This design comes from an exercise in tuning for small area, a short achievable clock period and few clock cycles on the open sky130 flow, not from production work. RTL that was checked went through simulation tests only; none was proved equivalent to the original. The series may have gaps, and a smaller design here may also do less where the tests do not look. The RTL of runs 2 to 4 and 8 to 15 was laid out without a check of its function.

==> flow/design.v <==
module ALU #(
    parameter DATA_W = 32
)
(
    input                       i_clk,    
    input                       i_rst_n,  
    input                       i_valid,  
    input [DATA_W - 1 : 0]      i_A,      
    input [DATA_W - 1 : 0]      i_B,      
    input [         2 : 0]      i_inst,   
    output [2*DATA_W - 1 : 0]   o_data,   
    output                      o_done    
);
    parameter S_IDLE           = 2'd0;
    parameter S_ONE_CYCLE_OP   = 2'd1;
    parameter S_MULTI_CYCLE_OP = 2'd2;
    parameter ADD  = 3'd0;
    parameter SUB  = 3'd1;
    parameter AND  = 3'd2;
    parameter OR   = 3'd3;
    parameter SLT  = 3'd4;
    parameter SRA  = 3'd5;
    parameter MUL  = 3'd6;
    parameter DIV  = 3'd7;
    reg done, done_nxt;
    reg [2*DATA_W - 1 : 0] shift_register, shift_register_nxt;
    reg [4:0] counter , counter_nxt;
    reg [32:0] alu_out;
    reg div_control;
    reg  [1: 0] state, state_nxt;  
    reg  [DATA_W-1: 0] operand_a, operand_a_nxt;
    reg  [DATA_W-1: 0] operand_b, operand_b_nxt;
    reg  [2: 0] inst, inst_nxt;
    assign o_done = done;
    assign o_data = shift_register;
    always @(*) begin
        if (i_valid) begin
            operand_a_nxt = i_A;
            operand_b_nxt = i_B;
            inst_nxt      = i_inst;
        end
        else begin
            operand_a_nxt = operand_a;
            operand_b_nxt = operand_b;
            inst_nxt      = inst;
        end
    end
    always @(*) begin
        case(state)
            S_IDLE: begin
                if (i_valid) begin
                    if (i_inst <= 3'd5) begin
                        state_nxt = S_ONE_CYCLE_OP;
                    end else begin
                        state_nxt = S_MULTI_CYCLE_OP;
                    end
                end else begin
                    state_nxt = S_IDLE;
                end
            end
            S_ONE_CYCLE_OP: begin
                state_nxt = S_IDLE;
            end
            S_MULTI_CYCLE_OP: begin
                if (counter == 5'd31) begin
                    state_nxt = S_IDLE;
                end else begin
                    state_nxt = state;
                end
            end
            default : state_nxt = state;
        endcase
    end
    always @(*) begin
        if (state == S_MULTI_CYCLE_OP) begin
            counter_nxt = counter + 1'b1;
        end else begin
            counter_nxt = 5'b0;
        end
    end
    always @(*) begin
        div_control = 1'b0;
        alu_out = 33'd0;
        case(state)
            S_ONE_CYCLE_OP: begin
                div_control = 1'b0;
                if (inst == ADD) begin
                    alu_out = $signed(shift_register[31:0]) + $signed(operand_b);
                    if ($signed(shift_register[31:0]) > 0 && $signed(operand_b) > 0 && $signed(alu_out[31:0]) < 0) begin
                        alu_out[31:0] = {1'b0, {31{1'b1}}};
                    end else if ($signed(shift_register[31:0]) < 0 && $signed(operand_b) < 0 && $signed(alu_out[31:0]) >= 0) begin
                        alu_out[31:0] = {1'b1, {31{1'b0}}};
                    end else begin
                        alu_out[31:0] = $signed(shift_register[31:0]) + $signed(operand_b);
                    end
                end 
                else if (inst == SUB) begin
                    alu_out = $signed(shift_register[31:0]) - $signed(operand_b);
                    if ($signed(shift_register[31:0]) >= 0 && $signed(operand_b) < 0 && $signed(alu_out[31:0]) < 0) begin
                        alu_out[31:0] = {1'b0, {31{1'b1}}};
                    end else if ($signed(shift_register[31:0]) < 0 && $signed(operand_b) > 0 && $signed(alu_out[31:0]) > 0) begin
                        alu_out[31:0] = {1'b1, {31{1'b0}}};
                    end else begin
                        alu_out[31:0] = $signed(shift_register[31:0]) - $signed(operand_b);
                    end 
                end 
                else if (inst == AND) begin
                    alu_out[31:0] = shift_register[31:0] & operand_b;
                end 
                else if (inst == OR) begin
                    alu_out[31:0] = shift_register[31:0] | operand_b;
                end 
                else if (inst == SLT) begin
                    if ($signed(shift_register[31:0]) < $signed(operand_b)) begin
                        alu_out = 33'd1;
                    end else begin
                        alu_out = 33'd0;
                    end
                end
                else begin
                    alu_out[31:0] = $signed(shift_register[31:0]) >>> operand_b;
                end
            end
            S_MULTI_CYCLE_OP: begin
                if (inst == MUL) begin
                    div_control = 1'b0;
                    if (shift_register[0] == 1'b1) begin
                        alu_out = shift_register[63:32] + operand_b;
                    end else begin
                        alu_out = shift_register[63:32];
                    end
                end
                else begin
                    div_control = shift_register[63:32] >= operand_b;
                    if (div_control) begin
                        alu_out = shift_register[63:32] - operand_b;
                    end else begin
                        alu_out = shift_register[63:32];
                    end
                end
            end
            default: begin
                div_control = 1'b0;
                alu_out = 33'd0;
            end
        endcase
    end
    always @(*) begin
        case(state) 
            S_ONE_CYCLE_OP: begin
                done_nxt = 1'b1;
            end
            S_MULTI_CYCLE_OP: begin
                if (counter == 31) begin
                    done_nxt = 1'b1;
                end else begin
                    done_nxt = 1'b0;
                end
            end
            default: done_nxt = 1'b0;
        endcase
    end
    always @(*) begin
        shift_register_nxt = shift_register;
        case(state)
            S_IDLE: begin
                if (i_valid) begin
                    if (i_inst == DIV) begin
                        shift_register_nxt = {31'd0, i_A, 1'b0};
                    end else begin
                        shift_register_nxt = {32'd0, i_A};
                    end
                end else begin
                    shift_register_nxt = 64'd0;
                end
            end
            S_ONE_CYCLE_OP: begin
                shift_register_nxt = {{32{1'b0}}, alu_out[31:0]}; 
            end
            S_MULTI_CYCLE_OP: begin
                if (inst == MUL) begin
                    shift_register_nxt = {alu_out, shift_register[31:1]};
                end else begin
                    if (div_control) begin
                        shift_register_nxt[32:0] = {shift_register[31:0], 1'b1};
                    end else begin
                        shift_register_nxt[32:0] = {shift_register[31:0], 1'b0};
                    end
                    if (counter == 31) begin
                        shift_register_nxt[63:32] = alu_out;
                    end else begin
                        shift_register_nxt[63:33] = alu_out[30:0];
                    end
                end
            end
            default: begin
                shift_register_nxt = shift_register;
            end
        endcase
    end
    always @(posedge i_clk or negedge i_rst_n) begin
        if (!i_rst_n) begin
            state       <= S_IDLE;
            operand_a   <= 32'd0;
            operand_b   <= 32'd0;
            inst        <= 3'd0;
            done        <= 1'b0;
            counter     <= 5'd0;
            shift_register <= 64'd0;
        end else begin
            state       <= state_nxt;
            operand_a   <= operand_a_nxt;
            operand_b   <= operand_b_nxt;
            inst        <= inst_nxt;
            done        <= done_nxt;
            counter     <= counter_nxt;
            shift_register <= shift_register_nxt;
        end
    end
endmodule
==> flow/run.sh <==
#!/bin/bash
# synth_recipe.tcl (not shown) runs the flow's synth.tcl, then flattens the netlist and writes it again
# the make line also repeats each setting of config.mk as NAME=value (left out here)
make -C /OpenROAD-flow-scripts/flow DESIGN_CONFIG=/design/flow/config.mk WORK_HOME=/design/flow/orfs CLKGATE_MAP_FILE= SYNTH_SCRIPT=/design/flow/synth_recipe.tcl finish
==> flow/config.mk <==
export PLATFORM = sky130hd
export DESIGN_NAME = ALU
export DESIGN_NICKNAME = ALU
export VERILOG_FILES = /design/flow/design.v
export SDC_FILE = /design/flow/constraint.sdc
export NUM_CORES = 4
export LEC_CHECK = 0
export CAP_MARGIN = 20
export CORE_MARGIN = 2
export CORE_UTILIZATION = 40
export PLACE_DENSITY = 0.6
export SLEW_MARGIN = 20
==> flow/constraint.sdc <==
create_clock -name core_clock -period 8.0 [get_ports {i_clk}]
set_input_delay 1.6000 -clock core_clock [delete_from_list [all_inputs] [get_ports {i_clk}]]
set_output_delay 1.6000 -clock core_clock [all_outputs]
set_load 0.01 [all_outputs]
==> run_1/layer_met3.png <==
Scale: 2 px per µm.
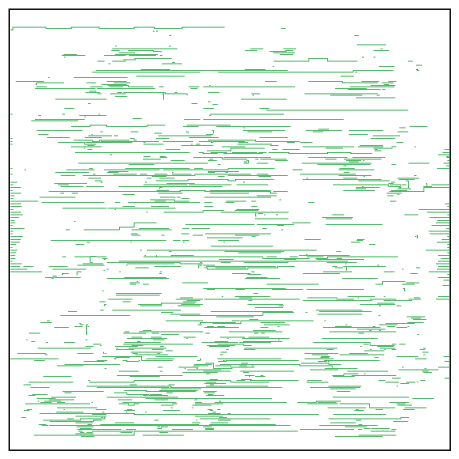
longest straight run	121 µm
share of all routed wire	10%
final WL: 109 mm
via count: 23200

==> run_1/layer_met4.png <==
Scale: 2 px per µm. Supply wires on this layer in grey.
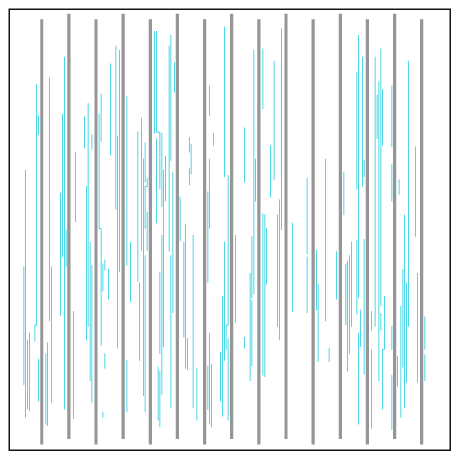
main direction	vertical
nets with wire on the layer	133
longest straight run	176 µm

==> run_1/layer_met1.png <==
Scale: 2 px per µm. Supply wires on this layer in grey. Cells faint in the background.
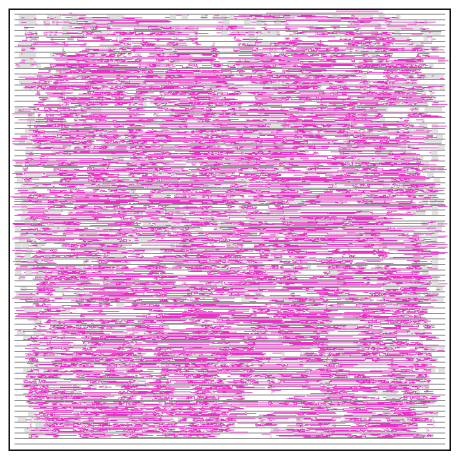
share of all routed wire	40%
longest straight run	109 µm
wire length on this layer	43.7 mm
met1 Use GR: 58.1%

==> run_1/layer_met2.png <==
Scale: 1.5 px per µm.
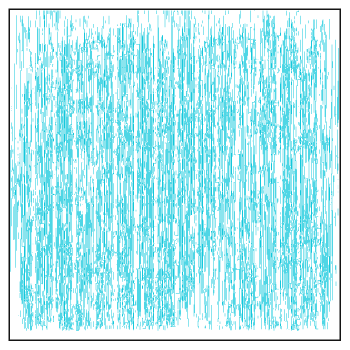
nets with wire on the layer	2377
share of all routed wire	43%
longest straight run	109 µm
wire length on this layer	46.6 mm
met2 usage: 66.8%

==> results.yml, run 1 <==
run_status:
  status: "no timing/DRC/antenna violations"
logic_synthesis:
  synth.most_common_cell: "nor2_1"
  synth_warnings: 1
  synth.distinct_cells: 102
  yosysSeqAreaShare_pct: 14.4
  syn_inst: 2626
  synth_top_family_by_area: "compound AO/OA/AOI/OAI gates"
  synth.area.mux_share_pct: 5.87
  synthesis.nets: 2865
  synth.area.top_cells: "dfrtp_1 14%, ha_1 11%, a21oi_1 6.9%, nor2_1 5.6%, o21ai_0 5.3%"
  synth_simple_gate_area_share_pct: 21.5
  yosys.area.top_type: "dfrtp_1"
  syn_area_per_cell_um2: 7.09
  synth-seq-cells: 107
  synthFlopType: "dfrtp_1"
layout:
  nNonClkInverters: 142
  layout-drive-gt1-share_pct: 5.89
  dominant_cells: "multi-input gates"
  fill_cells: 4891
  final_common_cell: "nor2_1"
  clk_share_pct: 1.64
  nNetsFinal: 2884
  largest_reg_flops: 64
  seq_share_pct: 12.9
  area_delta_synth_final_pct: 11.8
  diodes: 4
  fin_cells: 3261
  n_clock_buffer: 9
  reg.largest.list: "shift_register x64, operand_b x32, counter x5"
  multi_input_cells: 2199
  buf_share_pct: 8.34
cts:
  h-tree-depth: 3
  path_clk_slew_ns: 0.10
  clock_sinks: 107
  holdBufCountCts: 0
  numCtsBuffers: 9
  cts_root_buf: "clkbuf_16"
  cts_resized: 0
  clock_latency_ns: 0.41
global_routing:
  antenna_found_initial: 3
  grt_overflow: 0
  busiest_layer: "met2"
  grt_max_degree: 70
  grt_use_met3_pct: 8.42
setup_path:
  cp.arrival_ns: 6.68
  crit_top_cell: "o21ai_0"
  crit_cells: 14
  crit_fanout: 17
  worst_r2r_path_depth: 14
  crit_family: "compound AO/OA/AOI/OAI gates"
  r2r_start: "operand_b[2]"
  critical-path-max-stage-delay_ns: 0.76
  critPathKind: "reg2reg"
  cpMaxStageDelayCell: "o21ai_0"
  worstSetupEndpoint: "shift_register[23]"
  cp.required_ns: 8.26
worst_hold_path:
  holdPathEnd: "counter[0]"
  min_from: "counter[0]"
  hold_depth: 1
  min_path_type: "reg2reg"
floorplanning:
  die_x_um: 220
  ioPinCount: 135
  core_um2: 46300
  taps: 607
  placementRows: 79
sta:
  maxSlewViolCount: 0
  holdWs_ns: 0.468
  setup_viol: 0
  rsz0062_at_grt: "false"
  setup-tns-final_ns: 0
  relSlewSlack_pct: 18.4
  tightest_slew_ns: 1.21
  hold_viol: 0
place:
  port_buffers: 134
  dp_hpwl_mm: 85.6
  dpl_cell_area_um2: 20400
  pre_cts_ws_ns: 1.96
routing:
  routed.top_layer: "met5"
  dr_wl_met3_mm: 11.0
  first_pass_iters: 7
  wire_per_inst_um: 33.3
  dr.first_iter.drc_count: 3618
  detail-route-antenna-nets: 0
Testbench counts for the RTL of run 1, summed over its fixed seeds: cycles 45,816.
--- run 2 (diff from run 1) ---
==> flow/design.v (replaced) <==
module ALU #(
    parameter DATA_W = 32
)
(
    input                       i_clk,    
    input                       i_rst_n,  
    input                       i_valid,  
    input [DATA_W - 1 : 0]      i_A,      
    input [DATA_W - 1 : 0]      i_B,      
    input [         2 : 0]      i_inst,   
    output [2*DATA_W - 1 : 0]   o_data,   
    output                      o_done    
);
    localparam ADD  = 3'd0;
    localparam SUB  = 3'd1;
    localparam AND  = 3'd2;
    localparam OR   = 3'd3;
    localparam SLT  = 3'd4;
    localparam SRA  = 3'd5;
    localparam MUL  = 3'd6;
    localparam DIV  = 3'd7;
    reg        s_ex;     
    reg        s_mul;    
    reg        s_div;    
    reg        s_al;     
    reg        done;
    reg [63:0] R;        
    reg [31:0] D;        
    reg [2:0]  inst;
    reg [4:0]  cnt;
    wire idle = ~(s_ex | s_mul | s_div);
    assign o_done = done;
    assign o_data = R;
    wire [31:0] Rhi = R[63:32];
    wire [31:0] Rlo = R[31:0];
    wire        sub = s_div | (inst == SUB) | (inst == SLT);
    wire [32:0] y1  = s_mul ? {1'b0, D & {32{Rlo[0]}}} : {1'b0, D ^ {32{sub}}};
    wire [32:0] y2  = {D & {32{s_mul & Rlo[1]}}, 1'b0};
    wire [32:0] x0  = {1'b0, Rhi};
    wire [32:0] cs  = x0 ^ y1 ^ y2;
    wire [33:0] cc  = {(x0 & y1) | (x0 & y2) | (y1 & y2), 1'b0};
    wire [33:0] sum = {1'b0, cs} + cc + {33'd0, sub};
    wire        ovf = (Rhi[31] == y1[31]) & (sum[31] != Rhi[31]);
    wire [31:0] sat = ovf ? {Rhi[31], {31{~Rhi[31]}}} : sum[31:0];
    wire [4:0]  shamt = (|D[31:5]) ? 5'd31 : D[4:0];
    wire [31:0] sra = $signed(Rhi) >>> shamt;
    reg  [31:0] res;
    always @(*) begin
        case (inst)
            SLT:     res = {31'd0, sum[31] ^ ovf};
            SRA:     res = sra;
            default: res = sat;
        endcase
    end
    wire [31:0] m0 = Rhi;
    wire [31:0] m1 = m0 | (m0 >> 1);
    wire [31:0] m2 = m1 | (m1 >> 2);
    wire [31:0] m3 = m2 | (m2 >> 4);
    wire [31:0] m4 = m3 | (m3 >> 8);
    wire [31:0] mA = m4 | (m4 >> 16);
    wire dzero = ~|D;
    wire ok8   = ~|(D & ~(mA >> 8));
    wire ok1   = ~|(D & ~(mA >> 1));
    wire q     = sum[32];
    wire i_logic = (i_inst == AND) | (i_inst == OR);
    wire [31:0] ld_lo = (i_inst == AND) ? (i_A & i_B) :
                        (i_inst == OR)  ? (i_A | i_B) :
                        (i_A & {32{i_inst != DIV}});
    wire [31:0] ld_hi = i_A & {32{~i_logic & (i_inst != MUL)}};
    always @(posedge i_clk or negedge i_rst_n) begin
        if (!i_rst_n) begin
            s_ex  <= 1'b0;
            s_mul <= 1'b0;
            s_div <= 1'b0;
            s_al  <= 1'b0;
            done  <= 1'b0;
        end else begin
            done <= 1'b0;
            if (idle && i_valid) begin
                s_ex  <= ~i_logic & (i_inst != MUL) & (i_inst != DIV);
                s_mul <= (i_inst == MUL);
                s_div <= (i_inst == DIV);
                s_al  <= 1'b0;
                done  <= i_logic;
            end
            if (s_ex) begin
                s_ex <= 1'b0;
                done <= 1'b1;
            end
            if (s_mul && cnt == 5'd15) begin
                s_mul <= 1'b0;
                done  <= 1'b1;
            end
            if (s_div) begin
                if (!s_al) begin
                    if (dzero) begin
                        s_div <= 1'b0;
                        done  <= 1'b1;
                    end else if (!ok8 && !ok1) begin
                        s_al <= 1'b1;
                        if (cnt == 5'd0) begin
                            s_div <= 1'b0;
                            done  <= 1'b1;
                        end
                    end
                end else if (cnt == 5'd0) begin
                    s_div <= 1'b0;
                    done  <= 1'b1;
                end
            end
        end
    end
    always @(posedge i_clk) begin
        if (idle) begin
            R    <= {ld_hi, ld_lo};
            D    <= i_B;
            inst <= i_inst;
            cnt  <= 5'd0;
        end
        if (s_ex) begin
            R <= {32'd0, res};
        end
        if (s_mul) begin
            R   <= {sum[33:2], sum[1:0], Rlo[31:2]};
            cnt <= cnt + 5'd1;
        end
        if (s_div) begin
            if (!s_al && dzero) begin
                R[31:0] <= 32'hffffffff;
            end else if (!s_al && ok8) begin
                D   <= D << 8;
                cnt <= cnt + 5'd8;
            end else if (!s_al && ok1) begin
                D   <= D << 1;
                cnt <= cnt + 5'd1;
            end else begin
                if (q) R[63:32] <= sum[31:0];
                R[31:0] <= {Rlo[30:0], q};
                D   <= D >> 1;
                cnt <= cnt - 5'd1;
            end
        end
    end
endmodule
--- a/flow/config.mk
+++ b/flow/config.mk
@@ -11,2 +11,3 @@
 export PLACE_DENSITY = 0.6
+export SETUP_SLACK_MARGIN = 4.0
 export SLEW_MARGIN = 20
==> run_2/layer_met3.png <==
Scale: 3 px per µm.
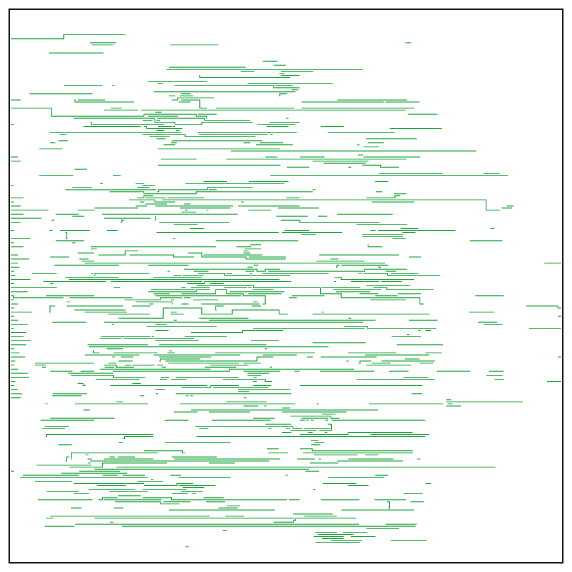
wire length on this layer	8280 µm
longest straight run	126 µm
via count: 15700
final WL: 65.0 mm

==> run_2/layer_met1.png <==
Scale: 3 px per µm. Supply wires on this layer in grey. Cells faint in the background.
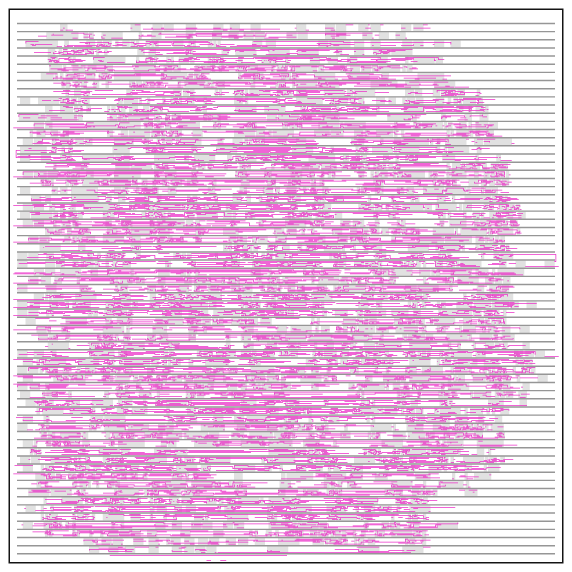
share of all routed wire	40%
longest straight run	97.8 µm
met1 Use GR: 50.6%

==> results.yml, run 2 <==
logic_synthesis:
  synthesis.nets: 1992
  syn_inst: 1851
  synth_warnings: 1
  yosys.area.top_type: "dfxtp_1"
  yosysSeqAreaShare_pct: 17.5
  synth.most_common_cell: "nand2_1"
  syn_area_per_cell_um2: 7.00
  synthFlopType: "dfxtp_1"
  synth.area.top_cells: "dfxtp_1 15%, a21oi_1 8.2%, nand2_1 7.6%, mux2i_1 5.7%, fa_1 4.9%"
  synth_simple_gate_area_share_pct: 21.1
cts:
  clock_latency_ns: 0.40
  cts_root_buf: "clkbuf_16"
  holdBufCountCts: 0
  path_clk_slew_ns: 0.09
  clock_sinks: 109
floorplanning:
  die_x_um: 184
  taps: 402
  placementRows: 65
  core_um2: 31700
sta:
  relSlewSlack_pct: 29.5
  hold_viol: 0
  setup_viol: 0
  tightest_slew_ns: 1.05
  rsz0062_at_grt: "true"
layout:
  fin_cells: 2332
  final_common_cell: "nand2_1"
  fill_cells: 3223
  dominant_cells: "multi-input gates"
  nNonClkInverters: 122
  seq_share_pct: 14.3
  reg.largest.list: "R x64, D x32, cnt x5"
  largest_reg_flops: 64
  multi_input_cells: 1457
  nNetsFinal: 2065
  buf_share_pct: 13.6
global_routing:
  grt_use_met3_pct: 8.82
  grt_overflow: 0
  grt_max_degree: 82
  busiest_layer: "met2"
  grtUsageMet2_pct: 57.2
routing:
  detail-route-antenna-nets: 0
  routed.top_layer: "met5"
  wire_per_inst_um: 27.9
  dr.first_iter.drc_count: 2354
worst_hold_path:
  min_path_type: "reg2reg"
  hold_depth: 2
  holdPathEnd: "R[23]"
  min_from: "R[22]"
setup_path:
  worst_r2r_path_depth: 21
  critical-path-max-stage-delay_ns: 0.59
  cp.required_ns: 8.27
  r2r_start: "inst[0]"
  crit_fanout: 8
  critPathKind: "reg2reg"
  crit_cells: 21
  cp.arrival_ns: 5.26
run_status:
  status: "no timing/DRC/antenna violations"
place:
  dpl_cell_area_um2: 14600
==> run_2/layer_met4.png <==
Scale: 3 px per µm. Supply wires on this layer in grey.
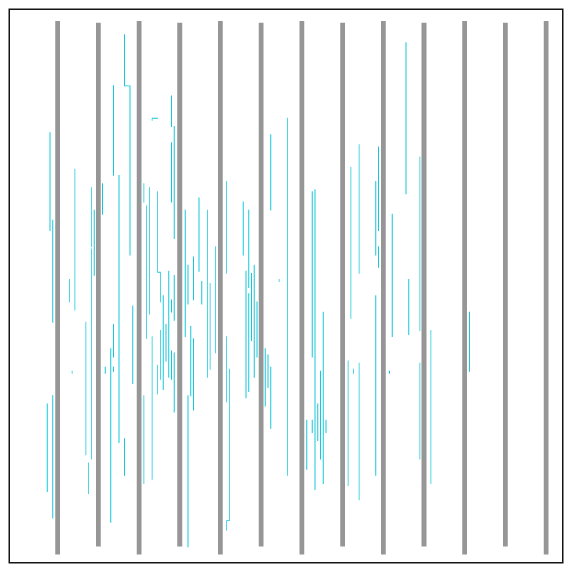
nets with wire on the layer	73
share of all routed wire	4.3%
main direction	vertical

## Run 3: files that changed since run 2, shown whole
==> flow/design.v <==
module ALU #(
    parameter DATA_W = 32
)
(
    input                       i_clk,    
    input                       i_rst_n,  
    input                       i_valid,  
    input [DATA_W - 1 : 0]      i_A,      
    input [DATA_W - 1 : 0]      i_B,      
    input [         2 : 0]      i_inst,   
    output [2*DATA_W - 1 : 0]   o_data,   
    output                      o_done    
);
    localparam ADD  = 3'd0;
    localparam SUB  = 3'd1;
    localparam AND  = 3'd2;
    localparam OR   = 3'd3;
    localparam SLT  = 3'd4;
    localparam SRA  = 3'd5;
    localparam MUL  = 3'd6;
    localparam DIV  = 3'd7;
    reg        s_mul;    
    reg        s_mulf;   
    reg        s_div;    
    reg        s_al;     
    reg        done;
    reg [63:0] R;        
    reg        Sx;       
    reg [31:0] D;        
    reg [4:0]  cnt;
    reg        fmt_add;  
    reg        fmt_slt;  
    reg        c16;      
    wire idle = ~(s_mul | s_mulf | s_div);
    wire [16:0] o_hi  = {R[31], R[31:16]} + {D[31], D[31:16]} + {16'd0, c16};
    wire        o_sgn = o_hi[16];
    wire        o_ovf = o_hi[16] ^ o_hi[15];
    reg  [31:0] o_lo;
    always @(*) begin
        if (fmt_slt)
            o_lo = {31'd0, o_sgn};
        else if (fmt_add & o_ovf)
            o_lo = {o_sgn, {31{~o_sgn}}};
        else if (fmt_add)
            o_lo = {o_hi[15:0], R[15:0]};
        else
            o_lo = R[31:0];
    end
    assign o_done = done;
    assign o_data = {R[63:32], o_lo};
    wire [31:0] Rhi = R[63:32];
    wire [31:0] Rlo = R[31:0];
    reg b0_one, b0_two, b0_neg, b1_one, b1_two, b1_neg;
    function [2:0] booth;   
        input hi, mid, lo;
        booth = {mid ^ lo, (hi & ~mid & ~lo) | (~hi & mid & lo), hi};
    endfunction
    wire [36:0] dext = {5'd0, D};
    wire [36:0] p0 = (({37{b0_one}} & dext) | ({37{b0_two}} & {dext[35:0], 1'b0})) ^ {37{b0_neg}};
    wire [36:0] p1m = (({37{b1_one}} & dext) | ({37{b1_two}} & {dext[35:0], 1'b0})) ^ {37{b1_neg}};
    wire [36:0] p1 = {p1m[34:0], b1_neg, b0_neg};
    wire [36:0] x0 = {{5{Sx}}, Rhi};
    wire [36:0] cs = x0 ^ p0 ^ p1;
    wire [36:0] cc = {(x0[35:0] & p0[35:0]) | (x0[35:0] & p1[35:0]) | (p0[35:0] & p1[35:0]), b1_neg};
    wire [36:0] T  = cs + cc + {36'd0, b1_neg};
    wire [31:0] m0 = Rhi;
    wire [31:0] m1 = m0 | (m0 >> 1);
    wire [31:0] m2 = m1 | (m1 >> 2);
    wire [31:0] m3 = m2 | (m2 >> 4);
    wire [31:0] m4 = m3 | (m3 >> 8);
    wire [31:0] mA = m4 | (m4 >> 16);
    wire dzero = ~|D;
    wire ok4   = ~|(D & ~(mA >> 4));
    wire ok1   = ~|(D & ~(mA >> 1));
    wire q     = ~T[36];
    wire i_and = (i_inst == AND);
    wire i_or  = (i_inst == OR);
    wire i_sra = (i_inst == SRA);
    wire i_mul = (i_inst == MUL);
    wire i_div = (i_inst == DIV);
    wire i_slt = (i_inst == SLT);
    wire i_sub = (i_inst == SUB) | i_slt;
    wire i_as  = ~i_and & ~i_or & ~i_sra & ~i_mul & ~i_div;    
    wire [31:0] i_bx  = i_B ^ {32{i_sub}};
    wire [16:0] i_sum = {1'b0, i_A[15:0]} + {1'b0, i_bx[15:0]} + {16'd0, i_sub};
    wire [4:0]  shamt = (|i_B[31:5]) ? 5'd31 : i_B[4:0];
    wire [31:0] i_sr  = $signed(i_A) >>> shamt;
    wire [31:0] ld_lo = i_and ? (i_A & i_B) :
                        i_or  ? (i_A | i_B) :
                        i_sra ? i_sr :
                        i_div ? 32'd0 :
                        i_mul ? i_A : {i_A[31:16], i_sum[15:0]};
    wire [31:0] ld_hi = i_A & {32{i_div}};
    always @(posedge i_clk or negedge i_rst_n) begin
        if (!i_rst_n) begin
            s_mul  <= 1'b0;
            s_mulf <= 1'b0;
            s_div  <= 1'b0;
            s_al   <= 1'b0;
            done   <= 1'b0;
        end else begin
            done <= 1'b0;
            if (idle && i_valid) begin
                s_mul <= i_mul;
                s_div <= i_div;
                s_al  <= 1'b0;
                done  <= ~i_mul & ~i_div;
            end
            if (s_mul && cnt == 5'd7) begin
                s_mul  <= 1'b0;
                s_mulf <= Rlo[3];
                done   <= ~Rlo[3];
            end
            if (s_mulf) begin
                s_mulf <= 1'b0;
                done   <= 1'b1;
            end
            if (s_div) begin
                if (!s_al) begin
                    if (dzero) begin
                        s_div <= 1'b0;
                        done  <= 1'b1;
                    end else if (!ok4 && !ok1) begin
                        s_al <= 1'b1;
                        if (cnt == 5'd0) begin
                            s_div <= 1'b0;
                            done  <= 1'b1;
                        end
                    end
                end else if (cnt == 5'd0) begin
                    s_div <= 1'b0;
                    done  <= 1'b1;
                end
            end
        end
    end
    always @(posedge i_clk) begin
        fmt_add <= idle & i_valid & i_as & ~i_slt;
        fmt_slt <= idle & i_valid & i_slt;
        c16     <= i_sum[16];
        if (idle) begin
            R     <= {ld_hi, ld_lo};
            Sx    <= 1'b0;
            D     <= {i_bx[31:16], i_B[15:0]};
            cnt   <= 5'd0;
            if (i_mul) begin
                {b0_one, b0_two, b0_neg} <= booth(i_A[1], i_A[0], 1'b0);
                {b1_one, b1_two, b1_neg} <= booth(i_A[3], i_A[2], i_A[1]);
            end else begin
                {b0_one, b0_two, b0_neg} <= 3'b101;
                {b1_one, b1_two, b1_neg} <= 3'b000;
            end
        end
        if (s_mul) begin
            R   <= {T[35:4], T[3:0], Rlo[31:4]};
            Sx  <= T[36];
            cnt <= cnt + 5'd1;
            if (cnt == 5'd7) begin
                {b0_one, b0_two, b0_neg} <= {Rlo[3], 2'b00};
                {b1_one, b1_two, b1_neg} <= 3'b000;
            end else begin
                {b0_one, b0_two, b0_neg} <= booth(Rlo[5], Rlo[4], Rlo[3]);
                {b1_one, b1_two, b1_neg} <= booth(Rlo[7], Rlo[6], Rlo[5]);
            end
        end
        if (s_mulf) begin
            R[63:32] <= T[31:0];
        end
        if (s_div) begin
            if (!s_al && dzero) begin
                R[31:0] <= 32'hffffffff;
            end else if (!s_al && ok4) begin
                D   <= D << 4;
                cnt <= cnt + 5'd4;
            end else if (!s_al && ok1) begin
                D   <= D << 1;
                cnt <= cnt + 5'd1;
            end else begin
                if (q) R[63:32] <= T[31:0];
                R[31:0] <= {Rlo[30:0], q};
                D   <= D >> 1;
                cnt <= cnt - 5'd1;
            end
        end
    end
endmodule
==> flow/config.mk <==
export PLATFORM = sky130hd
export DESIGN_NAME = ALU
export DESIGN_NICKNAME = ALU
export VERILOG_FILES = /design/flow/design.v
export SDC_FILE = /design/flow/constraint.sdc
export NUM_CORES = 4
export LEC_CHECK = 0
export CAP_MARGIN = 20
export CORE_MARGIN = 2
export CORE_UTILIZATION = 35
export PLACE_DENSITY = 0.5
export SETUP_SLACK_MARGIN = 3.3
export SLEW_MARGIN = 20
==> run_3/layer_met3.png <==
Scale: 2 px per µm.
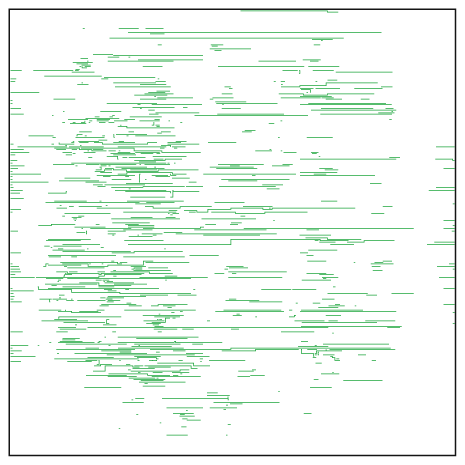
final WL: 81.9 mm
via count: 19000
GR met3 Demand/Resource: 6.23%

==> run_3/layer_met2.png <==
Scale: 1.5 px per µm.
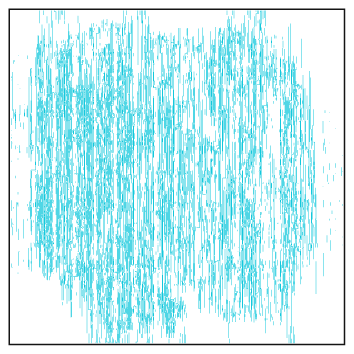
met2 usage: 48.8%

==> results.yml, run 3 <==
logic_synthesis:
  synth.area.mux_share_pct: 10.6
  syn_inst: 2244
  synth-edff-count: 9
  synth.most_common_cell: "nand2_1"
  synthFlopType: "dfxtp_1"
  synth.distinct_cells: 92
  synthesis.nets: 2429
  syn_area_um2: 16700
  synth_warnings: 1
  synth-seq-cells: 116
  yosys.area.top_type: "dfxtp_1"
  synth.area.top_cells: "dfxtp_1 12%, xnor2_1 6.1%, ha_1 5.8%, mux2i_1 5.2%, nand2_1 5.1%"
  synth_simple_gate_area_share_pct: 16.3
  yosysSeqAreaShare_pct: 14.6
  syn_area_per_cell_um2: 7.44
routing:
  detail-route-antenna-nets: 0
  dr_wl_met3_mm: 8.33
  dr.first_iter.drc_count: 2428
  route.met2.wl_mm: 35.3
  routed.top_layer: "met5"
  wire_per_inst_um: 27.9
setup_path:
  crit_family: "compound AO/OA/AOI/OAI gates"
  cp.required_ns: 6.40
  crit_fanout: 9
  cp.arrival_ns: 3.46
  critPathLaunchType: "register"
  ff2ff_setup_slack_ns: 3.40
  critical-path-max-stage-delay_ns: 0.41
  path_buf_inv: 5
  worstSetupEndpoint: "o_data[27]"
  r2r_start: "b1_one"
  rr_endpoint: "R[37]"
  worst_r2r_path_depth: 17
  crit_top_cell: "buf_4"
  crit_cells: 16
  crit_chain: "fa_2 -> a21o_1 -> a21oi_2 -> o21a_1 -> o21ai_2 -> nand2_1 -> o2111ai_2 -> o211ai_1 -> buf_4 -> mux2i_4 -> buf_4 -> buf_6 -> nand2b_4 -> buf_12 -> a211oi_2 -> buf_2"
  critPathKind: "reg2out"
cts:
  clockBufferDepth: 2
  numCtsBuffers: 17
  h-tree-depth: 4
  cts_resized: 270
  post-cts-setup-buffers: 50
  clock_latency_ns: 0.45
  clock_sinks: 116
  cts_root_buf: "clkbuf_16"
  path_clk_slew_ns: 0.06
  holdBufCountCts: 0
layout:
  final_common_cell: "nand2_1"
  seq_area_um2: 2490
  nNetsFinal: 2491
  multi_input_cells: 1750
  largest_register: "R"
  seq_share_pct: 12.2
  reg.largest.list: "R x64, D x32, cnt x5"
  fill_cells: 4935
  largest_reg_flops: 64
  n_clock_buffer: 24
  fin_cells: 2935
  buf_share_pct: 12.8
  most-common-layout-cells: "224 x nand2_1, 152 x a21oi_1, 145 x inv_1, 138 x o21ai_0, 134 x nor2_1"
  dominant_cells: "multi-input gates"
  diodes: 1
  nNonClkInverters: 150
  num-nonclk-buffers: 271
sta:
  hold_viol: 0
  finClkSkew_ns: 0.0101
  rsz0062_at_grt: "true"
  tightest_slew_ns: 1.17
  relSlewSlack_pct: 21.8
  holdWs_ns: 0.559
  setup_viol: 0
worst_hold_path:
  min_from: "s_al"
  hold_depth: 1
  holdPathEnd: "s_al"
  min_path_type: "reg2reg"
place:
  dp_hpwl_mm: 57.7
  dpl_cell_area_um2: 18300
  globalplace.congestion: 0.985
  pre_cts_ws_ns: 1.82
  port_buffers: 134
run_status:
  status: "no timing/DRC/antenna violations"
floorplanning:
  die_x_um: 222
  taps: 615
  placementRows: 80
  core_um2: 47400
  die-area_um2: 49500
  ioPinCount: 135
global_routing:
  grt_pass1_wl_mm: 119
  busiest_layer: "met2"
  grt_overflow: 0
  grt_max_degree: 55
==> run_3/layer_met1.png <==
Scale: 2 px per µm. Supply wires on this layer in grey. Cells faint in the background.
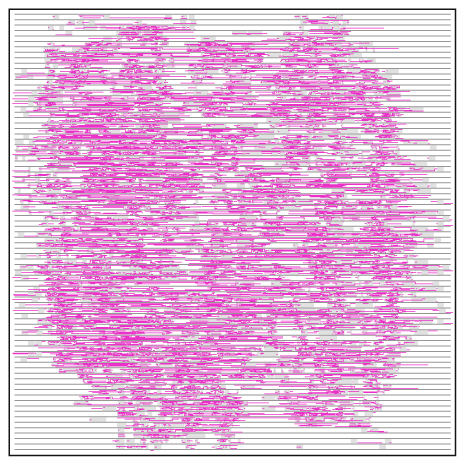
main direction	horizontal
longest straight run	61.2 µm
met1 Use GR: 42.0%

==> run_3/layer_met4.png <==
Scale: 2 px per µm. Supply wires on this layer in grey.
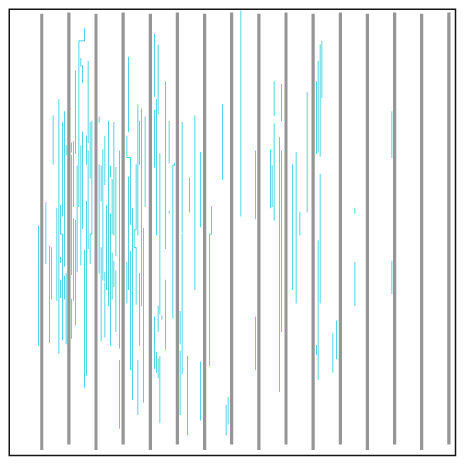

--- run 4 (diff from run 3) ---
--- a/flow/design.v
+++ b/flow/design.v
@@ -32,7 +32,7 @@
     reg        fmt_slt;  
-    reg        c16;      
+    reg        c24;      
     wire idle = ~(s_mul | s_mulf | s_div);
-    wire [16:0] o_hi  = {R[31], R[31:16]} + {D[31], D[31:16]} + {16'd0, c16};
-    wire        o_sgn = o_hi[16];
-    wire        o_ovf = o_hi[16] ^ o_hi[15];
+    wire [8:0]  o_hi  = {R[31], R[31:24]} + {D[31], D[31:24]} + {8'd0, c24};
+    wire        o_sgn = o_hi[8];
+    wire        o_ovf = o_hi[8] ^ o_hi[7];
     reg  [31:0] o_lo;
@@ -44,3 +44,3 @@
         else if (fmt_add)
-            o_lo = {o_hi[15:0], R[15:0]};
+            o_lo = {o_hi[7:0], R[23:0]};
         else
@@ -84,5 +84,5 @@
     wire [31:0] i_bx  = i_B ^ {32{i_sub}};
-    wire [16:0] i_sum = {1'b0, i_A[15:0]} + {1'b0, i_bx[15:0]} + {16'd0, i_sub};
-    wire [4:0]  shamt = (|i_B[31:5]) ? 5'd31 : i_B[4:0];
-    wire [31:0] i_sr  = $signed(i_A) >>> shamt;
+    wire [24:0] i_sum = {1'b0, i_A[23:0]} + {1'b0, i_bx[23:0]} + {24'd0, i_sub};
+    wire [31:0] i_sh  = $signed(i_A) >>> i_B[4:0];
+    wire [31:0] i_sr  = (|i_B[31:5]) ? {32{i_A[31]}} : i_sh;
     wire [31:0] ld_lo = i_and ? (i_A & i_B) :
@@ -91,3 +91,3 @@
                         i_div ? 32'd0 :
-                        i_mul ? i_A : {i_A[31:16], i_sum[15:0]};
+                        i_mul ? i_A : {i_A[31:24], i_sum[23:0]};
     wire [31:0] ld_hi = i_A & {32{i_div}};
@@ -139,3 +139,3 @@
         fmt_slt <= idle & i_valid & i_slt;
-        c16     <= i_sum[16];
+        c24     <= i_sum[24];
         if (idle) begin
@@ -143,3 +143,3 @@
             Sx    <= 1'b0;
-            D     <= {i_bx[31:16], i_B[15:0]};
+            D     <= {i_bx[31:24], i_B[23:0]};
             cnt   <= 5'd0;
==> run_4/layer_met4.png <==
Scale: 2 px per µm. Supply wires on this layer in grey.
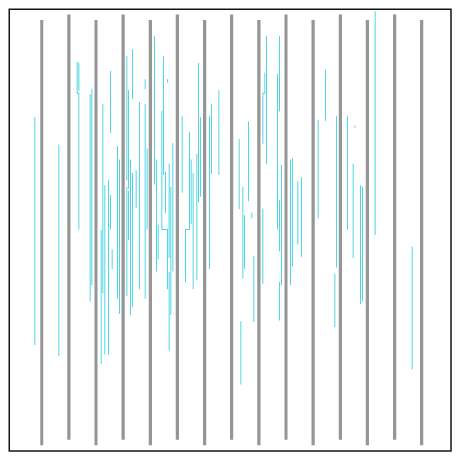
main direction	vertical
longest straight run	114 µm
nets with wire on the layer	66
share of all routed wire	5.3%
wire length on this layer	4060 µm
via count: 18100
final WL: 76.1 mm

==> run_4/layer_met2.png <==
Scale: 1.5 px per µm.
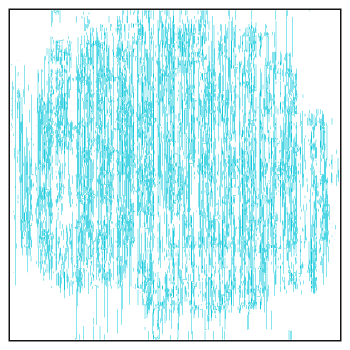
nets with wire on the layer	2029
wire length on this layer	34.4 mm
longest straight run	146 µm
main direction	vertical
met2 usage: 49.6%

==> run_4/layer_met1.png <==
Scale: 2 px per µm. Supply wires on this layer in grey. Cells faint in the background.
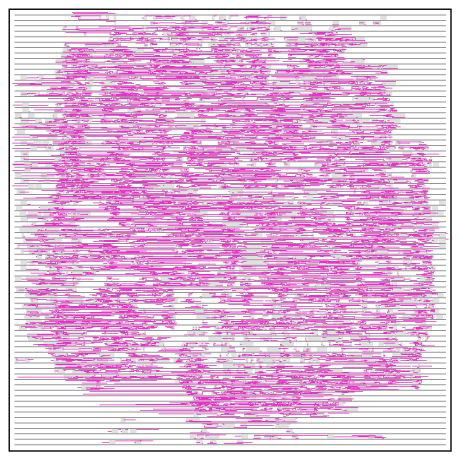
main direction	horizontal
longest straight run	59.8 µm
nets with wire on the layer	2299
wire length on this layer	31.6 mm
share of all routed wire	42%
met1 Use GR: 40.5%

==> results.yml, run 4 <==
place:
  port_buffers: 134
  dpl_cell_area_um2: 17800
  globalplace.congestion: 0.972
  dp_hpwl_mm: 55.3
  pre_cts_ws_ns: 1.90
floorplanning:
  die-area_um2: 48400
  die_x_um: 220
  placementRows: 79
  taps: 607
  core_um2: 46400
  ioPinCount: 135
routing:
  dr_wl_met3_mm: 5.98
  routed.top_layer: "met5"
  dr.first_iter.drc_count: 1957
  wire_per_inst_um: 26.2
  route.met2.wl_mm: 34.4
  detail-route-antenna-nets: 0
cts:
  numCtsBuffers: 17
  h-tree-depth: 4
  post-cts-setup-buffers: 54
  cts_root_buf: "clkbuf_16"
  clock_latency_ns: 0.45
  clock_sinks: 116
  path_clk_slew_ns: 0.07
  tritoncts: "built"
  clockBufferDepth: 2
  cts_resized: 218
worst_hold_path:
  holdPathEnd: "R[25]"
  hold_depth: 2
  min_path_type: "reg2reg"
  min_from: "R[24]"
layout:
  fill_cells: 4805
  fin_cells: 2899
  reg.largest.list: "R x64, D x32, cnt x5"
  most-common-layout-cells: "216 x nand2_1, 211 x nor2_1, 155 x a21oi_1, 145 x inv_1, 126 x o21ai_0"
  seq_area_um2: 2460
  seq_share_pct: 12.5
  multi_input_cells: 1734
  buf_share_pct: 12.2
  diodes: 0
  nNonClkInverters: 152
  largest_reg_flops: 64
  nNetsFinal: 2464
  num-nonclk-buffers: 258
  largest_register: "R"
  final_common_cell: "nand2_1"
sta:
  setup_viol: 0
  holdWs_ns: 0.559
  rsz0062_at_grt: "true"
  hold_viol: 0
  finClkSkew_ns: 0.0180
  tightest_slew_ns: 1.01
logic_synthesis:
  yosysSeqAreaShare_pct: 14.9
  yosys.area.top_type: "dfxtp_1"
  synth-edff-count: 9
  synth.area.mux_share_pct: 8.25
  synth_warnings: 1
  synth_simple_gate_area_share_pct: 17.1
  syn_inst: 2218
  synth.area.top_cells: "dfxtp_1 12%, xnor2_1 5.9%, ha_1 5.9%, a21oi_1 5.1%, nor2_1 5.1%"
  synthFlopType: "dfxtp_1"
  synth-seq-cells: 116
  syn_area_per_cell_um2: 7.37
  synth.most_common_cell: "nor2_1"
  synthesis.nets: 2403
  synth.distinct_cells: 99
setup_path:
  rr_endpoint: "R[59]"
  r2r_start: "b1_two"
  crit_cells: 17
  crit_fanout: 6
  ff2ff_setup_slack_ns: 3.37
  crit_top_cell: "buf_6"
  critPathLaunchType: "register"
  cp.required_ns: 6.40
  worstSetupEndpoint: "o_data[3]"
  worst_r2r_path_depth: 18
  cp.arrival_ns: 3.49
  crit_chain: "fa_2 -> inv_2 -> fa_2 -> nor2b_2 -> o21ai_2 -> a21boi_2 -> o21a_1 -> o21ai_2 -> a21boi_2 -> or3_4 -> a21oi_4 -> buf_6 -> buf_6 -> buf_6 -> nor2_1 -> nor2_1 -> buf_2"
  path_buf_inv: 5
  critPathKind: "reg2out"
run_status:
  status: "no timing/DRC/antenna violations"
global_routing:
  busiest_layer: "met2"
  grt_pass1_vias: 17200
  grt_use_met3_pct: 3.85
  grt_max_degree: 56
  grt_pass1_wl_mm: 111
--- run 5 (diff from run 4) ---
--- a/flow/design.v
+++ b/flow/design.v
@@ -33,6 +33,8 @@
     reg        c24;      
+    reg        sg0, sg1;  
+    reg        ov0, ov1;  
     wire idle = ~(s_mul | s_mulf | s_div);
-    wire [8:0]  o_hi  = {R[31], R[31:24]} + {D[31], D[31:24]} + {8'd0, c24};
-    wire        o_sgn = o_hi[8];
-    wire        o_ovf = o_hi[8] ^ o_hi[7];
+    wire [7:0]  o_top = c24 ? D[31:24] : R[31:24];
+    wire        o_sgn = c24 ? sg1 : sg0;
+    wire        o_ovf = c24 ? ov1 : ov0;
     reg  [31:0] o_lo;
@@ -44,3 +46,3 @@
         else if (fmt_add)
-            o_lo = {o_hi[7:0], R[23:0]};
+            o_lo = {o_top, R[23:0]};
         else
@@ -85,2 +87,4 @@
     wire [24:0] i_sum = {1'b0, i_A[23:0]} + {1'b0, i_bx[23:0]} + {24'd0, i_sub};
+    wire [8:0]  i_hi0 = {i_A[31], i_A[31:24]} + {i_bx[31], i_bx[31:24]};
+    wire [8:0]  i_hi1 = {i_A[31], i_A[31:24]} + {i_bx[31], i_bx[31:24]} + 9'd1;
     wire [31:0] i_sh  = $signed(i_A) >>> i_B[4:0];
@@ -91,3 +95,3 @@
                         i_div ? 32'd0 :
-                        i_mul ? i_A : {i_A[31:24], i_sum[23:0]};
+                        i_mul ? i_A : {i_hi0[7:0], i_sum[23:0]};
     wire [31:0] ld_hi = i_A & {32{i_div}};
@@ -140,2 +144,6 @@
         c24     <= i_sum[24];
+        sg0     <= i_hi0[8];
+        sg1     <= i_hi1[8];
+        ov0     <= i_hi0[8] ^ i_hi0[7];
+        ov1     <= i_hi1[8] ^ i_hi1[7];
         if (idle) begin
@@ -143,3 +151,3 @@
             Sx    <= 1'b0;
-            D     <= {i_bx[31:24], i_B[23:0]};
+            D     <= {(i_as ? i_hi1[7:0] : i_B[31:24]), i_B[23:0]};
             cnt   <= 5'd0;
==> flow/flow/run.sh (new file) <==
#!/bin/bash
set -euo pipefail
export BUFFER_PORTS_ARGS="-buffer_cell sky130_fd_sc_hd__buf_1"
bash standard.sh finish > layout.log 2>&1
==> flow/standard.sh (new file) <==
#!/bin/bash
# synth_recipe.tcl (not shown) runs the flow's synth.tcl, then flattens the netlist and writes it again
# the make line also repeats each setting of config.mk as NAME=value (left out here)
make -C /OpenROAD-flow-scripts/flow DESIGN_CONFIG=/design/flow/config.mk WORK_HOME=/design/flow/orfs CLKGATE_MAP_FILE= SYNTH_SCRIPT=/design/flow/synth_recipe.tcl "${@:-finish}"
removed: flow/run.sh
==> run_5/layer_met4.png <==
Scale: 2 px per µm. Supply wires on this layer in grey.
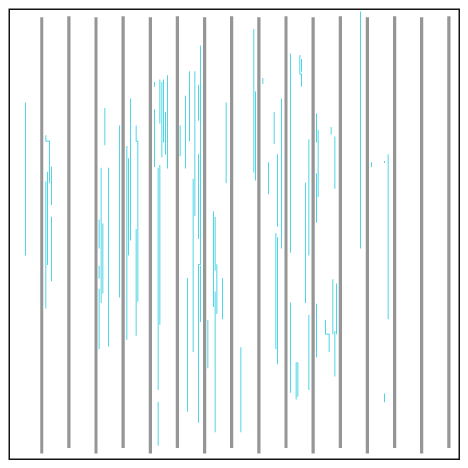
via count: 18400
final WL: 76.2 mm

==> run_5/layer_met1.png <==
Scale: 2 px per µm. Supply wires on this layer in grey. Cells faint in the background.
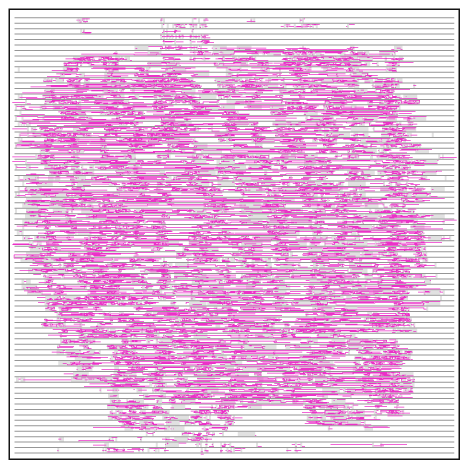
wire length on this layer	31.5 mm
main direction	horizontal
share of all routed wire	41%
nets with wire on the layer	2290
longest straight run	74.1 µm

==> results.yml, run 5 <==
run_status:
  status: "no timing/DRC/antenna violations"
routing:
  route.met2.wl_mm: 35.3
  routed.top_layer: "met5"
  dr.first_iter.drc_count: 2383
  dr_wl_met3_mm: 6.05
  wire_per_inst_um: 26.2
  detail-route-antenna-nets: 0
cts:
  path_clk_slew_ns: 0.06
  numCtsBuffers: 17
  tritoncts: "built"
  clock_sinks: 120
  clockBufferDepth: 2
  h-tree-depth: 4
  post-cts-setup-buffers: 4
  cts_resized: 11
  clock_latency_ns: 0.45
layout:
  fill_cells: 5007
  most-common-layout-cells: "224 x nand2_1, 207 x nor2_1, 164 x a21oi_1, 146 x inv_1, 129 x buf_1"
  diodes: 0
  nNonClkInverters: 150
  largest_reg_flops: 64
  seq_share_pct: 13.6
  final_common_cell: "nand2_1"
  nNetsFinal: 2466
  multi_input_cells: 1805
  seq_area_um2: 2520
  reg.largest.list: "R x64, D x32, cnt x5"
  num-nonclk-buffers: 186
place:
  dpl_cell_area_um2: 17600
  dp_hpwl_mm: 57.0
  port_buffers: 134
  pre_cts_ws_ns: 2.43
setup_path:
  critPathLaunchType: "input pin"
  crit_chain: "clkbuf_2 -> buf_12 -> xnor2_2 -> nor2_4 -> buf_6 -> xor2_1 -> ha_1 -> inv_1 -> fa_1 -> nor2b_1 -> o21a_1 -> o21ai_0 -> a21oi_1 -> nand2_1 -> nor4_2 -> xnor2_1 -> a31oi_1"
  r2r_start: "D[10]"
  cp.arrival_ns: 4.92
  ff2ff_setup_slack_ns: 3.49
  critPathKind: "in2reg"
  worstSetupEndpoint: "D[31]"
  cp.required_ns: 8.30
  crit_fanout: 14
sta:
  setup_viol: 0
  hold_viol: 0
  finClkSkew_ns: 0.0134
  holdWs_ns: 0.565
  tightest_slew_ns: 1.10
logic_synthesis:
  synth.area.mux_share_pct: 8.09
  synth.area.top_cells: "dfxtp_1 13%, xnor2_1 6.0%, ha_1 5.8%, nand2_1 5.0%, a21oi_1 5.0%"
  synthFlopType: "dfxtp_1"
  synth.distinct_cells: 98
  synth.most_common_cell: "nand2_1"
  synth-seq-cells: 120
  syn_inst: 2293
  syn_area_per_cell_um2: 7.40
  yosysSeqAreaShare_pct: 14.8
  synth-edff-count: 9
worst_hold_path:
  hold_depth: 2
floorplanning:
  ioPinCount: 135
  taps: 615
  die-area_um2: 50300
global_routing:
  grt_pass1_wl_mm: 112
  grt_pass1_vias: 17500
  grt_max_degree: 60
  use_met1_pct: 38.7
Testbench counts for the RTL of run 5, summed over its fixed seeds: cycles 12,085.
==> run_5/layer_met2.png <==
Scale: 1.5 px per µm.
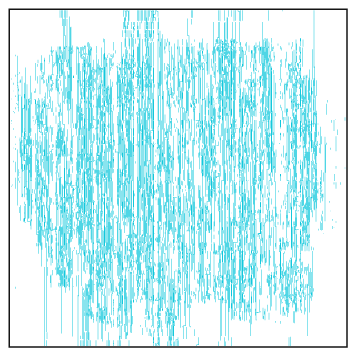
longest straight run	84.3 µm
main direction	vertical
met2 usage: 47.9%

--- run 6 (diff from run 5) ---
--- a/flow/config.mk
+++ b/flow/config.mk
@@ -11,3 +11,3 @@
 export PLACE_DENSITY = 0.5
-export SETUP_SLACK_MARGIN = 3.3
+export SETUP_SLACK_MARGIN = 3.5
 export SLEW_MARGIN = 20
==> run_6/layer_met4.png <==
Scale: 2 px per µm. Supply wires on this layer in grey.
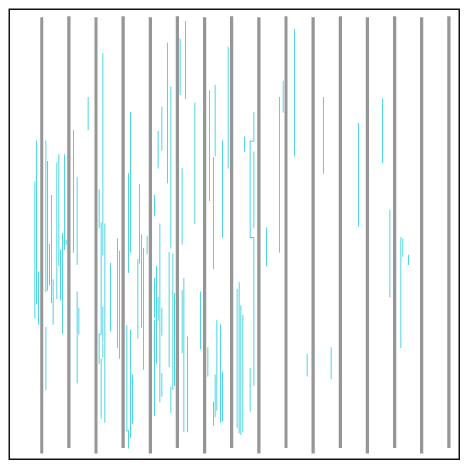
longest straight run	101 µm
main direction	vertical
final WL: 82.0 mm
via count: 19100

==> run_6/layer_met3.png <==
Scale: 2 px per µm.
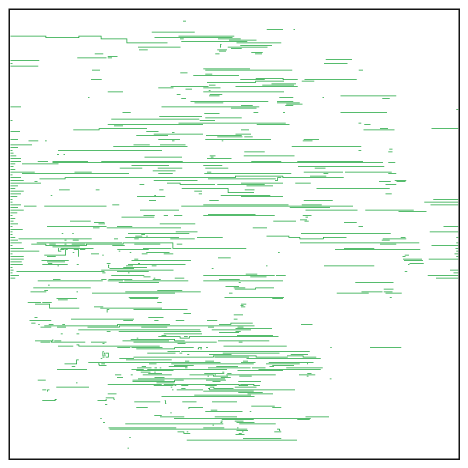
main direction	horizontal
nets with wire on the layer	392
GR met3 Demand/Resource: 5.06%

==> results.yml, run 6 <==
routing:
  dr_wl_met3_mm: 7.87
  wire_per_inst_um: 27.6
  detail-route-antenna-nets: 0
  route.met2.wl_mm: 34.2
  routed.top_layer: "met4"
  dr.first_iter.drc_count: 2663
logic_synthesis:
  yosysTopAreaCellShare_pct: 12.5
  synth.area.top_cells: "dfxtp_1 13%, xnor2_1 6.0%, ha_1 5.8%, nand2_1 5.0%, a21oi_1 5.0%"
  synth_warnings: 1
  synth-seq-cells: 120
  synth.area.mux_share_pct: 8.09
  synth-edff-count: 9
  synth.distinct_cells: 98
  syn_inst: 2293
  syn_area_per_cell_um2: 7.40
  synthFlopType: "dfxtp_1"
  yosysSeqAreaShare_pct: 14.8
  synth.most_common_cell: "nand2_1"
place:
  dpl_cell_area_um2: 17700
  placed_cells: 2871
  dp_hpwl_mm: 58.3
  pre_cts_ws_ns: 2.30
  port_buffers: 134
floorplanning:
  taps: 615
  ioPinCount: 135
  initial_utilization_pct: 35.5
  die-area_um2: 50300
layout:
  nNonClkInverters: 150
  seq_share_pct: 12.9
  final_common_cell: "nand2_1"
  multi_input_cells: 1807
  diodes: 1
  fill_cells: 5006
  largest_reg_flops: 64
  most-common-layout-cells: "223 x nand2_1, 201 x nor2_1, 161 x a21oi_1, 142 x inv_1, 129 x buf_1"
  nNetsFinal: 2525
  num-nonclk-buffers: 243
  reg.largest.list: "R x64, D x32, cnt x5"
  seq_area_um2: 2520
run_status:
  status: "no timing/DRC/antenna violations"
setup_path:
  crit_chain: "buf_8 -> buf_12 -> xnor2_4 -> nor2_4 -> buf_4 -> xnor2_1 -> ha_2 -> nor2b_2 -> o31a_1 -> buf_4 -> o21ai_0 -> nand2b_1 -> xnor2_1 -> a21oi_1 -> a221o_1 -> o211ai_1 -> a31oi_1"
  r2r_start: "b0_neg"
  critPathKind: "in2reg"
  cp.required_ns: 8.32
  worstSetupEndpoint: "R[6]"
  crit_fanout: 8
  critPathLaunchType: "input pin"
  ff2ff_setup_slack_ns: 3.57
  cp.arrival_ns: 4.78
cts:
  clock_sinks: 120
  post-cts-setup-buffers: 23
  numCtsBuffers: 17
  cts_resized: 63
  clock_latency_ns: 0.45
  path_clk_slew_ns: 0.06
  h-tree-depth: 4
  clockBufferDepth: 2
  tritoncts: "built"
global_routing:
  grt_pass1_vias: 17800
  use_met1_pct: 45.0
  grt_max_degree: 60
  grt_usage_pct: 31.5
  grtUsageMet2_pct: 46.1
  grt_pass1_wl_mm: 119
sta:
  tightest_slew_ns: 1.21
  setup_viol: 0
  holdWs_ns: 0.528
  finClkSkew_ns: 0.0151
worst_hold_path:
  hold_depth: 1
run:
  drv_cap: 0
==> run_6/layer_met1.png <==
Scale: 2 px per µm. Supply wires on this layer in grey. Cells faint in the background.
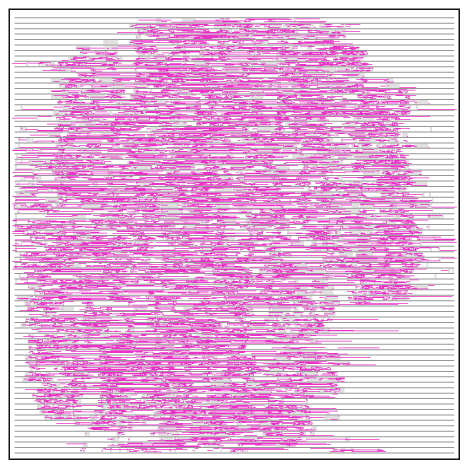
longest straight run	66.7 µm
wire length on this layer	35.7 mm
main direction	horizontal
nets with wire on the layer	2365

--- run 7 (diff from run 6) ---
==> flow/run.sh (new file) <==
#!/bin/bash
# synth_recipe.tcl (not shown) runs the flow's synth.tcl, then flattens the netlist and writes it again
# the make line also repeats each setting of config.mk as NAME=value (left out here)
make -C /OpenROAD-flow-scripts/flow DESIGN_CONFIG=/design/flow/config.mk WORK_HOME=/design/flow/orfs CLKGATE_MAP_FILE= SYNTH_SCRIPT=/design/flow/synth_recipe.tcl finish
--- a/flow/config.mk
+++ b/flow/config.mk
@@ -11,3 +11,3 @@
 export PLACE_DENSITY = 0.5
-export SETUP_SLACK_MARGIN = 3.5
+export SETUP_SLACK_MARGIN = 3.3
 export SLEW_MARGIN = 20
removed: flow/flow/run.sh
removed: flow/standard.sh
==> run_7/layer_met1.png <==
Scale: 2 px per µm. Supply wires on this layer in grey. Cells faint in the background.
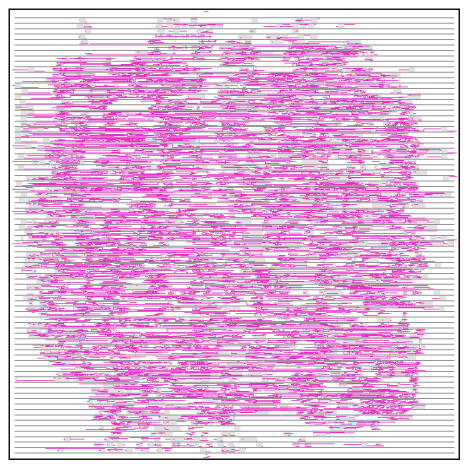
longest straight run	68.1 µm
wire length on this layer	32.2 mm
main direction	horizontal
via count: 18400
met1 Use GR: 38.8%
final WL: 76.7 mm

==> run_7/layer_met4.png <==
Scale: 2 px per µm. Supply wires on this layer in grey.
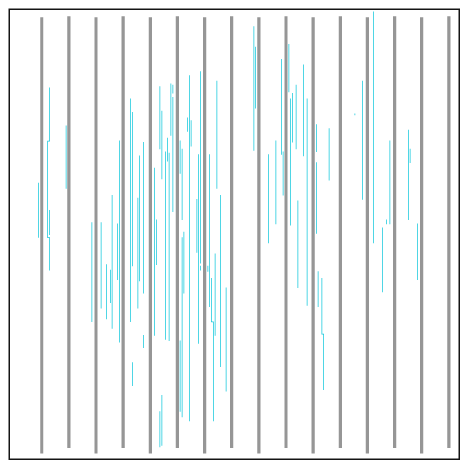

==> run_7/layer_met2.png <==
Scale: 1.5 px per µm.
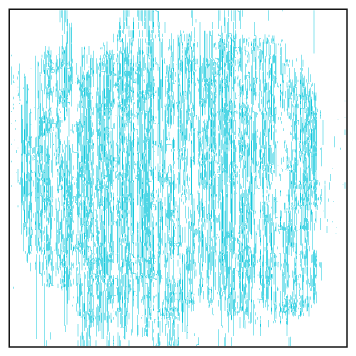
main direction	vertical
share of all routed wire	47%

==> results.yml, run 7 <==
floorplanning:
  taps: 615
  initial_utilization_pct: 35.5
  core_um2: 47800
  ioPinCount: 135
  die-area_um2: 50300
cts:
  numCtsBuffers: 17
  path_clk_slew_ns: 0.07
  tritoncts: "built"
  clockBufferDepth: 2
  post-cts-setup-buffers: 26
  clock_latency_ns: 0.46
  clock_sinks: 120
  h-tree-depth: 4
  cts_resized: 41
logic_synthesis:
  synth_top_family_by_area: "compound AO/OA/AOI/OAI gates"
  synth.area.top_cells: "dfxtp_1 13%, xnor2_1 6.0%, ha_1 5.8%, nand2_1 5.0%, a21oi_1 5.0%"
  synth-seq-cells: 120
  synth.area.mux_share_pct: 8.09
  yosysTopAreaCellShare_pct: 12.5
  synth-edff-count: 9
  yosysSeqAreaShare_pct: 14.8
  synth.distinct_cells: 98
  syn_area_per_cell_um2: 7.40
  synthFlopType: "dfxtp_1"
worst_hold_path:
  hold_depth: 2
  min_from: "R[15]"
layout:
  fill_cells: 4990
  nNonClkInverters: 150
  final_common_cell: "nand2_1"
  seq_share_pct: 12.9
  largest_reg_flops: 64
  reg.largest.list: "R x64, D x32, cnt x5"
  diodes: 1
  most-common-layout-cells: "223 x nand2_1, 207 x nor2_1, 165 x a21oi_1, 146 x inv_1, 127 x clkdlybuf4s50_1"
  seq_area_um2: 2530
  nNetsFinal: 2481
  num-nonclk-buffers: 201
global_routing:
  grt_pass1_wl_mm: 114
  grt_max_degree: 60
  grt_usage_pct: 29.9
  grt_use_met3_pct: 3.76
routing:
  dr_wl_met3_mm: 5.18
  wire_per_inst_um: 26.3
  dr.first_iter.drc_count: 2034
  detail-route-antenna-nets: 0
  route.met2.wl_mm: 35.9
setup_path:
  worstSetupEndpoint: "R[16]"
  crit_chain: "clkdlybuf4s50_1 -> mux4_2 -> mux2_2 -> mux2i_1 -> nand2_1 -> a221oi_1 -> o21ai_0 -> o311ai_0 -> a31oi_1"
  crit_fanout: 9
  r2r_start: "b1_neg"
  critPathLaunchType: "input pin"
  crit_cells: 9
  ff2ff_setup_slack_ns: 3.49
  critPathKind: "in2reg"
place:
  pre_cts_ws_ns: 1.86
  placed_cells: 2857
  dp_hpwl_mm: 57.3
  dpl_cell_area_um2: 18300
sta:
  setup_viol: 0
  finClkSkew_ns: 0.0106
  tightest_slew_ns: 1.05
  holdWs_ns: 0.563
run_status:
  status: "no timing/DRC/antenna violations"
run:
  drv_cap: 0
--- run 8 (diff from run 7) ---
--- a/flow/design.v
+++ b/flow/design.v
@@ -73,3 +73,2 @@
     wire [31:0] mA = m4 | (m4 >> 16);
-    wire dzero = ~|D;
     wire ok4   = ~|(D & ~(mA >> 4));
@@ -84,2 +83,4 @@
     wire i_sub = (i_inst == SUB) | i_slt;
+    wire i_bz  = ~|i_B;                                
+    wire i_dlt = (i_A < i_B);                          
     wire i_as  = ~i_and & ~i_or & ~i_sra & ~i_mul & ~i_div;    
@@ -94,3 +95,3 @@
                         i_sra ? i_sr :
-                        i_div ? 32'd0 :
+                        i_div ? {32{i_bz}} :
                         i_mul ? i_A : {i_hi0[7:0], i_sum[23:0]};
@@ -108,5 +109,5 @@
                 s_mul <= i_mul;
-                s_div <= i_div;
+                s_div <= i_div & ~i_dlt & ~i_bz;
                 s_al  <= 1'b0;
-                done  <= ~i_mul & ~i_div;
+                done  <= ~i_mul & (~i_div | i_dlt | i_bz);
             end
@@ -123,6 +124,3 @@
                 if (!s_al) begin
-                    if (dzero) begin
-                        s_div <= 1'b0;
-                        done  <= 1'b1;
-                    end else if (!ok4 && !ok1) begin
+                    if (!ok4 && !ok1) begin
                         s_al <= 1'b1;
@@ -177,5 +175,3 @@
         if (s_div) begin
-            if (!s_al && dzero) begin
-                R[31:0] <= 32'hffffffff;
-            end else if (!s_al && ok4) begin
+            if (!s_al && ok4) begin
                 D   <= D << 4;
==> run_8/layer_met4.png <==
Scale: 2 px per µm. Supply wires on this layer in grey.
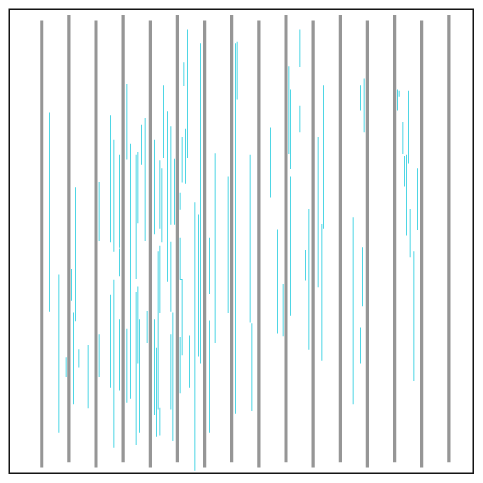
longest straight run	185 µm
main direction	vertical
wire length on this layer	4200 µm
nets with wire on the layer	78

==> run_8/layer_met1.png <==
Scale: 2 px per µm. Supply wires on this layer in grey. Cells faint in the background.
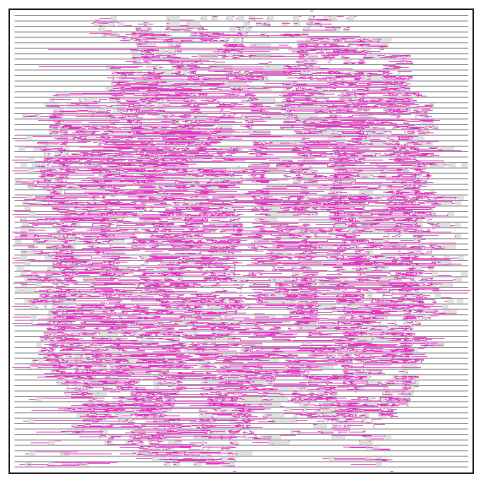
main direction	horizontal
share of all routed wire	41%
via count: 19200
met1 Use GR: 38.4%
final WL: 81.7 mm

==> run_8/layer_met2.png <==
Scale: 1.5 px per µm.
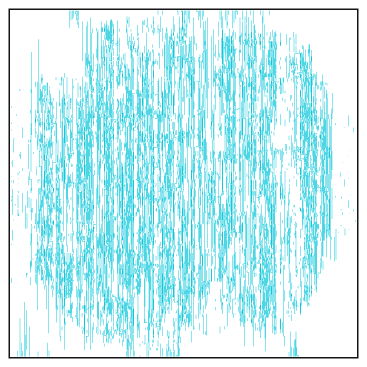
met2 usage: 47.8%

==> results.yml, run 8 <==
setup_path:
  critPathKind: "in2reg"
  ff2ff_setup_slack_ns: 3.47
  crit_fanout: 12
  critPathLaunchType: "input pin"
  cp-startpoint: "i_A[1]"
  r2r_start: "b1_neg"
  worstSetupEndpoint: "s_div"
  crit_chain: "clkdlybuf4s50_1 -> inv_1 -> ha_1 -> o21bai_1 -> a21oi_1 -> o21bai_1 -> a21oi_1 -> o21bai_1 -> a221oi_1 -> a41oi_1 -> o21ba_2 -> a32o_1"
  crit_cells: 12
  crit_family: "compound AO/OA/AOI/OAI gates"
logic_synthesis:
  synth.distinct_cells: 87
  synth.area.mux_share_pct: 6.49
  synth_common_cells: "278 x nand2_1, 220 x inv_1, 186 x nor2_1"
  synth-edff-count: 44
  synth.most_common_cell: "nand2_1"
  synth-seq-cells: 120
  yosysSeqAreaShare_pct: 15.9
  synth_compound_area_share_pct: 27.7
  yosys.area.top_type: "ha_1"
  synthXorXnorAreaFrac_pct: 8.43
  synth_top_family_by_area: "compound AO/OA/AOI/OAI gates"
  synthFlopType: "dfxtp_1"
  yosysTopAreaCellShare_pct: 12.0
  synth.area.top_cells: "ha_1 12%, dfxtp_1 7.9%, edfxtp_1 7.3%, xnor2_1 6.9%, nand2_1 5.8%"
  syn_area_per_cell_um2: 7.53
sta:
  maxSlewViolCount: 0
  setup_viol: 0
  holdWs_ns: 0.524
  tightest_slew_ns: 0.951
  finClkSkew_ns: 0.0108
floorplanning:
  core_um2: 51200
  initial_utilization_pct: 35.3
  die-area_um2: 53500
  placementRows: 83
  ioPinCount: 135
  taps: 680
layout:
  reg.largest.list: "R x64, D x32, cnt x5"
  fin_util_pct: 41.3
  fill_cells: 5240
  diodes: 2
  nNonClkInverters: 224
  multi_input_area_um2: 13900
  most-common-layout-cells: "277 x nand2_1, 219 x inv_1, 181 x nor2_1, 179 x a21oi_1, 168 x ha_1"
  seq_area_um2: 2870
  seq_share_pct: 13.6
  n_clock_buffer: 18
  fin_cells: 3108
  final_common_cell: "nand2_1"
  buf_share_pct: 9.26
  clk_share_pct: 3.09
  num-nonclk-buffers: 203
  nNetsFinal: 2693
  largest_reg_flops: 64
run_status:
  status: "no timing/DRC/antenna violations"
place:
  placed_cells: 3046
  port_buffers: 134
  dp_hpwl_mm: 61.0
  dpl_cell_area_um2: 19700
  pre_cts_ws_ns: 1.68
global_routing:
  grt_max_degree: 60
  antenna_found_initial: 1
  grt_pass1_vias: 18600
  grt_pass1_wl_mm: 120
  grt_usage_pct: 29.8
  busiest_layer: "met2"
  grt_use_met3_pct: 5.41
run:
  drv_cap: 0
worst_hold_path:
  min_from: "R[2]"
  hold_depth: 2
routing:
  dr_wl_met3_mm: 6.88
  detail-route-antenna-nets: 0
  wire_per_inst_um: 26.3
  route.met2.wl_mm: 37.0
  dr.first_iter.drc_count: 2529
  routed.top_layer: "met4"
cts:
  post-cts-setup-buffers: 16
  clock_latency_ns: 0.47
  numCtsBuffers: 17
  cts_resized: 60
  h-tree-depth: 4
  clockBufferDepth: 2
  clock_sinks: 120
  tritoncts: "built"
  cts_root_buf: "clkbuf_16"
  path_clk_slew_ns: 0.06
==> run 9: a larger rewrite; changed files in full <==
==> flow/design.v <==
module ALU #(
    parameter DATA_W = 32
)
(
    input                       i_clk,    
    input                       i_rst_n,  
    input                       i_valid,  
    input [DATA_W - 1 : 0]      i_A,      
    input [DATA_W - 1 : 0]      i_B,      
    input [         2 : 0]      i_inst,   
    output [2*DATA_W - 1 : 0]   o_data,   
    output                      o_done    
);
    localparam ADD  = 3'd0;
    localparam SUB  = 3'd1;
    localparam AND  = 3'd2;
    localparam OR   = 3'd3;
    localparam SLT  = 3'd4;
    localparam SRA  = 3'd5;
    localparam MUL  = 3'd6;
    localparam DIV  = 3'd7;
    reg        s_mul;    
    reg        s_div;    
    reg        s_al;     
    reg        done;
    reg [63:0] R;        
    reg        Sx;       
    reg [31:0] D;        
    reg [4:0]  cnt;
    reg        fmt_add;  
    reg        fmt_slt;  
    reg        c16;      
    wire idle = ~(s_mul | s_div);
    wire [16:0] o_hi  = {R[31], R[31:16]} + {D[31], D[31:16]} + {16'd0, c16};
    wire        o_sgn = o_hi[16];
    wire        o_ovf = o_hi[16] ^ o_hi[15];
    reg  [31:0] o_lo;
    always @(*) begin
        if (fmt_slt)
            o_lo = {31'd0, o_sgn};
        else if (fmt_add & o_ovf)
            o_lo = {o_sgn, {31{~o_sgn}}};
        else if (fmt_add)
            o_lo = {o_hi[15:0], R[15:0]};
        else
            o_lo = R[31:0];
    end
    assign o_done = done;
    assign o_data = {R[63:32], o_lo};
    wire [31:0] Rhi = R[63:32];
    wire [31:0] Rlo = R[31:0];
    reg b0_one, b0_two, b0_neg, b1_one, b1_two, b1_neg, b2_one, b2_two, b2_neg;
    function [2:0] booth;   
        input hi, mid, lo;
        booth = {mid ^ lo, (hi & ~mid & ~lo) | (~hi & mid & lo), hi};
    endfunction
    wire [38:0] dext = {7'd0, D};
    wire [38:0] p0  = (({39{b0_one}} & dext) | ({39{b0_two}} & {dext[37:0], 1'b0})) ^ {39{b0_neg}};
    wire [38:0] p1m = (({39{b1_one}} & dext) | ({39{b1_two}} & {dext[37:0], 1'b0})) ^ {39{b1_neg}};
    wire [38:0] p2m = (({39{b2_one}} & dext) | ({39{b2_two}} & {dext[37:0], 1'b0})) ^ {39{b2_neg}};
    wire [38:0] p1 = {p1m[36:0], b2_neg, b0_neg};
    wire [38:0] p2 = {p2m[34:0], b2_neg, b2_neg, b1_neg, b1_neg};
    wire [38:0] x0 = {{7{Sx}}, Rhi};
    wire [38:0] s1 = x0 ^ p0 ^ p1;
    wire [38:0] c1 = {(x0[37:0] & p0[37:0]) | (x0[37:0] & p1[37:0]) | (p0[37:0] & p1[37:0]), b2_neg};
    wire [38:0] s2 = s1 ^ c1 ^ p2;
    wire [38:0] c2 = {(s1[37:0] & c1[37:0]) | (s1[37:0] & p2[37:0]) | (c1[37:0] & p2[37:0]), b2_neg};
    wire [38:0] T  = s2 + c2 + {38'd0, b1_neg};
    wire [31:0] m0 = Rhi;
    wire [31:0] m1 = m0 | (m0 >> 1);
    wire [31:0] m2 = m1 | (m1 >> 2);
    wire [31:0] m3 = m2 | (m2 >> 4);
    wire [31:0] m4 = m3 | (m3 >> 8);
    wire [31:0] mA = m4 | (m4 >> 16);
    wire dzero = ~|D;
    wire ok4   = ~|(D & ~(mA >> 4));
    wire ok1   = ~|(D & ~(mA >> 1));
    wire q     = ~T[38];
    wire i_and = (i_inst == AND);
    wire i_or  = (i_inst == OR);
    wire i_sra = (i_inst == SRA);
    wire i_mul = (i_inst == MUL);
    wire i_div = (i_inst == DIV);
    wire i_slt = (i_inst == SLT);
    wire i_sub = (i_inst == SUB) | i_slt;
    wire i_as  = ~i_and & ~i_or & ~i_sra & ~i_mul & ~i_div;    
    wire [31:0] i_bx  = i_B ^ {32{i_sub}};
    wire [16:0] i_sum = {1'b0, i_A[15:0]} + {1'b0, i_bx[15:0]} + {16'd0, i_sub};
    wire [4:0]  shamt = (|i_B[31:5]) ? 5'd31 : i_B[4:0];
    wire [31:0] i_sr  = $signed(i_A) >>> shamt;
    wire [31:0] ld_lo = i_and ? (i_A & i_B) :
                        i_or  ? (i_A | i_B) :
                        i_sra ? i_sr :
                        i_div ? 32'd0 :
                        i_mul ? i_A : {i_A[31:16], i_sum[15:0]};
    wire [31:0] ld_hi = i_A & {32{i_div}};
    always @(posedge i_clk or negedge i_rst_n) begin
        if (!i_rst_n) begin
            s_mul  <= 1'b0;
            s_div  <= 1'b0;
            s_al   <= 1'b0;
            done   <= 1'b0;
        end else begin
            done <= 1'b0;
            if (idle && i_valid) begin
                s_mul <= i_mul;
                s_div <= i_div;
                s_al  <= 1'b0;
                done  <= ~i_mul & ~i_div;
            end
            if (s_mul && cnt == 5'd5) begin
                s_mul <= 1'b0;
                done  <= 1'b1;
            end
            if (s_div) begin
                if (!s_al) begin
                    if (dzero) begin
                        s_div <= 1'b0;
                        done  <= 1'b1;
                    end else if (!ok4 && !ok1) begin
                        s_al <= 1'b1;
                        if (cnt == 5'd0) begin
                            s_div <= 1'b0;
                            done  <= 1'b1;
                        end
                    end
                end else if (cnt == 5'd0) begin
                    s_div <= 1'b0;
                    done  <= 1'b1;
                end
            end
        end
    end
    always @(posedge i_clk) begin
        fmt_add <= idle & i_valid & i_as & ~i_slt;
        fmt_slt <= idle & i_valid & i_slt;
        c16     <= i_sum[16];
        if (idle) begin
            R     <= {ld_hi, ld_lo};
            Sx    <= 1'b0;
            D     <= {i_bx[31:16], i_B[15:0]};
            cnt   <= 5'd0;
            if (i_mul) begin
                {b0_one, b0_two, b0_neg} <= booth(i_A[1], i_A[0], 1'b0);
                {b1_one, b1_two, b1_neg} <= booth(i_A[3], i_A[2], i_A[1]);
                {b2_one, b2_two, b2_neg} <= booth(i_A[5], i_A[4], i_A[3]);
            end else begin
                {b0_one, b0_two, b0_neg} <= 3'b101;
                {b1_one, b1_two, b1_neg} <= 3'b000;
                {b2_one, b2_two, b2_neg} <= 3'b000;
            end
        end
        if (s_mul) begin
            cnt <= cnt + 5'd1;
            if (cnt == 5'd5) begin
                R  <= {T[33:2], T[1:0], Rlo[31:2]};
                Sx <= T[38];
            end else begin
                R  <= {T[37:6], T[5:0], Rlo[31:6]};
                Sx <= T[38];
            end
            if (cnt == 5'd4) begin
                {b0_one, b0_two, b0_neg} <= booth(Rlo[7], Rlo[6], Rlo[5]);
                {b1_one, b1_two, b1_neg} <= {Rlo[7], 2'b00};
                {b2_one, b2_two, b2_neg} <= 3'b000;
            end else begin
                {b0_one, b0_two, b0_neg} <= booth(Rlo[7], Rlo[6], Rlo[5]);
                {b1_one, b1_two, b1_neg} <= booth(Rlo[9], Rlo[8], Rlo[7]);
                {b2_one, b2_two, b2_neg} <= booth(Rlo[11], Rlo[10], Rlo[9]);
            end
        end
        if (s_div) begin
            if (!s_al && dzero) begin
                R[31:0] <= 32'hffffffff;
            end else if (!s_al && ok4) begin
                D   <= D << 4;
                cnt <= cnt + 5'd4;
            end else if (!s_al && ok1) begin
                D   <= D << 1;
                cnt <= cnt + 5'd1;
            end else begin
                if (q) R[63:32] <= T[31:0];
                R[31:0] <= {Rlo[30:0], q};
                D   <= D >> 1;
                cnt <= cnt - 5'd1;
            end
        end
    end
endmodule
==> run_9/layer_met1.png <==
Scale: 2 px per µm. Supply wires on this layer in grey. Cells faint in the background.
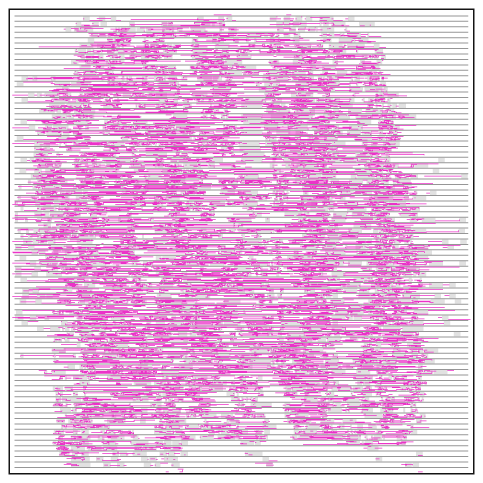
final WL: 85.4 mm
via count: 19800

==> run_9/layer_met2.png <==
Scale: 1.5 px per µm.
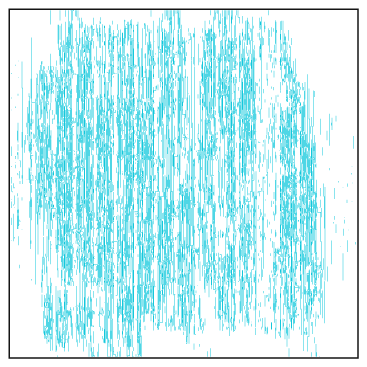
wire length on this layer	38.5 mm
share of all routed wire	45%
longest straight run	90.1 µm
met2 usage: 48.0%

==> results.yml, run 9 <==
run_status:
  status: "no timing/DRC/antenna violations"
floorplanning:
  taps: 680
  initial_utilization_pct: 35.4
cts:
  cts_resized: 313
  post-cts-setup-buffers: 45
  clock_sinks: 118
  tritoncts: "built"
  clock_latency_ns: 0.46
  clockBufferDepth: 2
  numCtsBuffers: 17
  h-tree-depth: 4
  cts_root_buf: "clkbuf_16"
  path_clk_slew_ns: 0.06
layout:
  nNonClkInverters: 105
  seq_area_um2: 2550
  reg.largest.list: "R x64, D x32, cnt x5"
  fin_cells: 3074
  seq_share_pct: 11.3
  final_common_cell: "nand2_1"
  largest_reg_flops: 64
  nNetsFinal: 2601
  clk_share_pct: 2.75
  fill_cells: 5085
  fin_util_pct: 44.1
  most-common-layout-cells: "193 x nand2_1, 164 x a21oi_1, 145 x xnor2_1, 142 x o21ai_0, 116 x a22oi_1"
logic_synthesis:
  synth.area.mux_share_pct: 9.70
  synth.most_common_cell: "nand2_1"
  synth.distinct_cells: 84
  synth_compound_area_share_pct: 30.9
  synth-seq-cells: 118
  synth-edff-count: 12
  synthXorXnorAreaFrac_pct: 9.72
  synth_common_cells: "195 x nand2_1, 186 x a21oi_1, 167 x clkbuf_1"
  yosys.area.top_type: "dfxtp_1"
run:
  drv_cap: 0
routing:
  dr.first_iter.drc_count: 2386
  detail-route-antenna-nets: 0
  dr_wl_met3_mm: 7.23
  wire_per_inst_um: 27.8
setup_path:
  crit_family: "compound AO/OA/AOI/OAI gates"
  crit_cells: 17
  critPathLaunchType: "register"
  ff2ff_setup_slack_ns: 3.07
  crit_fanout: 5
global_routing:
  grt_usage_pct: 30.4
  grt_use_met3_pct: 4.64
  busiest_layer: "met2"
  use_met1_pct: 40.6
  antenna_found_initial: 4
  grt_max_degree: 59
place:
  dp_hpwl_mm: 61.2
  port_buffers: 134
  placed_cells: 2953
sta:
  setup_viol: 0
  maxSlewViolCount: 0
  finClkSkew_ns: 0.0140
  tightest_slew_ns: 1.15
==> run_9/layer_met4.png <==
Scale: 2 px per µm. Supply wires on this layer in grey.
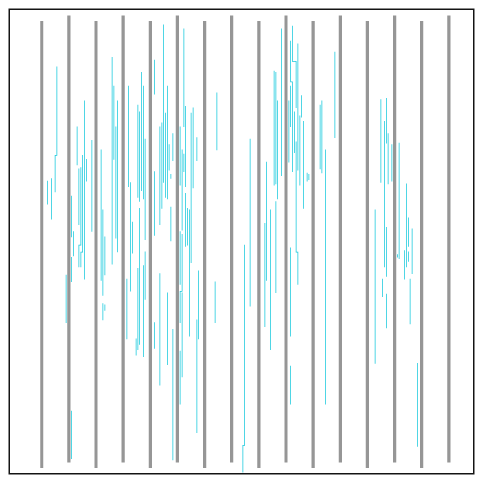
share of all routed wire	5.4%
main direction	vertical
nets with wire on the layer	101

--- run 10 (diff from run 9) ---
--- a/flow/design.v
+++ b/flow/design.v
@@ -31,7 +31,7 @@
     reg        fmt_slt;  
-    reg        c16;      
+    reg        c24;      
     wire idle = ~(s_mul | s_div);
-    wire [16:0] o_hi  = {R[31], R[31:16]} + {D[31], D[31:16]} + {16'd0, c16};
-    wire        o_sgn = o_hi[16];
-    wire        o_ovf = o_hi[16] ^ o_hi[15];
+    wire [8:0]  o_hi  = {R[31], R[31:24]} + {D[31], D[31:24]} + {8'd0, c24};
+    wire        o_sgn = o_hi[8];
+    wire        o_ovf = o_hi[8] ^ o_hi[7];
     reg  [31:0] o_lo;
@@ -43,3 +43,3 @@
         else if (fmt_add)
-            o_lo = {o_hi[15:0], R[15:0]};
+            o_lo = {o_hi[7:0], R[23:0]};
         else
@@ -87,3 +87,3 @@
     wire [31:0] i_bx  = i_B ^ {32{i_sub}};
-    wire [16:0] i_sum = {1'b0, i_A[15:0]} + {1'b0, i_bx[15:0]} + {16'd0, i_sub};
+    wire [24:0] i_sum = {1'b0, i_A[23:0]} + {1'b0, i_bx[23:0]} + {24'd0, i_sub};
     wire [4:0]  shamt = (|i_B[31:5]) ? 5'd31 : i_B[4:0];
@@ -94,3 +94,3 @@
                         i_div ? 32'd0 :
-                        i_mul ? i_A : {i_A[31:16], i_sum[15:0]};
+                        i_mul ? i_A : {i_A[31:24], i_sum[23:0]};
     wire [31:0] ld_hi = i_A & {32{i_div}};
@@ -136,3 +136,3 @@
         fmt_slt <= idle & i_valid & i_slt;
-        c16     <= i_sum[16];
+        c24     <= i_sum[24];
         if (idle) begin
@@ -140,3 +140,3 @@
             Sx    <= 1'b0;
-            D     <= {i_bx[31:16], i_B[15:0]};
+            D     <= {i_bx[31:24], i_B[23:0]};
             cnt   <= 5'd0;
==> results.yml, run 10 <==
logic_synthesis:
  synth.most_common_cell: "nand2_1"
  yosysSeqAreaShare_pct: 13.7
  synth-seq-cells: 118
  synth.distinct_cells: 85
  synth_compound_area_share_pct: 31.9
  yosysTopAreaCellShare_pct: 11.2
  synthXorXnorAreaFrac_pct: 9.23
  synth_top_family_by_area: "compound AO/OA/AOI/OAI gates"
  synth_common_cells: "247 x nand2_1, 211 x a21oi_1, 176 x clkbuf_1"
  synth.area.mux_share_pct: 7.57
  synth-edff-count: 12
  yosys.area.top_type: "dfxtp_1"
layout:
  seq_share_pct: 10.5
  reg.largest.list: "R x64, D x32, cnt x5"
  seq_area_um2: 2540
  n_clock_buffer: 19
  largest_reg_flops: 64
  fin_cells: 3260
  fin_util_pct: 46.7
  final_common_cell: "nand2_1"
  fill_cells: 5124
  nNetsFinal: 2790
  clk_share_pct: 2.55
  seq_cell_count: 118
  nNonClkInverters: 107
  most-common-layout-cells: "244 x nand2_1, 185 x a21oi_1, 157 x buf_4, 133 x xnor2_1, 126 x nor2_1"
routing:
  detail-route-antenna-nets: 0
  wire_per_inst_um: 32.0
  vias: 21800
  drt_wl_total_mm: 104
  dr.first_iter.drc_count: 2813
  dr_wl_met3_mm: 10.4
worst_hold_path:
  hold_depth: 2
sta:
  holdWs_ns: 0.587
  tightest_slew_ns: 1.17
  setup-tns-final_ns: 0
  setup_viol: 0
setup_path:
  crit_family: "compound AO/OA/AOI/OAI gates"
  ff2ff_setup_slack_ns: 3.03
  crit_cells: 17
  crit_fanout: 8
cts:
  clock_latency_ns: 0.50
  clockBufferDepth: 2
  cts_resized: 413
  post-cts-setup-buffers: 103
  cts_root_buf: "clkbuf_16"
  numCtsBuffers: 17
  h-tree-depth: 4
  tritoncts: "built"
  path_clk_slew_ns: 0.06
run:
  drv_cap: 0
global_routing:
  grt_max_degree: 61
  busiest_layer: "met2"
  grt_use_met3_pct: 8.43
place:
  placed_cells: 3076
  port_buffers: 134
  dp_hpwl_mm: 71.8
floorplanning:
  initial_utilization_pct: 35.5
  taps: 680
  core_um2: 51500
run_status:
  status: "no timing/DRC/antenna violations"
==> run_10/layer_met4.png <==
Scale: 2 px per µm. Supply wires on this layer in grey.
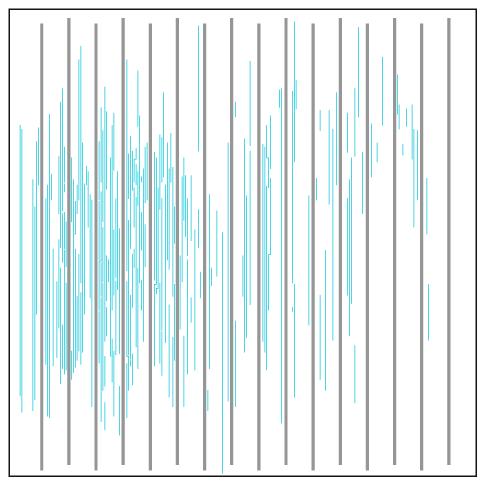
nets with wire on the layer	139
longest straight run	167 µm
share of all routed wire	8.2%
main direction	vertical

==> run_10/layer_met2.png <==
Scale: 1.5 px per µm.
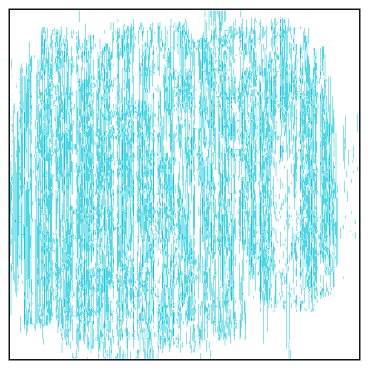
main direction	vertical
share of all routed wire	44%
wire length on this layer	45.7 mm
longest straight run	123 µm

==> run_10/layer_met3.png <==
Scale: 2 px per µm.
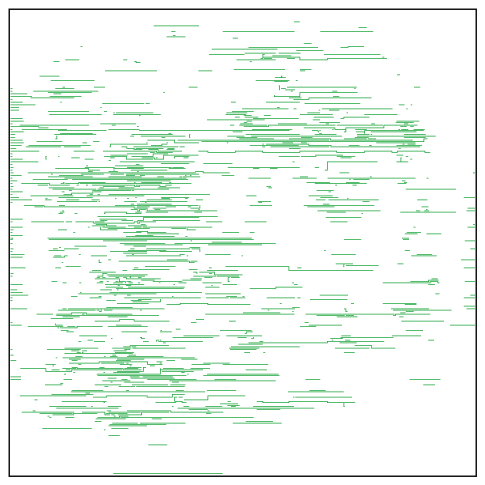
nets with wire on the layer	470
longest straight run	111 µm

==> run 11: a larger rewrite; changed files in full <==
==> flow/design.v <==
module ALU #(
    parameter DATA_W = 32
)
(
    input                       i_clk,    
    input                       i_rst_n,  
    input                       i_valid,  
    input [DATA_W - 1 : 0]      i_A,      
    input [DATA_W - 1 : 0]      i_B,      
    input [         2 : 0]      i_inst,   
    output [2*DATA_W - 1 : 0]   o_data,   
    output                      o_done    
);
    localparam ADD  = 3'd0;
    localparam SUB  = 3'd1;
    localparam AND  = 3'd2;
    localparam OR   = 3'd3;
    localparam SLT  = 3'd4;
    localparam SRA  = 3'd5;
    localparam MUL  = 3'd6;
    localparam DIV  = 3'd7;
    reg        s_ex;     
    reg        s_mul;    
    reg        s_mulf;   
    reg        s_div;    
    reg        s_al;     
    reg        done;
    reg [63:0] R;        
    reg        Sx;       
    reg [31:0] D;        
    reg        Dx;       
    reg        f_sub;    
    reg        f_slt;    
    reg [4:0]  cnt;
    wire idle = ~(s_ex | s_mul | s_mulf | s_div);
    assign o_done = done;
    assign o_data = R;
    wire [31:0] Rhi = R[63:32];
    wire [31:0] Rlo = R[31:0];
    reg b0_one, b0_two, b0_neg, b1_one, b1_two, b1_neg;
    function [2:0] booth;   
        input hi, mid, lo;
        booth = {mid ^ lo, (hi & ~mid & ~lo) | (~hi & mid & lo), hi};
    endfunction
    wire [36:0] dext = {{5{Dx}}, D};
    wire [36:0] p0 = (({37{b0_one}} & dext) | ({37{b0_two}} & {dext[35:0], 1'b0})) ^ {37{b0_neg}};
    wire [36:0] p1m = (({37{b1_one}} & dext) | ({37{b1_two}} & {dext[35:0], 1'b0})) ^ {37{b1_neg}};
    wire [36:0] p1 = {p1m[34:0], b1_neg, b0_neg};
    wire [36:0] x0 = {{5{Sx}}, Rhi};
    wire [36:0] cs = x0 ^ p0 ^ p1;
    wire [36:0] cc = {(x0[35:0] & p0[35:0]) | (x0[35:0] & p1[35:0]) | (p0[35:0] & p1[35:0]), b1_neg};
    wire [36:0] T  = cs + cc + {36'd0, b1_neg};
    wire        ovf = T[32] ^ T[31];
    wire [31:0] sat = ovf ? {T[36], {31{~T[36]}}} : T[31:0];
    wire [31:0] res = f_slt ? {31'd0, T[36]} : sat;
    wire [31:0] m0 = Rhi;
    wire [31:0] m1 = m0 | (m0 >> 1);
    wire [31:0] m2 = m1 | (m1 >> 2);
    wire [31:0] m3 = m2 | (m2 >> 4);
    wire [31:0] m4 = m3 | (m3 >> 8);
    wire [31:0] mA = m4 | (m4 >> 16);
    wire dzero = ~|D;
    wire ok8   = ~|(D & ~(mA >> 8));
    wire ok1   = ~|(D & ~(mA >> 1));
    wire q     = ~T[36];
    wire i_and = (i_inst == AND);
    wire i_or  = (i_inst == OR);
    wire i_sra = (i_inst == SRA);
    wire i_mul = (i_inst == MUL);
    wire i_div = (i_inst == DIV);
    wire i_one = i_and | i_or | i_sra;             
    wire i_sgn = ~i_one & ~i_mul & ~i_div;          
    wire [4:0]  shamt = (|i_B[31:5]) ? 5'd31 : i_B[4:0];
    wire [31:0] i_sr  = $signed(i_A) >>> shamt;
    wire [31:0] ld_lo = i_and ? (i_A & i_B) :
                        i_or  ? (i_A | i_B) :
                        i_sra ? i_sr :
                        (i_A & {32{~i_div}});
    wire [31:0] ld_hi = i_A & {32{i_sgn | i_div}};
    always @(posedge i_clk or negedge i_rst_n) begin
        if (!i_rst_n) begin
            s_ex   <= 1'b0;
            s_mul  <= 1'b0;
            s_mulf <= 1'b0;
            s_div  <= 1'b0;
            s_al   <= 1'b0;
            done   <= 1'b0;
        end else begin
            done <= 1'b0;
            if (idle && i_valid) begin
                s_ex  <= i_sgn;
                s_mul <= i_mul;
                s_div <= i_div;
                s_al  <= 1'b0;
                done  <= i_one;
            end
            if (s_ex) begin
                s_ex <= 1'b0;
                done <= 1'b1;
            end
            if (s_mul && cnt == 5'd7) begin
                s_mul  <= 1'b0;
                s_mulf <= Rlo[3];
                done   <= ~Rlo[3];
            end
            if (s_mulf) begin
                s_mulf <= 1'b0;
                done   <= 1'b1;
            end
            if (s_div) begin
                if (!s_al) begin
                    if (dzero) begin
                        s_div <= 1'b0;
                        done  <= 1'b1;
                    end else if (!ok8 && !ok1) begin
                        s_al <= 1'b1;
                        if (cnt == 5'd0) begin
                            s_div <= 1'b0;
                            done  <= 1'b1;
                        end
                    end
                end else if (cnt == 5'd0) begin
                    s_div <= 1'b0;
                    done  <= 1'b1;
                end
            end
        end
    end
    always @(posedge i_clk) begin
        if (idle) begin
            R     <= {ld_hi, ld_lo};
            Sx    <= i_sgn & i_A[31];
            D     <= i_B;
            Dx    <= i_sgn & i_B[31];
            f_sub <= (i_inst == SUB) | (i_inst == SLT);
            f_slt <= (i_inst == SLT);
            cnt   <= 5'd0;
            if (i_mul) begin
                {b0_one, b0_two, b0_neg} <= booth(i_A[1], i_A[0], 1'b0);
                {b1_one, b1_two, b1_neg} <= booth(i_A[3], i_A[2], i_A[1]);
            end else begin
                {b0_one, b0_two, b0_neg} <= {1'b1, 1'b0, i_div | (i_inst == SUB) | (i_inst == SLT)};
                {b1_one, b1_two, b1_neg} <= 3'b000;
            end
        end
        if (s_ex) begin
            R <= {32'd0, res};
        end
        if (s_mul) begin
            R   <= {T[35:4], T[3:0], Rlo[31:4]};
            Sx  <= T[36];
            cnt <= cnt + 5'd1;
            if (cnt == 5'd7) begin
                {b0_one, b0_two, b0_neg} <= {Rlo[3], 2'b00};
                {b1_one, b1_two, b1_neg} <= 3'b000;
            end else begin
                {b0_one, b0_two, b0_neg} <= booth(Rlo[5], Rlo[4], Rlo[3]);
                {b1_one, b1_two, b1_neg} <= booth(Rlo[7], Rlo[6], Rlo[5]);
            end
        end
        if (s_mulf) begin
            R[63:32] <= T[31:0];
        end
        if (s_div) begin
            if (!s_al && dzero) begin
                R[31:0] <= 32'hffffffff;
            end else if (!s_al && ok8) begin
                D   <= D << 8;
                cnt <= cnt + 5'd8;
            end else if (!s_al && ok1) begin
                D   <= D << 1;
                cnt <= cnt + 5'd1;
            end else begin
                if (q) R[63:32] <= T[31:0];
                R[31:0] <= {Rlo[30:0], q};
                D   <= D >> 1;
                cnt <= cnt - 5'd1;
            end
        end
    end
endmodule
==> flow/config.mk <==
export PLATFORM = sky130hd
export DESIGN_NAME = ALU
export DESIGN_NICKNAME = ALU
export VERILOG_FILES = /design/flow/design.v
export SDC_FILE = /design/flow/constraint.sdc
export NUM_CORES = 4
export LEC_CHECK = 0
export CAP_MARGIN = 20
export CORE_MARGIN = 2
export CORE_UTILIZATION = 35
export PLACE_DENSITY = 0.5
export SETUP_SLACK_MARGIN = 4.0
export SLEW_MARGIN = 20
==> run_11/layer_met1.png <==
Scale: 3 px per µm. Supply wires on this layer in grey. Cells faint in the background.
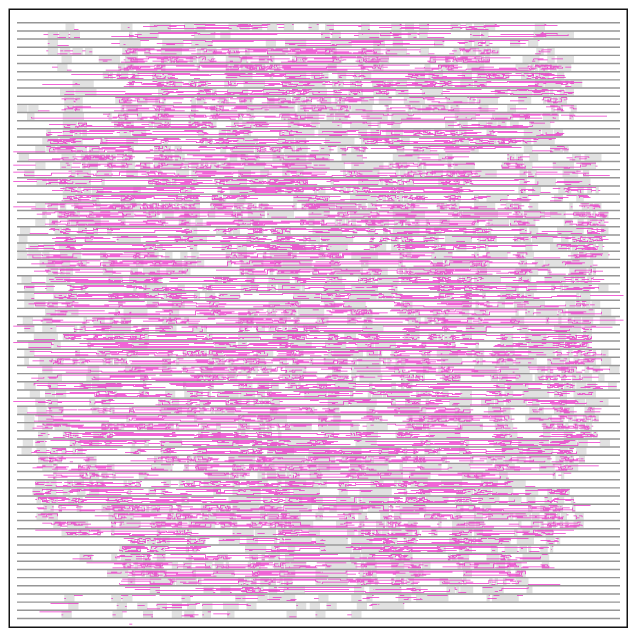
final WL: 80.4 mm
via count: 17800
met1 Use GR: 48.0%

==> run_11/layer_met4.png <==
Scale: 3 px per µm. Supply wires on this layer in grey.
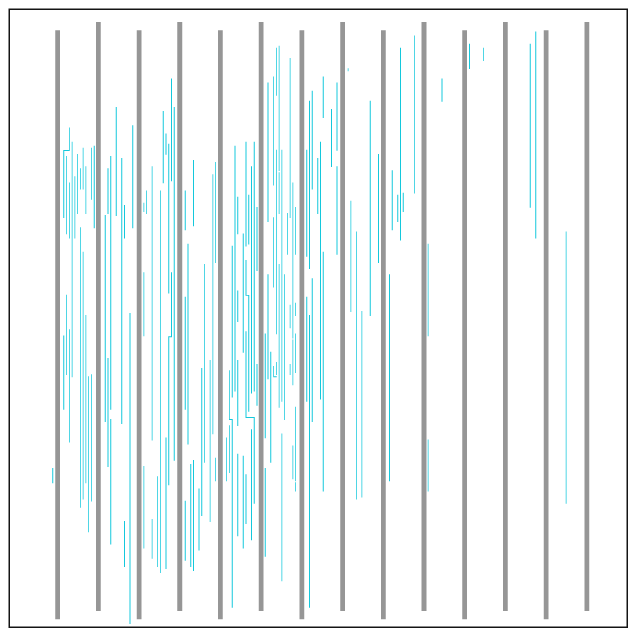
longest straight run	127 µm
wire length on this layer	5420 µm

==> results.yml, run 11 <==
layout:
  final_common_cell: "nor2_1"
  reg.largest.list: "R x64, D x32, cnt x5"
  layout-drive-gt1-share_pct: 22.3
  n_clock_buffer: 19
  clk_share_pct: 3.18
  fin_cells: 2601
  fin_util_pct: 48.5
  seq_cell_count: 116
  most-common-layout-cells: "157 x nor2_1, 152 x a21oi_1, 143 x nand2_1, 106 x clkdlybuf4s50_1, 104 x o21ai_0"
  num-nonclk-buffers: 294
  nNonClkInverters: 65
  largest_reg_flops: 64
  seq_area_um2: 2490
  fill_cells: 3891
  seq_share_pct: 12.9
  nNetsFinal: 2209
cts:
  numCtsBuffers: 17
  holdBufCountCts: 0
  clock_latency_ns: 0.44
  path_clk_slew_ns: 0.06
  cts_root_buf: "clkbuf_16"
  cts_resized: 284
  post-cts-setup-buffers: 89
  h-tree-depth: 4
  clockBufferDepth: 2
  tritoncts: "built"
logic_synthesis:
  yosysSeqAreaShare_pct: 17.4
  synth_top_family_by_area: "compound AO/OA/AOI/OAI gates"
  synthXorXnorAreaFrac_pct: 6.47
  yosysTopAreaCellShare_pct: 13.8
  synth_common_cells: "185 x nor2_1, 180 x a21oi_1, 171 x clkbuf_1"
  synth.distinct_cells: 84
  synth_compound_area_share_pct: 35.2
  syn_area_um2: 14200
  synth.area.top_cells: "dfxtp_1 14%, a21oi_1 6.3%, mux2i_1 5.8%, xnor2_1 5.2%, fa_1 4.9%"
  synth.most_common_cell: "nor2_1"
  synth-seq-cells: 116
  syn_inst: 1938
  synth.area.mux_share_pct: 7.20
  synth-edff-count: 12
  yosys.area.top_type: "dfxtp_1"
place:
  port_buffers: 134
  globalplace.congestion: 0.952
  dp_hpwl_mm: 55.8
  placed_cells: 2448
sta:
  tightest_slew_ns: 1.13
  setup_viol: 0
  hold_viol: 0
  finClkSkew_ns: 0.00954
  setup-tns-final_ns: 0
  holdWs_ns: 0.553
routing:
  route.met2.wl_mm: 35.1
  dr.first_iter.drc_count: 2408
  detail-route-antenna-nets: 0
  wire_per_inst_um: 30.9
  wl_met1_mm: 31.5
  dr_wl_met3_mm: 8.43
run:
  drv_cap: 0
setup_path:
  crit_fanout: 5
  worst_r2r_path_depth: 17
  crit_cells: 13
  crit_family: "simple AND/OR/NAND/NOR gates"
  cpMaxStageDelayCell: "or4_4"
  critPathLaunchType: "input pin"
  ff2ff_setup_slack_ns: 3.42
  critPathKind: "in2reg"
  critical-path-max-stage-delay_ns: 0.61
floorplanning:
  taps: 525
  die_y_um: 206
  initial_utilization_pct: 35.6
  die_x_um: 206
  core_um2: 39900
global_routing:
  grt_overflow: 0
  busiest_layer: "met2"
  grt_max_degree: 50
  grt_pass1_vias: 16900
  grt_use_met3_pct: 7.49
  antenna_found_initial: 1
run_status:
  status: "no timing/DRC/antenna violations"
worst_hold_path:
  hold_depth: 2
==> run_11/layer_met2.png <==
Scale: 2 px per µm.
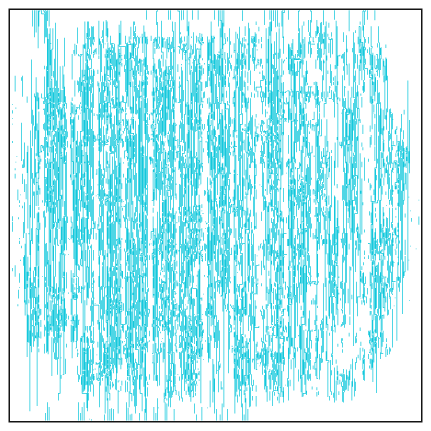
nets with wire on the layer	1847
main direction	vertical
longest straight run	94.9 µm
share of all routed wire	44%
wire length on this layer	35.1 mm

==> run_11/layer_met3.png <==
Scale: 3 px per µm.
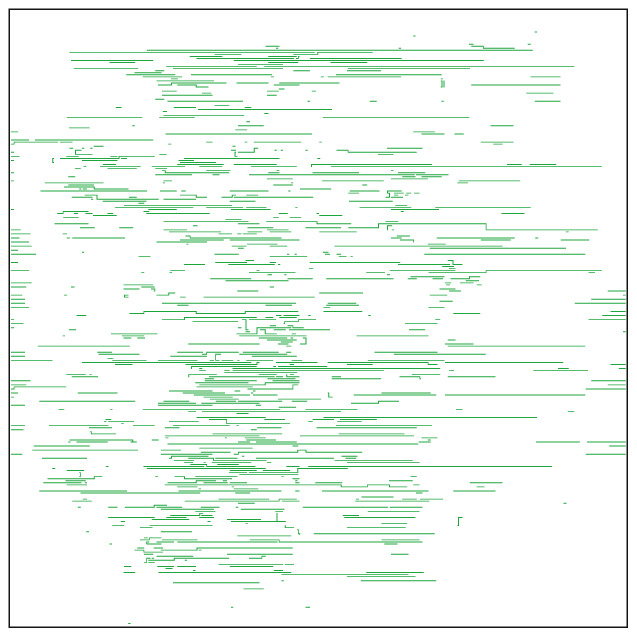

--- run 12 (diff from run 11) ---
--- a/flow/design.v
+++ b/flow/design.v
@@ -35,4 +35,10 @@
     wire idle = ~(s_ex | s_mul | s_mulf | s_div);
+    reg        fmt_sat;  
+    reg        fmt_slt;  
+    reg        fmt_sgn;  
     assign o_done = done;
-    assign o_data = R;
+    assign o_data[63:32] = R[63:32];
+    assign o_data[31]    = fmt_sat ? fmt_sgn : R[31] & ~fmt_slt;
+    assign o_data[30:1]  = fmt_sat ? {30{~fmt_sgn}} : R[30:1] & {30{~fmt_slt}};
+    assign o_data[0]     = fmt_sat ? ~fmt_sgn : (fmt_slt ? fmt_sgn : R[0]);
     wire [31:0] Rhi = R[63:32];
@@ -52,5 +58,2 @@
     wire [36:0] T  = cs + cc + {36'd0, b1_neg};
-    wire        ovf = T[32] ^ T[31];
-    wire [31:0] sat = ovf ? {T[36], {31{~T[36]}}} : T[31:0];
-    wire [31:0] res = f_slt ? {31'd0, T[36]} : sat;
     wire [31:0] m0 = Rhi;
@@ -62,3 +65,3 @@
     wire dzero = ~|D;
-    wire ok8   = ~|(D & ~(mA >> 8));
+    wire ok4   = ~|(D & ~(mA >> 4));
     wire ok1   = ~|(D & ~(mA >> 1));
@@ -114,3 +117,3 @@
                         done  <= 1'b1;
-                    end else if (!ok8 && !ok1) begin
+                    end else if (!ok4 && !ok1) begin
                         s_al <= 1'b1;
@@ -145,4 +148,7 @@
         end
+        fmt_sat <= s_ex & ~f_slt & (T[32] ^ T[31]);
+        fmt_slt <= s_ex & f_slt;
+        fmt_sgn <= T[36];
         if (s_ex) begin
-            R <= {32'd0, res};
+            R <= {32'd0, T[31:0]};
         end
@@ -166,5 +172,5 @@
                 R[31:0] <= 32'hffffffff;
-            end else if (!s_al && ok8) begin
-                D   <= D << 8;
-                cnt <= cnt + 5'd8;
+            end else if (!s_al && ok4) begin
+                D   <= D << 4;
+                cnt <= cnt + 5'd4;
             end else if (!s_al && ok1) begin
--- a/flow/config.mk
+++ b/flow/config.mk
@@ -11,3 +11,2 @@
 export PLACE_DENSITY = 0.5
-export SETUP_SLACK_MARGIN = 4.0
 export SLEW_MARGIN = 20
==> run_12/layer_met3.png <==
Scale: 3 px per µm.
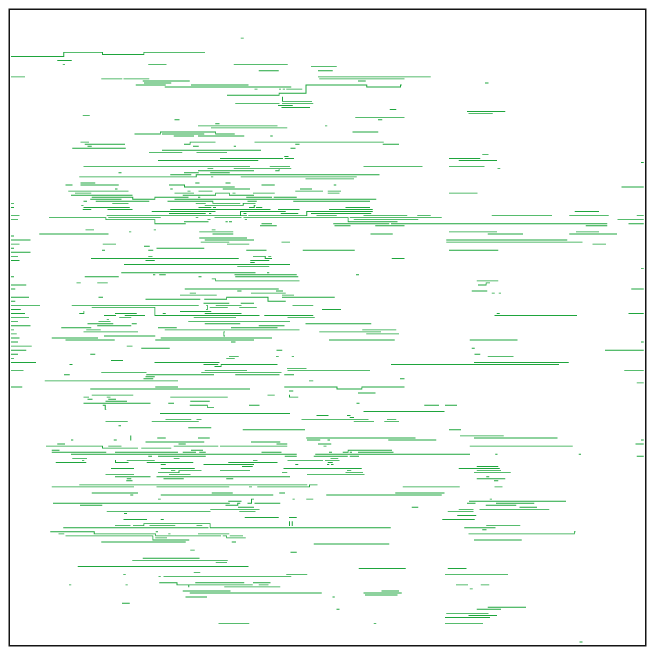
GR met3 Demand/Resource: 5.73%
final WL: 79.1 mm
via count: 16900

==> run_12/layer_met2.png <==
Scale: 2 px per µm.
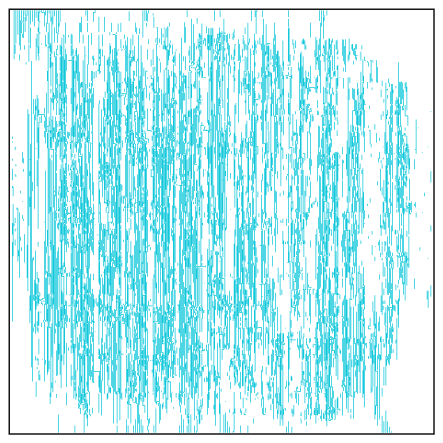
met2 usage: 53.2%

==> results.yml, run 12 <==
place:
  dp_hpwl_mm: 59.3
  globalplace.congestion: 1.00
  placed_cells: 2511
cts:
  tritoncts: "built"
  post-cts-setup-buffers: 0
  path_clk_slew_ns: 0.06
  clock_latency_ns: 0.45
  clockBufferDepth: 2
  cts_root_buf: "clkbuf_16"
  holdBufCountCts: 0
  h-tree-depth: 4
  numCtsBuffers: 17
logic_synthesis:
  synth-seq-cells: 119
  synth.area.mux_share_pct: 10.7
  syn_area_per_cell_um2: 7.51
  syn_inst: 2009
  synth.distinct_cells: 96
  synth_compound_area_share_pct: 33.0
  synth.most_common_cell: "nand2_1"
  syn_area_um2: 15100
  yosysTopAreaCellShare_pct: 13.5
  synth_top_family_by_area: "compound AO/OA/AOI/OAI gates"
  yosys.area.top_type: "dfxtp_1"
  synth.area.top_cells: "dfxtp_1 14%, mux2i_1 9.0%, xnor2_1 4.9%, fa_1 4.6%, o21ai_0 4.6%"
worst_hold_path:
  hold_depth: 1
  holdPathEnd: "fmt_sat"
  min_path_type: "reg2reg"
layout:
  nNetsFinal: 2134
  reg.largest.list: "R x64, D x32, cnt x5"
  largest_reg_flops: 64
  n_clock_buffer: 20
  diodes: 1
  fin_cells: 2544
  clk_share_pct: 3.38
  most-common-layout-cells: "152 x nand2_1, 139 x o21ai_0, 137 x nor2_1, 136 x mux2i_1, 135 x a21oi_1"
  final_common_cell: "nand2_1"
  seq_share_pct: 14.8
  seq_area_um2: 2520
  num-nonclk-buffers: 182
  nNonClkInverters: 84
setup_path:
  crit_family: "simple AND/OR/NAND/NOR gates"
  critPathLaunchType: "input pin"
  critPathKind: "in2reg"
  ff2ff_setup_slack_ns: 2.55
  critical-path-max-stage-delay_ns: 1.08
  crit_cells: 12
  crit_fanout: 24
  worst_r2r_path_depth: 16
global_routing:
  grt_pass1_vias: 16000
  antenna_found_initial: 1
  grt_max_degree: 65
  busiest_layer: "met2"
routing:
  dr_wl_met3_mm: 6.74
  route.met2.wl_mm: 34.0
  dr.first_iter.drc_count: 2130
  detail-route-antenna-nets: 0
  wl_met1_mm: 33.0
  wire_per_inst_um: 31.1
floorplanning:
  die_x_um: 212
  taps: 546
  initial_utilization_pct: 35.3
  core_um2: 42800
  die-area_um2: 44800
sta:
  setup-tns-final_ns: 0
  holdWs_ns: 0.490
  hold_viol: 0
  setup_viol: 0
run_status:
  status: "no timing/DRC/antenna violations"
run:
  drv_cap: 0
==> run_12/layer_met1.png <==
Scale: 3 px per µm. Supply wires on this layer in grey. Cells faint in the background.
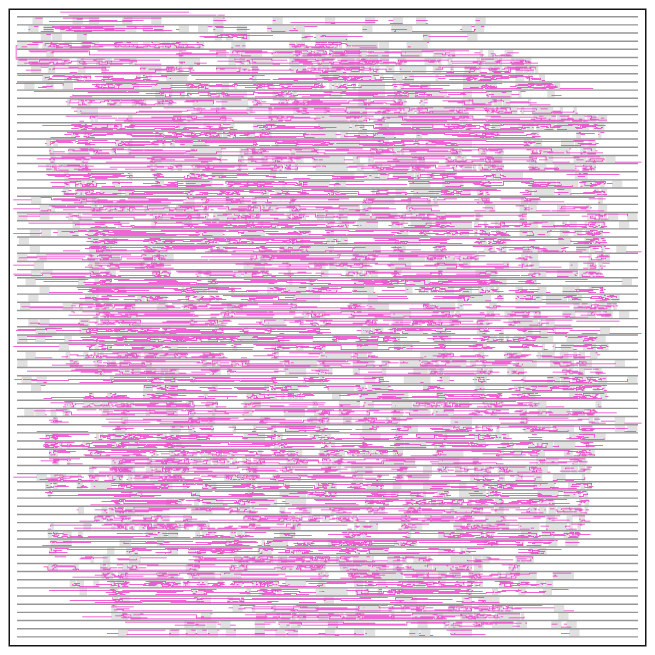
wire length on this layer	33.0 mm
share of all routed wire	42%
longest straight run	93.8 µm

--- run 13 (diff from run 12) ---
--- a/flow/config.mk
+++ b/flow/config.mk
@@ -7,2 +7,3 @@
 export LEC_CHECK = 0
+export ABC_AREA = 1
 export CAP_MARGIN = 20
==> run_13/layer_met3.png <==
Scale: 3 px per µm.
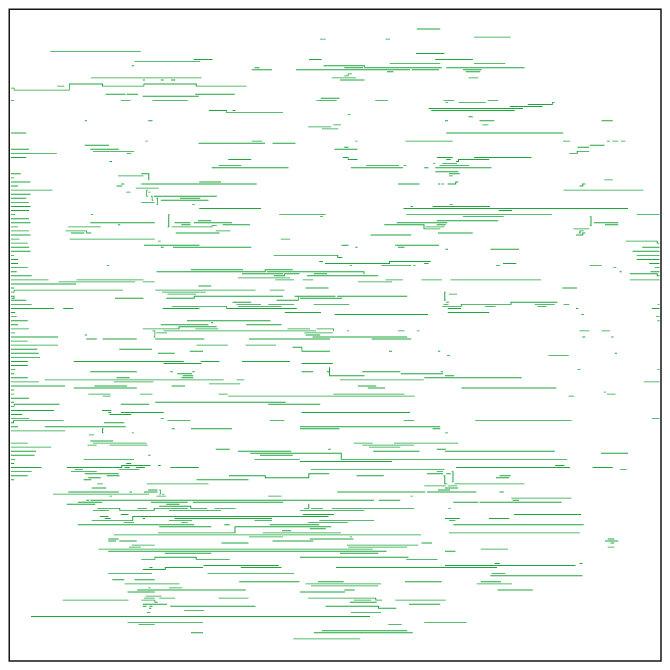
nets with wire on the layer	440
wire length on this layer	7160 µm

==> run_13/layer_met1.png <==
Scale: 3 px per µm. Supply wires on this layer in grey. Cells faint in the background.
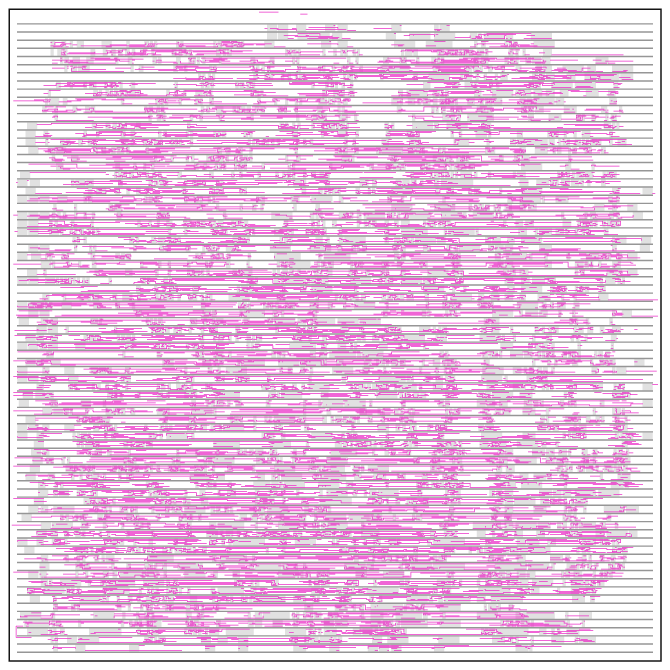
wire length on this layer	34.8 mm
share of all routed wire	41%
via count: 19600
final WL: 84.2 mm
met1 Use GR: 45.9%

==> results.yml, run 13 <==
logic_synthesis:
  yosys.area.top_type: "nand2_1"
  yosysTopAreaCellShare_pct: 15.9
  synth.most_common_cell: "nand2_1"
  syn_area_per_cell_um2: 5.97
  synth_top_family_by_area: "simple AND/OR/NAND/NOR gates"
  synth_compound_area_share_pct: 25.5
  synth.area.top_cells: "nand2_1 16%, dfxtp_1 13%, inv_1 7.9%, nand3_1 6.0%, o21ai_0 5.5%"
layout:
  clk_share_pct: 3.43
  num-nonclk-buffers: 165
  final_common_cell: "nand2_1"
  diodes: 1
  seq_share_pct: 14.0
  largest_reg_flops: 64
  n_clock_buffer: 21
  nNonClkInverters: 345
  most-common-layout-cells: "673 x nand2_1, 332 x inv_1, 189 x nand3_1, 180 x nor2_1, 174 x o21ai_0"
  nNetsFinal: 2812
global_routing:
  grtUsageMet2_pct: 56.6
  grt_max_degree: 82
  grt_use_met3_pct: 5.34
floorplanning:
  die-area_um2: 47000
  taps: 592
routing:
  dr.first_iter.drc_count: 2238
  wire_per_inst_um: 25.8
  wl_met1_mm: 34.8
setup_path:
  crit_fanout: 48
  ff2ff_setup_slack_ns: 2.46
  critical-path-max-stage-delay_ns: 1.02
  worst_r2r_path_depth: 18
cts:
  numCtsBuffers: 17
  clockBufferDepth: 2
  path_clk_slew_ns: 0.06
  tritoncts: "built"
  holdBufCountCts: 0
sta:
  holdWs_ns: 0.465
  setup_viol: 0
worst_hold_path:
  holdPathEnd: "fmt_sat"
  hold_depth: 1
run_status:
  status: "no timing/DRC/antenna violations"
place:
  dp_hpwl_mm: 67.6
run:
  drv_cap: 0
==> run_13/layer_met4.png <==
Scale: 3 px per µm. Supply wires on this layer in grey.
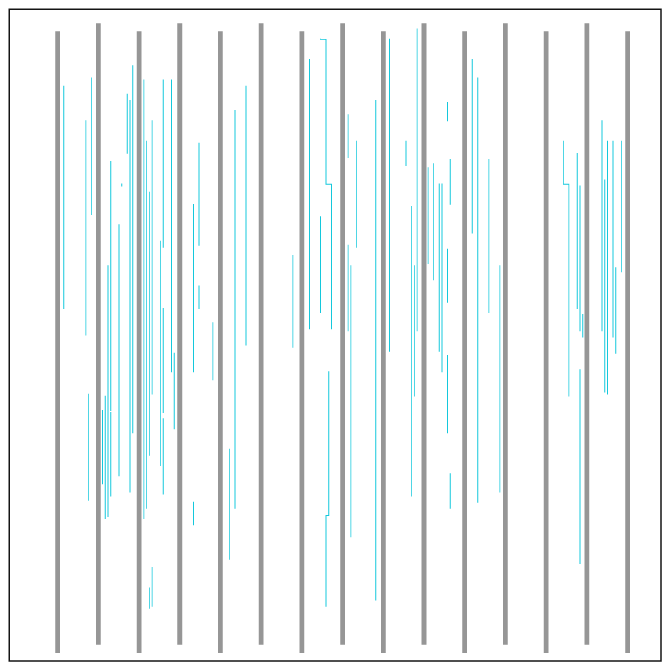

--- run 14 (diff from run 13) ---
--- a/flow/config.mk
+++ b/flow/config.mk
@@ -7,3 +7,2 @@
 export LEC_CHECK = 0
-export ABC_AREA = 1
 export CAP_MARGIN = 20
@@ -12,2 +11,3 @@
 export PLACE_DENSITY = 0.5
+export SETUP_SLACK_MARGIN = 3.3
 export SLEW_MARGIN = 20
==> run_14/layer_met1.png <==
Scale: 3 px per µm. Supply wires on this layer in grey. Cells faint in the background.
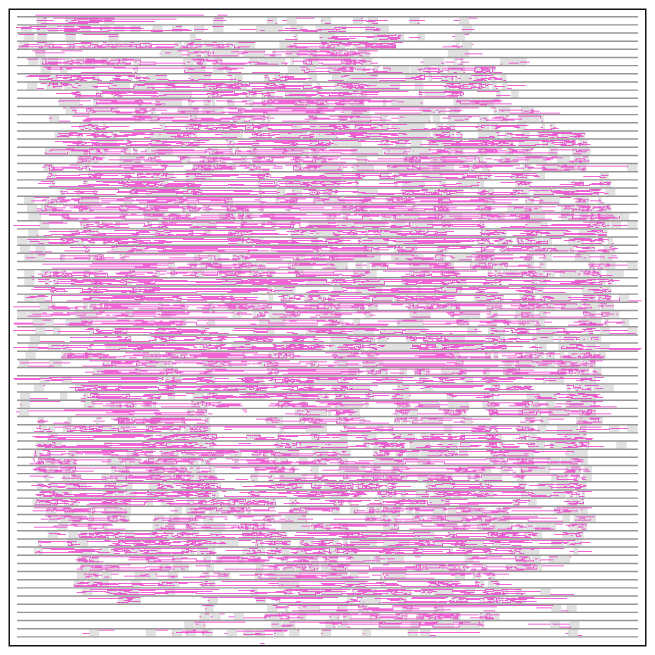
main direction	horizontal
wire length on this layer	32.7 mm
share of all routed wire	41%

==> run_14/layer_met4.png <==
Scale: 3 px per µm. Supply wires on this layer in grey.
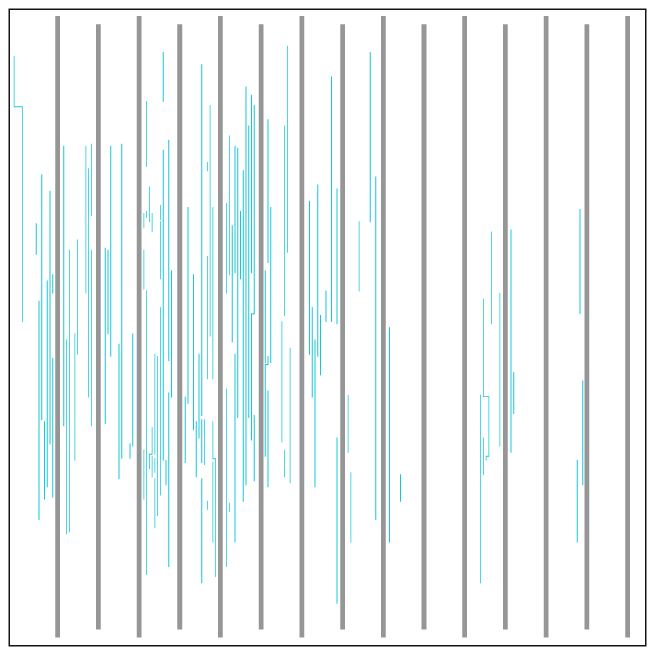
main direction	vertical
share of all routed wire	6.5%
nets with wire on the layer	97
wire length on this layer	5150 µm

==> run_14/layer_met3.png <==
Scale: 3 px per µm.
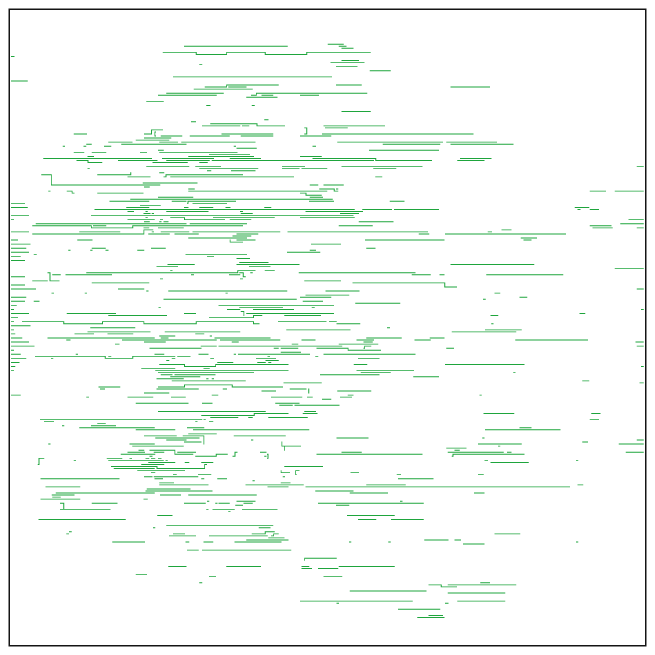
main direction	horizontal
wire length on this layer	6180 µm
nets with wire on the layer	337
share of all routed wire	7.8%

==> results.yml, run 14 <==
run_status:
  status: "no timing/DRC/antenna violations"
logic_synthesis:
  yosysTopAreaCellShare_pct: 13.5
  syn_area_per_cell_um2: 7.51
  yosys.area.top_type: "dfxtp_1"
  synth.most_common_cell: "nand2_1"
  synth_compound_area_share_pct: 33.0
  synth_top_family_by_area: "compound AO/OA/AOI/OAI gates"
setup_path:
  crit_fanout: 7
  ff2ff_setup_slack_ns: 3.46
  worst_r2r_path_depth: 10
  critical-path-max-stage-delay_ns: 0.70
cts:
  clockBufferDepth: 2
  numCtsBuffers: 17
  path_clk_slew_ns: 0.06
  tritoncts: "built"
routing:
  dr.first_iter.drc_count: 2295
  wire_per_inst_um: 30.3
  wl_met1_mm: 32.7
floorplanning:
  taps: 546
  die-area_um2: 44800
global_routing:
  grt_max_degree: 73
  use_met1_pct: 45.7
  grt_use_met3_pct: 4.76
layout:
  num-nonclk-buffers: 245
  nNetsFinal: 2200
  nNonClkInverters: 84
  n_clock_buffer: 22
  most-common-layout-cells: "152 x nand2_1, 135 x nor2_1, 132 x o21ai_0, 130 x a21oi_1, 130 x mux2i_1"
  clk_share_pct: 3.11
  diodes: 0
  final_common_cell: "nand2_1"
  seq_share_pct: 13.8
sta:
  holdWs_ns: 0.459
  setup_viol: 0
worst_hold_path:
  holdPathEnd: "fmt_sat"
--- run 15 (diff from run 14) ---
--- a/flow/config.mk
+++ b/flow/config.mk
@@ -7,2 +7,3 @@
 export LEC_CHECK = 0
+export ABC_AREA = 1
 export CAP_MARGIN = 20
@@ -11,3 +12,3 @@
 export PLACE_DENSITY = 0.5
-export SETUP_SLACK_MARGIN = 3.3
+export SETUP_SLACK_MARGIN = 4.0
 export SLEW_MARGIN = 20
==> run_15/layer_met2.png <==
Scale: 1.5 px per µm.
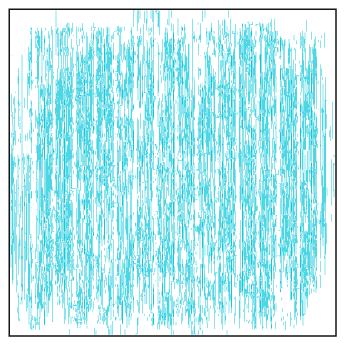
main direction	vertical
longest straight run	104 µm
wire length on this layer	41.9 mm
nets with wire on the layer	2438
met2 usage: 60.3%
final WL: 93.0 mm
via count: 20900

==> run_15/layer_met1.png <==
Scale: 3 px per µm. Supply wires on this layer in grey. Cells faint in the background.
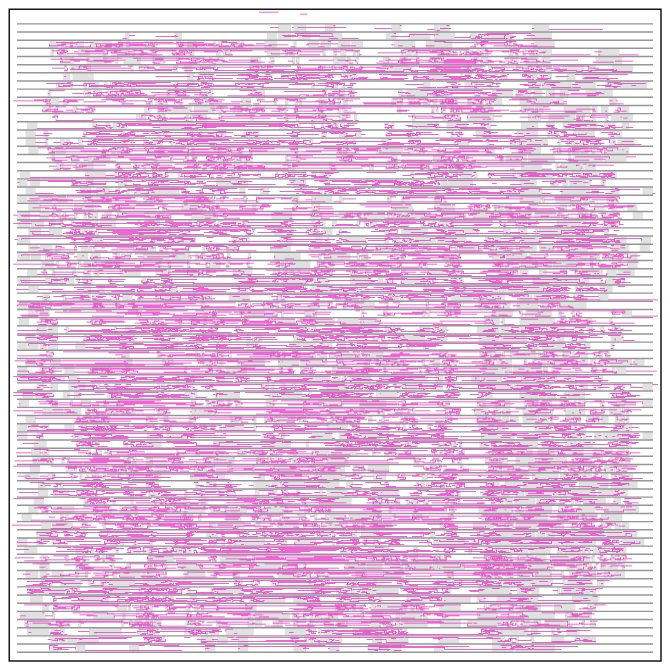
met1 Use GR: 47.6%

==> run_15/layer_met4.png <==
Scale: 3 px per µm. Supply wires on this layer in grey.
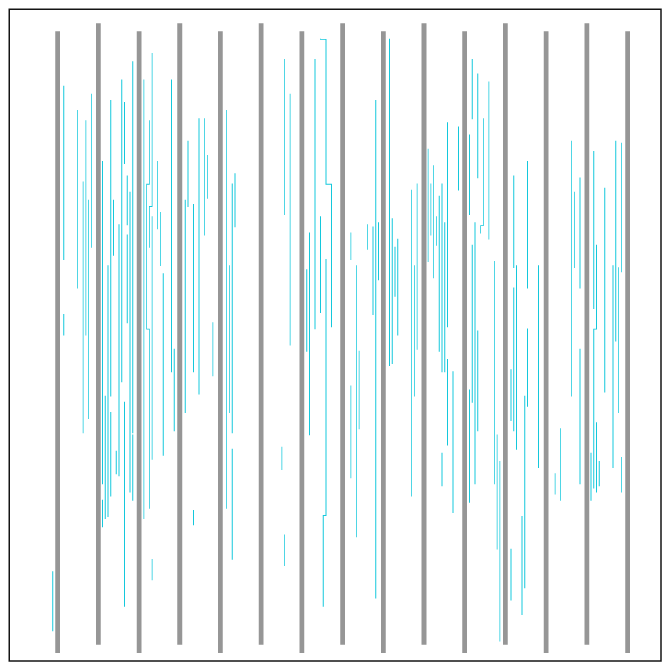
nets with wire on the layer	107
wire length on this layer	6150 µm
share of all routed wire	6.6%
longest straight run	166 µm

==> results.yml, run 15 <==
worst_hold_path:
  hold_depth: 1
  holdPathEnd: "fmt_sat"
logic_synthesis:
  synth_compound_area_share_pct: 25.5
  syn_inst: 2655
  synth.most_common_cell: "nand2_1"
  yosysSeqAreaShare_pct: 15.9
  synth_top_family_by_area: "simple AND/OR/NAND/NOR gates"
  yosysTopAreaCellShare_pct: 15.9
global_routing:
  grt_max_degree: 82
  busiest_layer: "met2"
  grt_pass1_wl_mm: 130
  grt_use_met3_pct: 5.87
sta:
  finClkSkew_ns: 0.0126
  setup_viol: 0
  holdWs_ns: 0.463
layout:
  nNonClkInverters: 356
  nNetsFinal: 2969
  clk_share_pct: 2.81
  seq_share_pct: 11.5
  dominant_cells: "multi-input gates"
  n_clock_buffer: 21
  num-nonclk-buffers: 300
  diodes: 1
  final_common_cell: "nand2_1"
  most-common-layout-cells: "607 x nand2_1, 304 x inv_1, 168 x nand3_1, 151 x nor2_1"
setup_path:
  critical-path-max-stage-delay_ns: 0.50
  cp-startpoint: "b1_one"
  ff2ff_setup_slack_ns: 3.85
  crit_fanout: 10
  worst_r2r_path_depth: 21
cts:
  tritoncts: "built"
  holdBufCountCts: 0
  path_clk_slew_ns: 0.06
  clockBufferDepth: 2
  numCtsBuffers: 17
routing:
  wire_per_inst_um: 27.1
  dr.first_iter.drc_count: 2630
floorplanning:
  die-area_um2: 47000
  taps: 592
place:
  placed_cells: 3235
  port_buffers: 134
run_status:
  status: "no timing/DRC/antenna violations"

[re-timing with driven ports]
The flow's constraints put no driver on any port. The routed layouts listed below were extracted and timed again, unchanged, in two steps. Step 1 (the two cells are an assumption about what drives the block):
set clk [get_ports {i_clk}]
set_driving_cell -lib_cell sky130_fd_sc_hd__clkbuf_16 $clk
set_driving_cell -lib_cell sky130_fd_sc_hd__buf_2 [delete_from_list [all_inputs] $clk]
Step 2, shift: input delay + t, output delay - t, t = (earliest + latest rising clock arrival at the registers) / 2. This alone moves slack from input paths to output paths. Slacks: no drivers / after step 1 / after step 2; pairs: no drivers / after step 1.
run | t, ns | slack for setup (ns) | hold slack, ns | latest minus earliest clock arrival (ns)
run 1 | 0.452 | 1.576 / 1.576 / 1.576 | 0.468 / 0.468 / 0.468 | 0.022 / 0.022
run 2 | 0.439 | 3.013 / 3.013 / 3.013 | 0.560 / 0.560 / 0.560 | 0.017 / 0.018
run 3 | 0.494 | 2.941 / 2.891 / 2.882 | 0.559 / 0.559 / 0.559 | 0.010 / 0.011
run 4 | 0.506 | 2.909 / 2.849 / 2.953 | 0.559 / 0.559 / 0.559 | 0.019 / 0.019
run 5 | 0.496 | 3.376 / 3.406 / 2.910 | 0.565 / 0.565 / 0.565 | 0.014 / 0.013
run 6 | 0.498 | 3.535 / 3.546 / 3.048 | 0.528 / 0.528 / 0.528 | 0.015 / 0.015
run 7 | 0.502 | 3.285 / 3.310 / 2.808 | 0.563 / 0.563 / 0.563 | 0.012 / 0.012
run 8 | 0.520 | 3.393 / 3.408 / 2.887 | 0.524 / 0.524 / 0.524 | 0.011 / 0.011
run 9 | 0.513 | 2.684 / 2.628 / 2.826 | 0.592 / 0.592 / 0.592 | 0.014 / 0.014
run 10 | 0.548 | 2.802 / 2.748 / 2.634 | 0.587 / 0.587 / 0.587 | 0.016 / 0.015
run 11 | 0.488 | 3.421 / 3.422 / 2.946 | 0.553 / 0.553 / 0.553 | 0.009 / 0.010
run 12 | 0.502 | 2.104 / 2.137 / 1.636 | 0.490 / 0.490 / 0.490 | 0.018 / 0.017
run 13 | 0.506 | 2.363 / 2.396 / 1.890 | 0.465 / 0.465 / 0.465 | 0.012 / 0.011
run 14 | 0.497 | 3.357 / 3.386 / 2.889 | 0.459 / 0.459 / 0.459 | 0.023 / 0.023
run 15 | 0.514 | 3.851 / 3.851 / 3.523 | 0.463 / 0.463 / 0.463 | 0.013 / 0.013
After both steps every run listed still meets setup and hold. For run 8, which loses most, drivers alone change the setup slack by +0.015 ns; drivers and shift together by -0.506 ns.
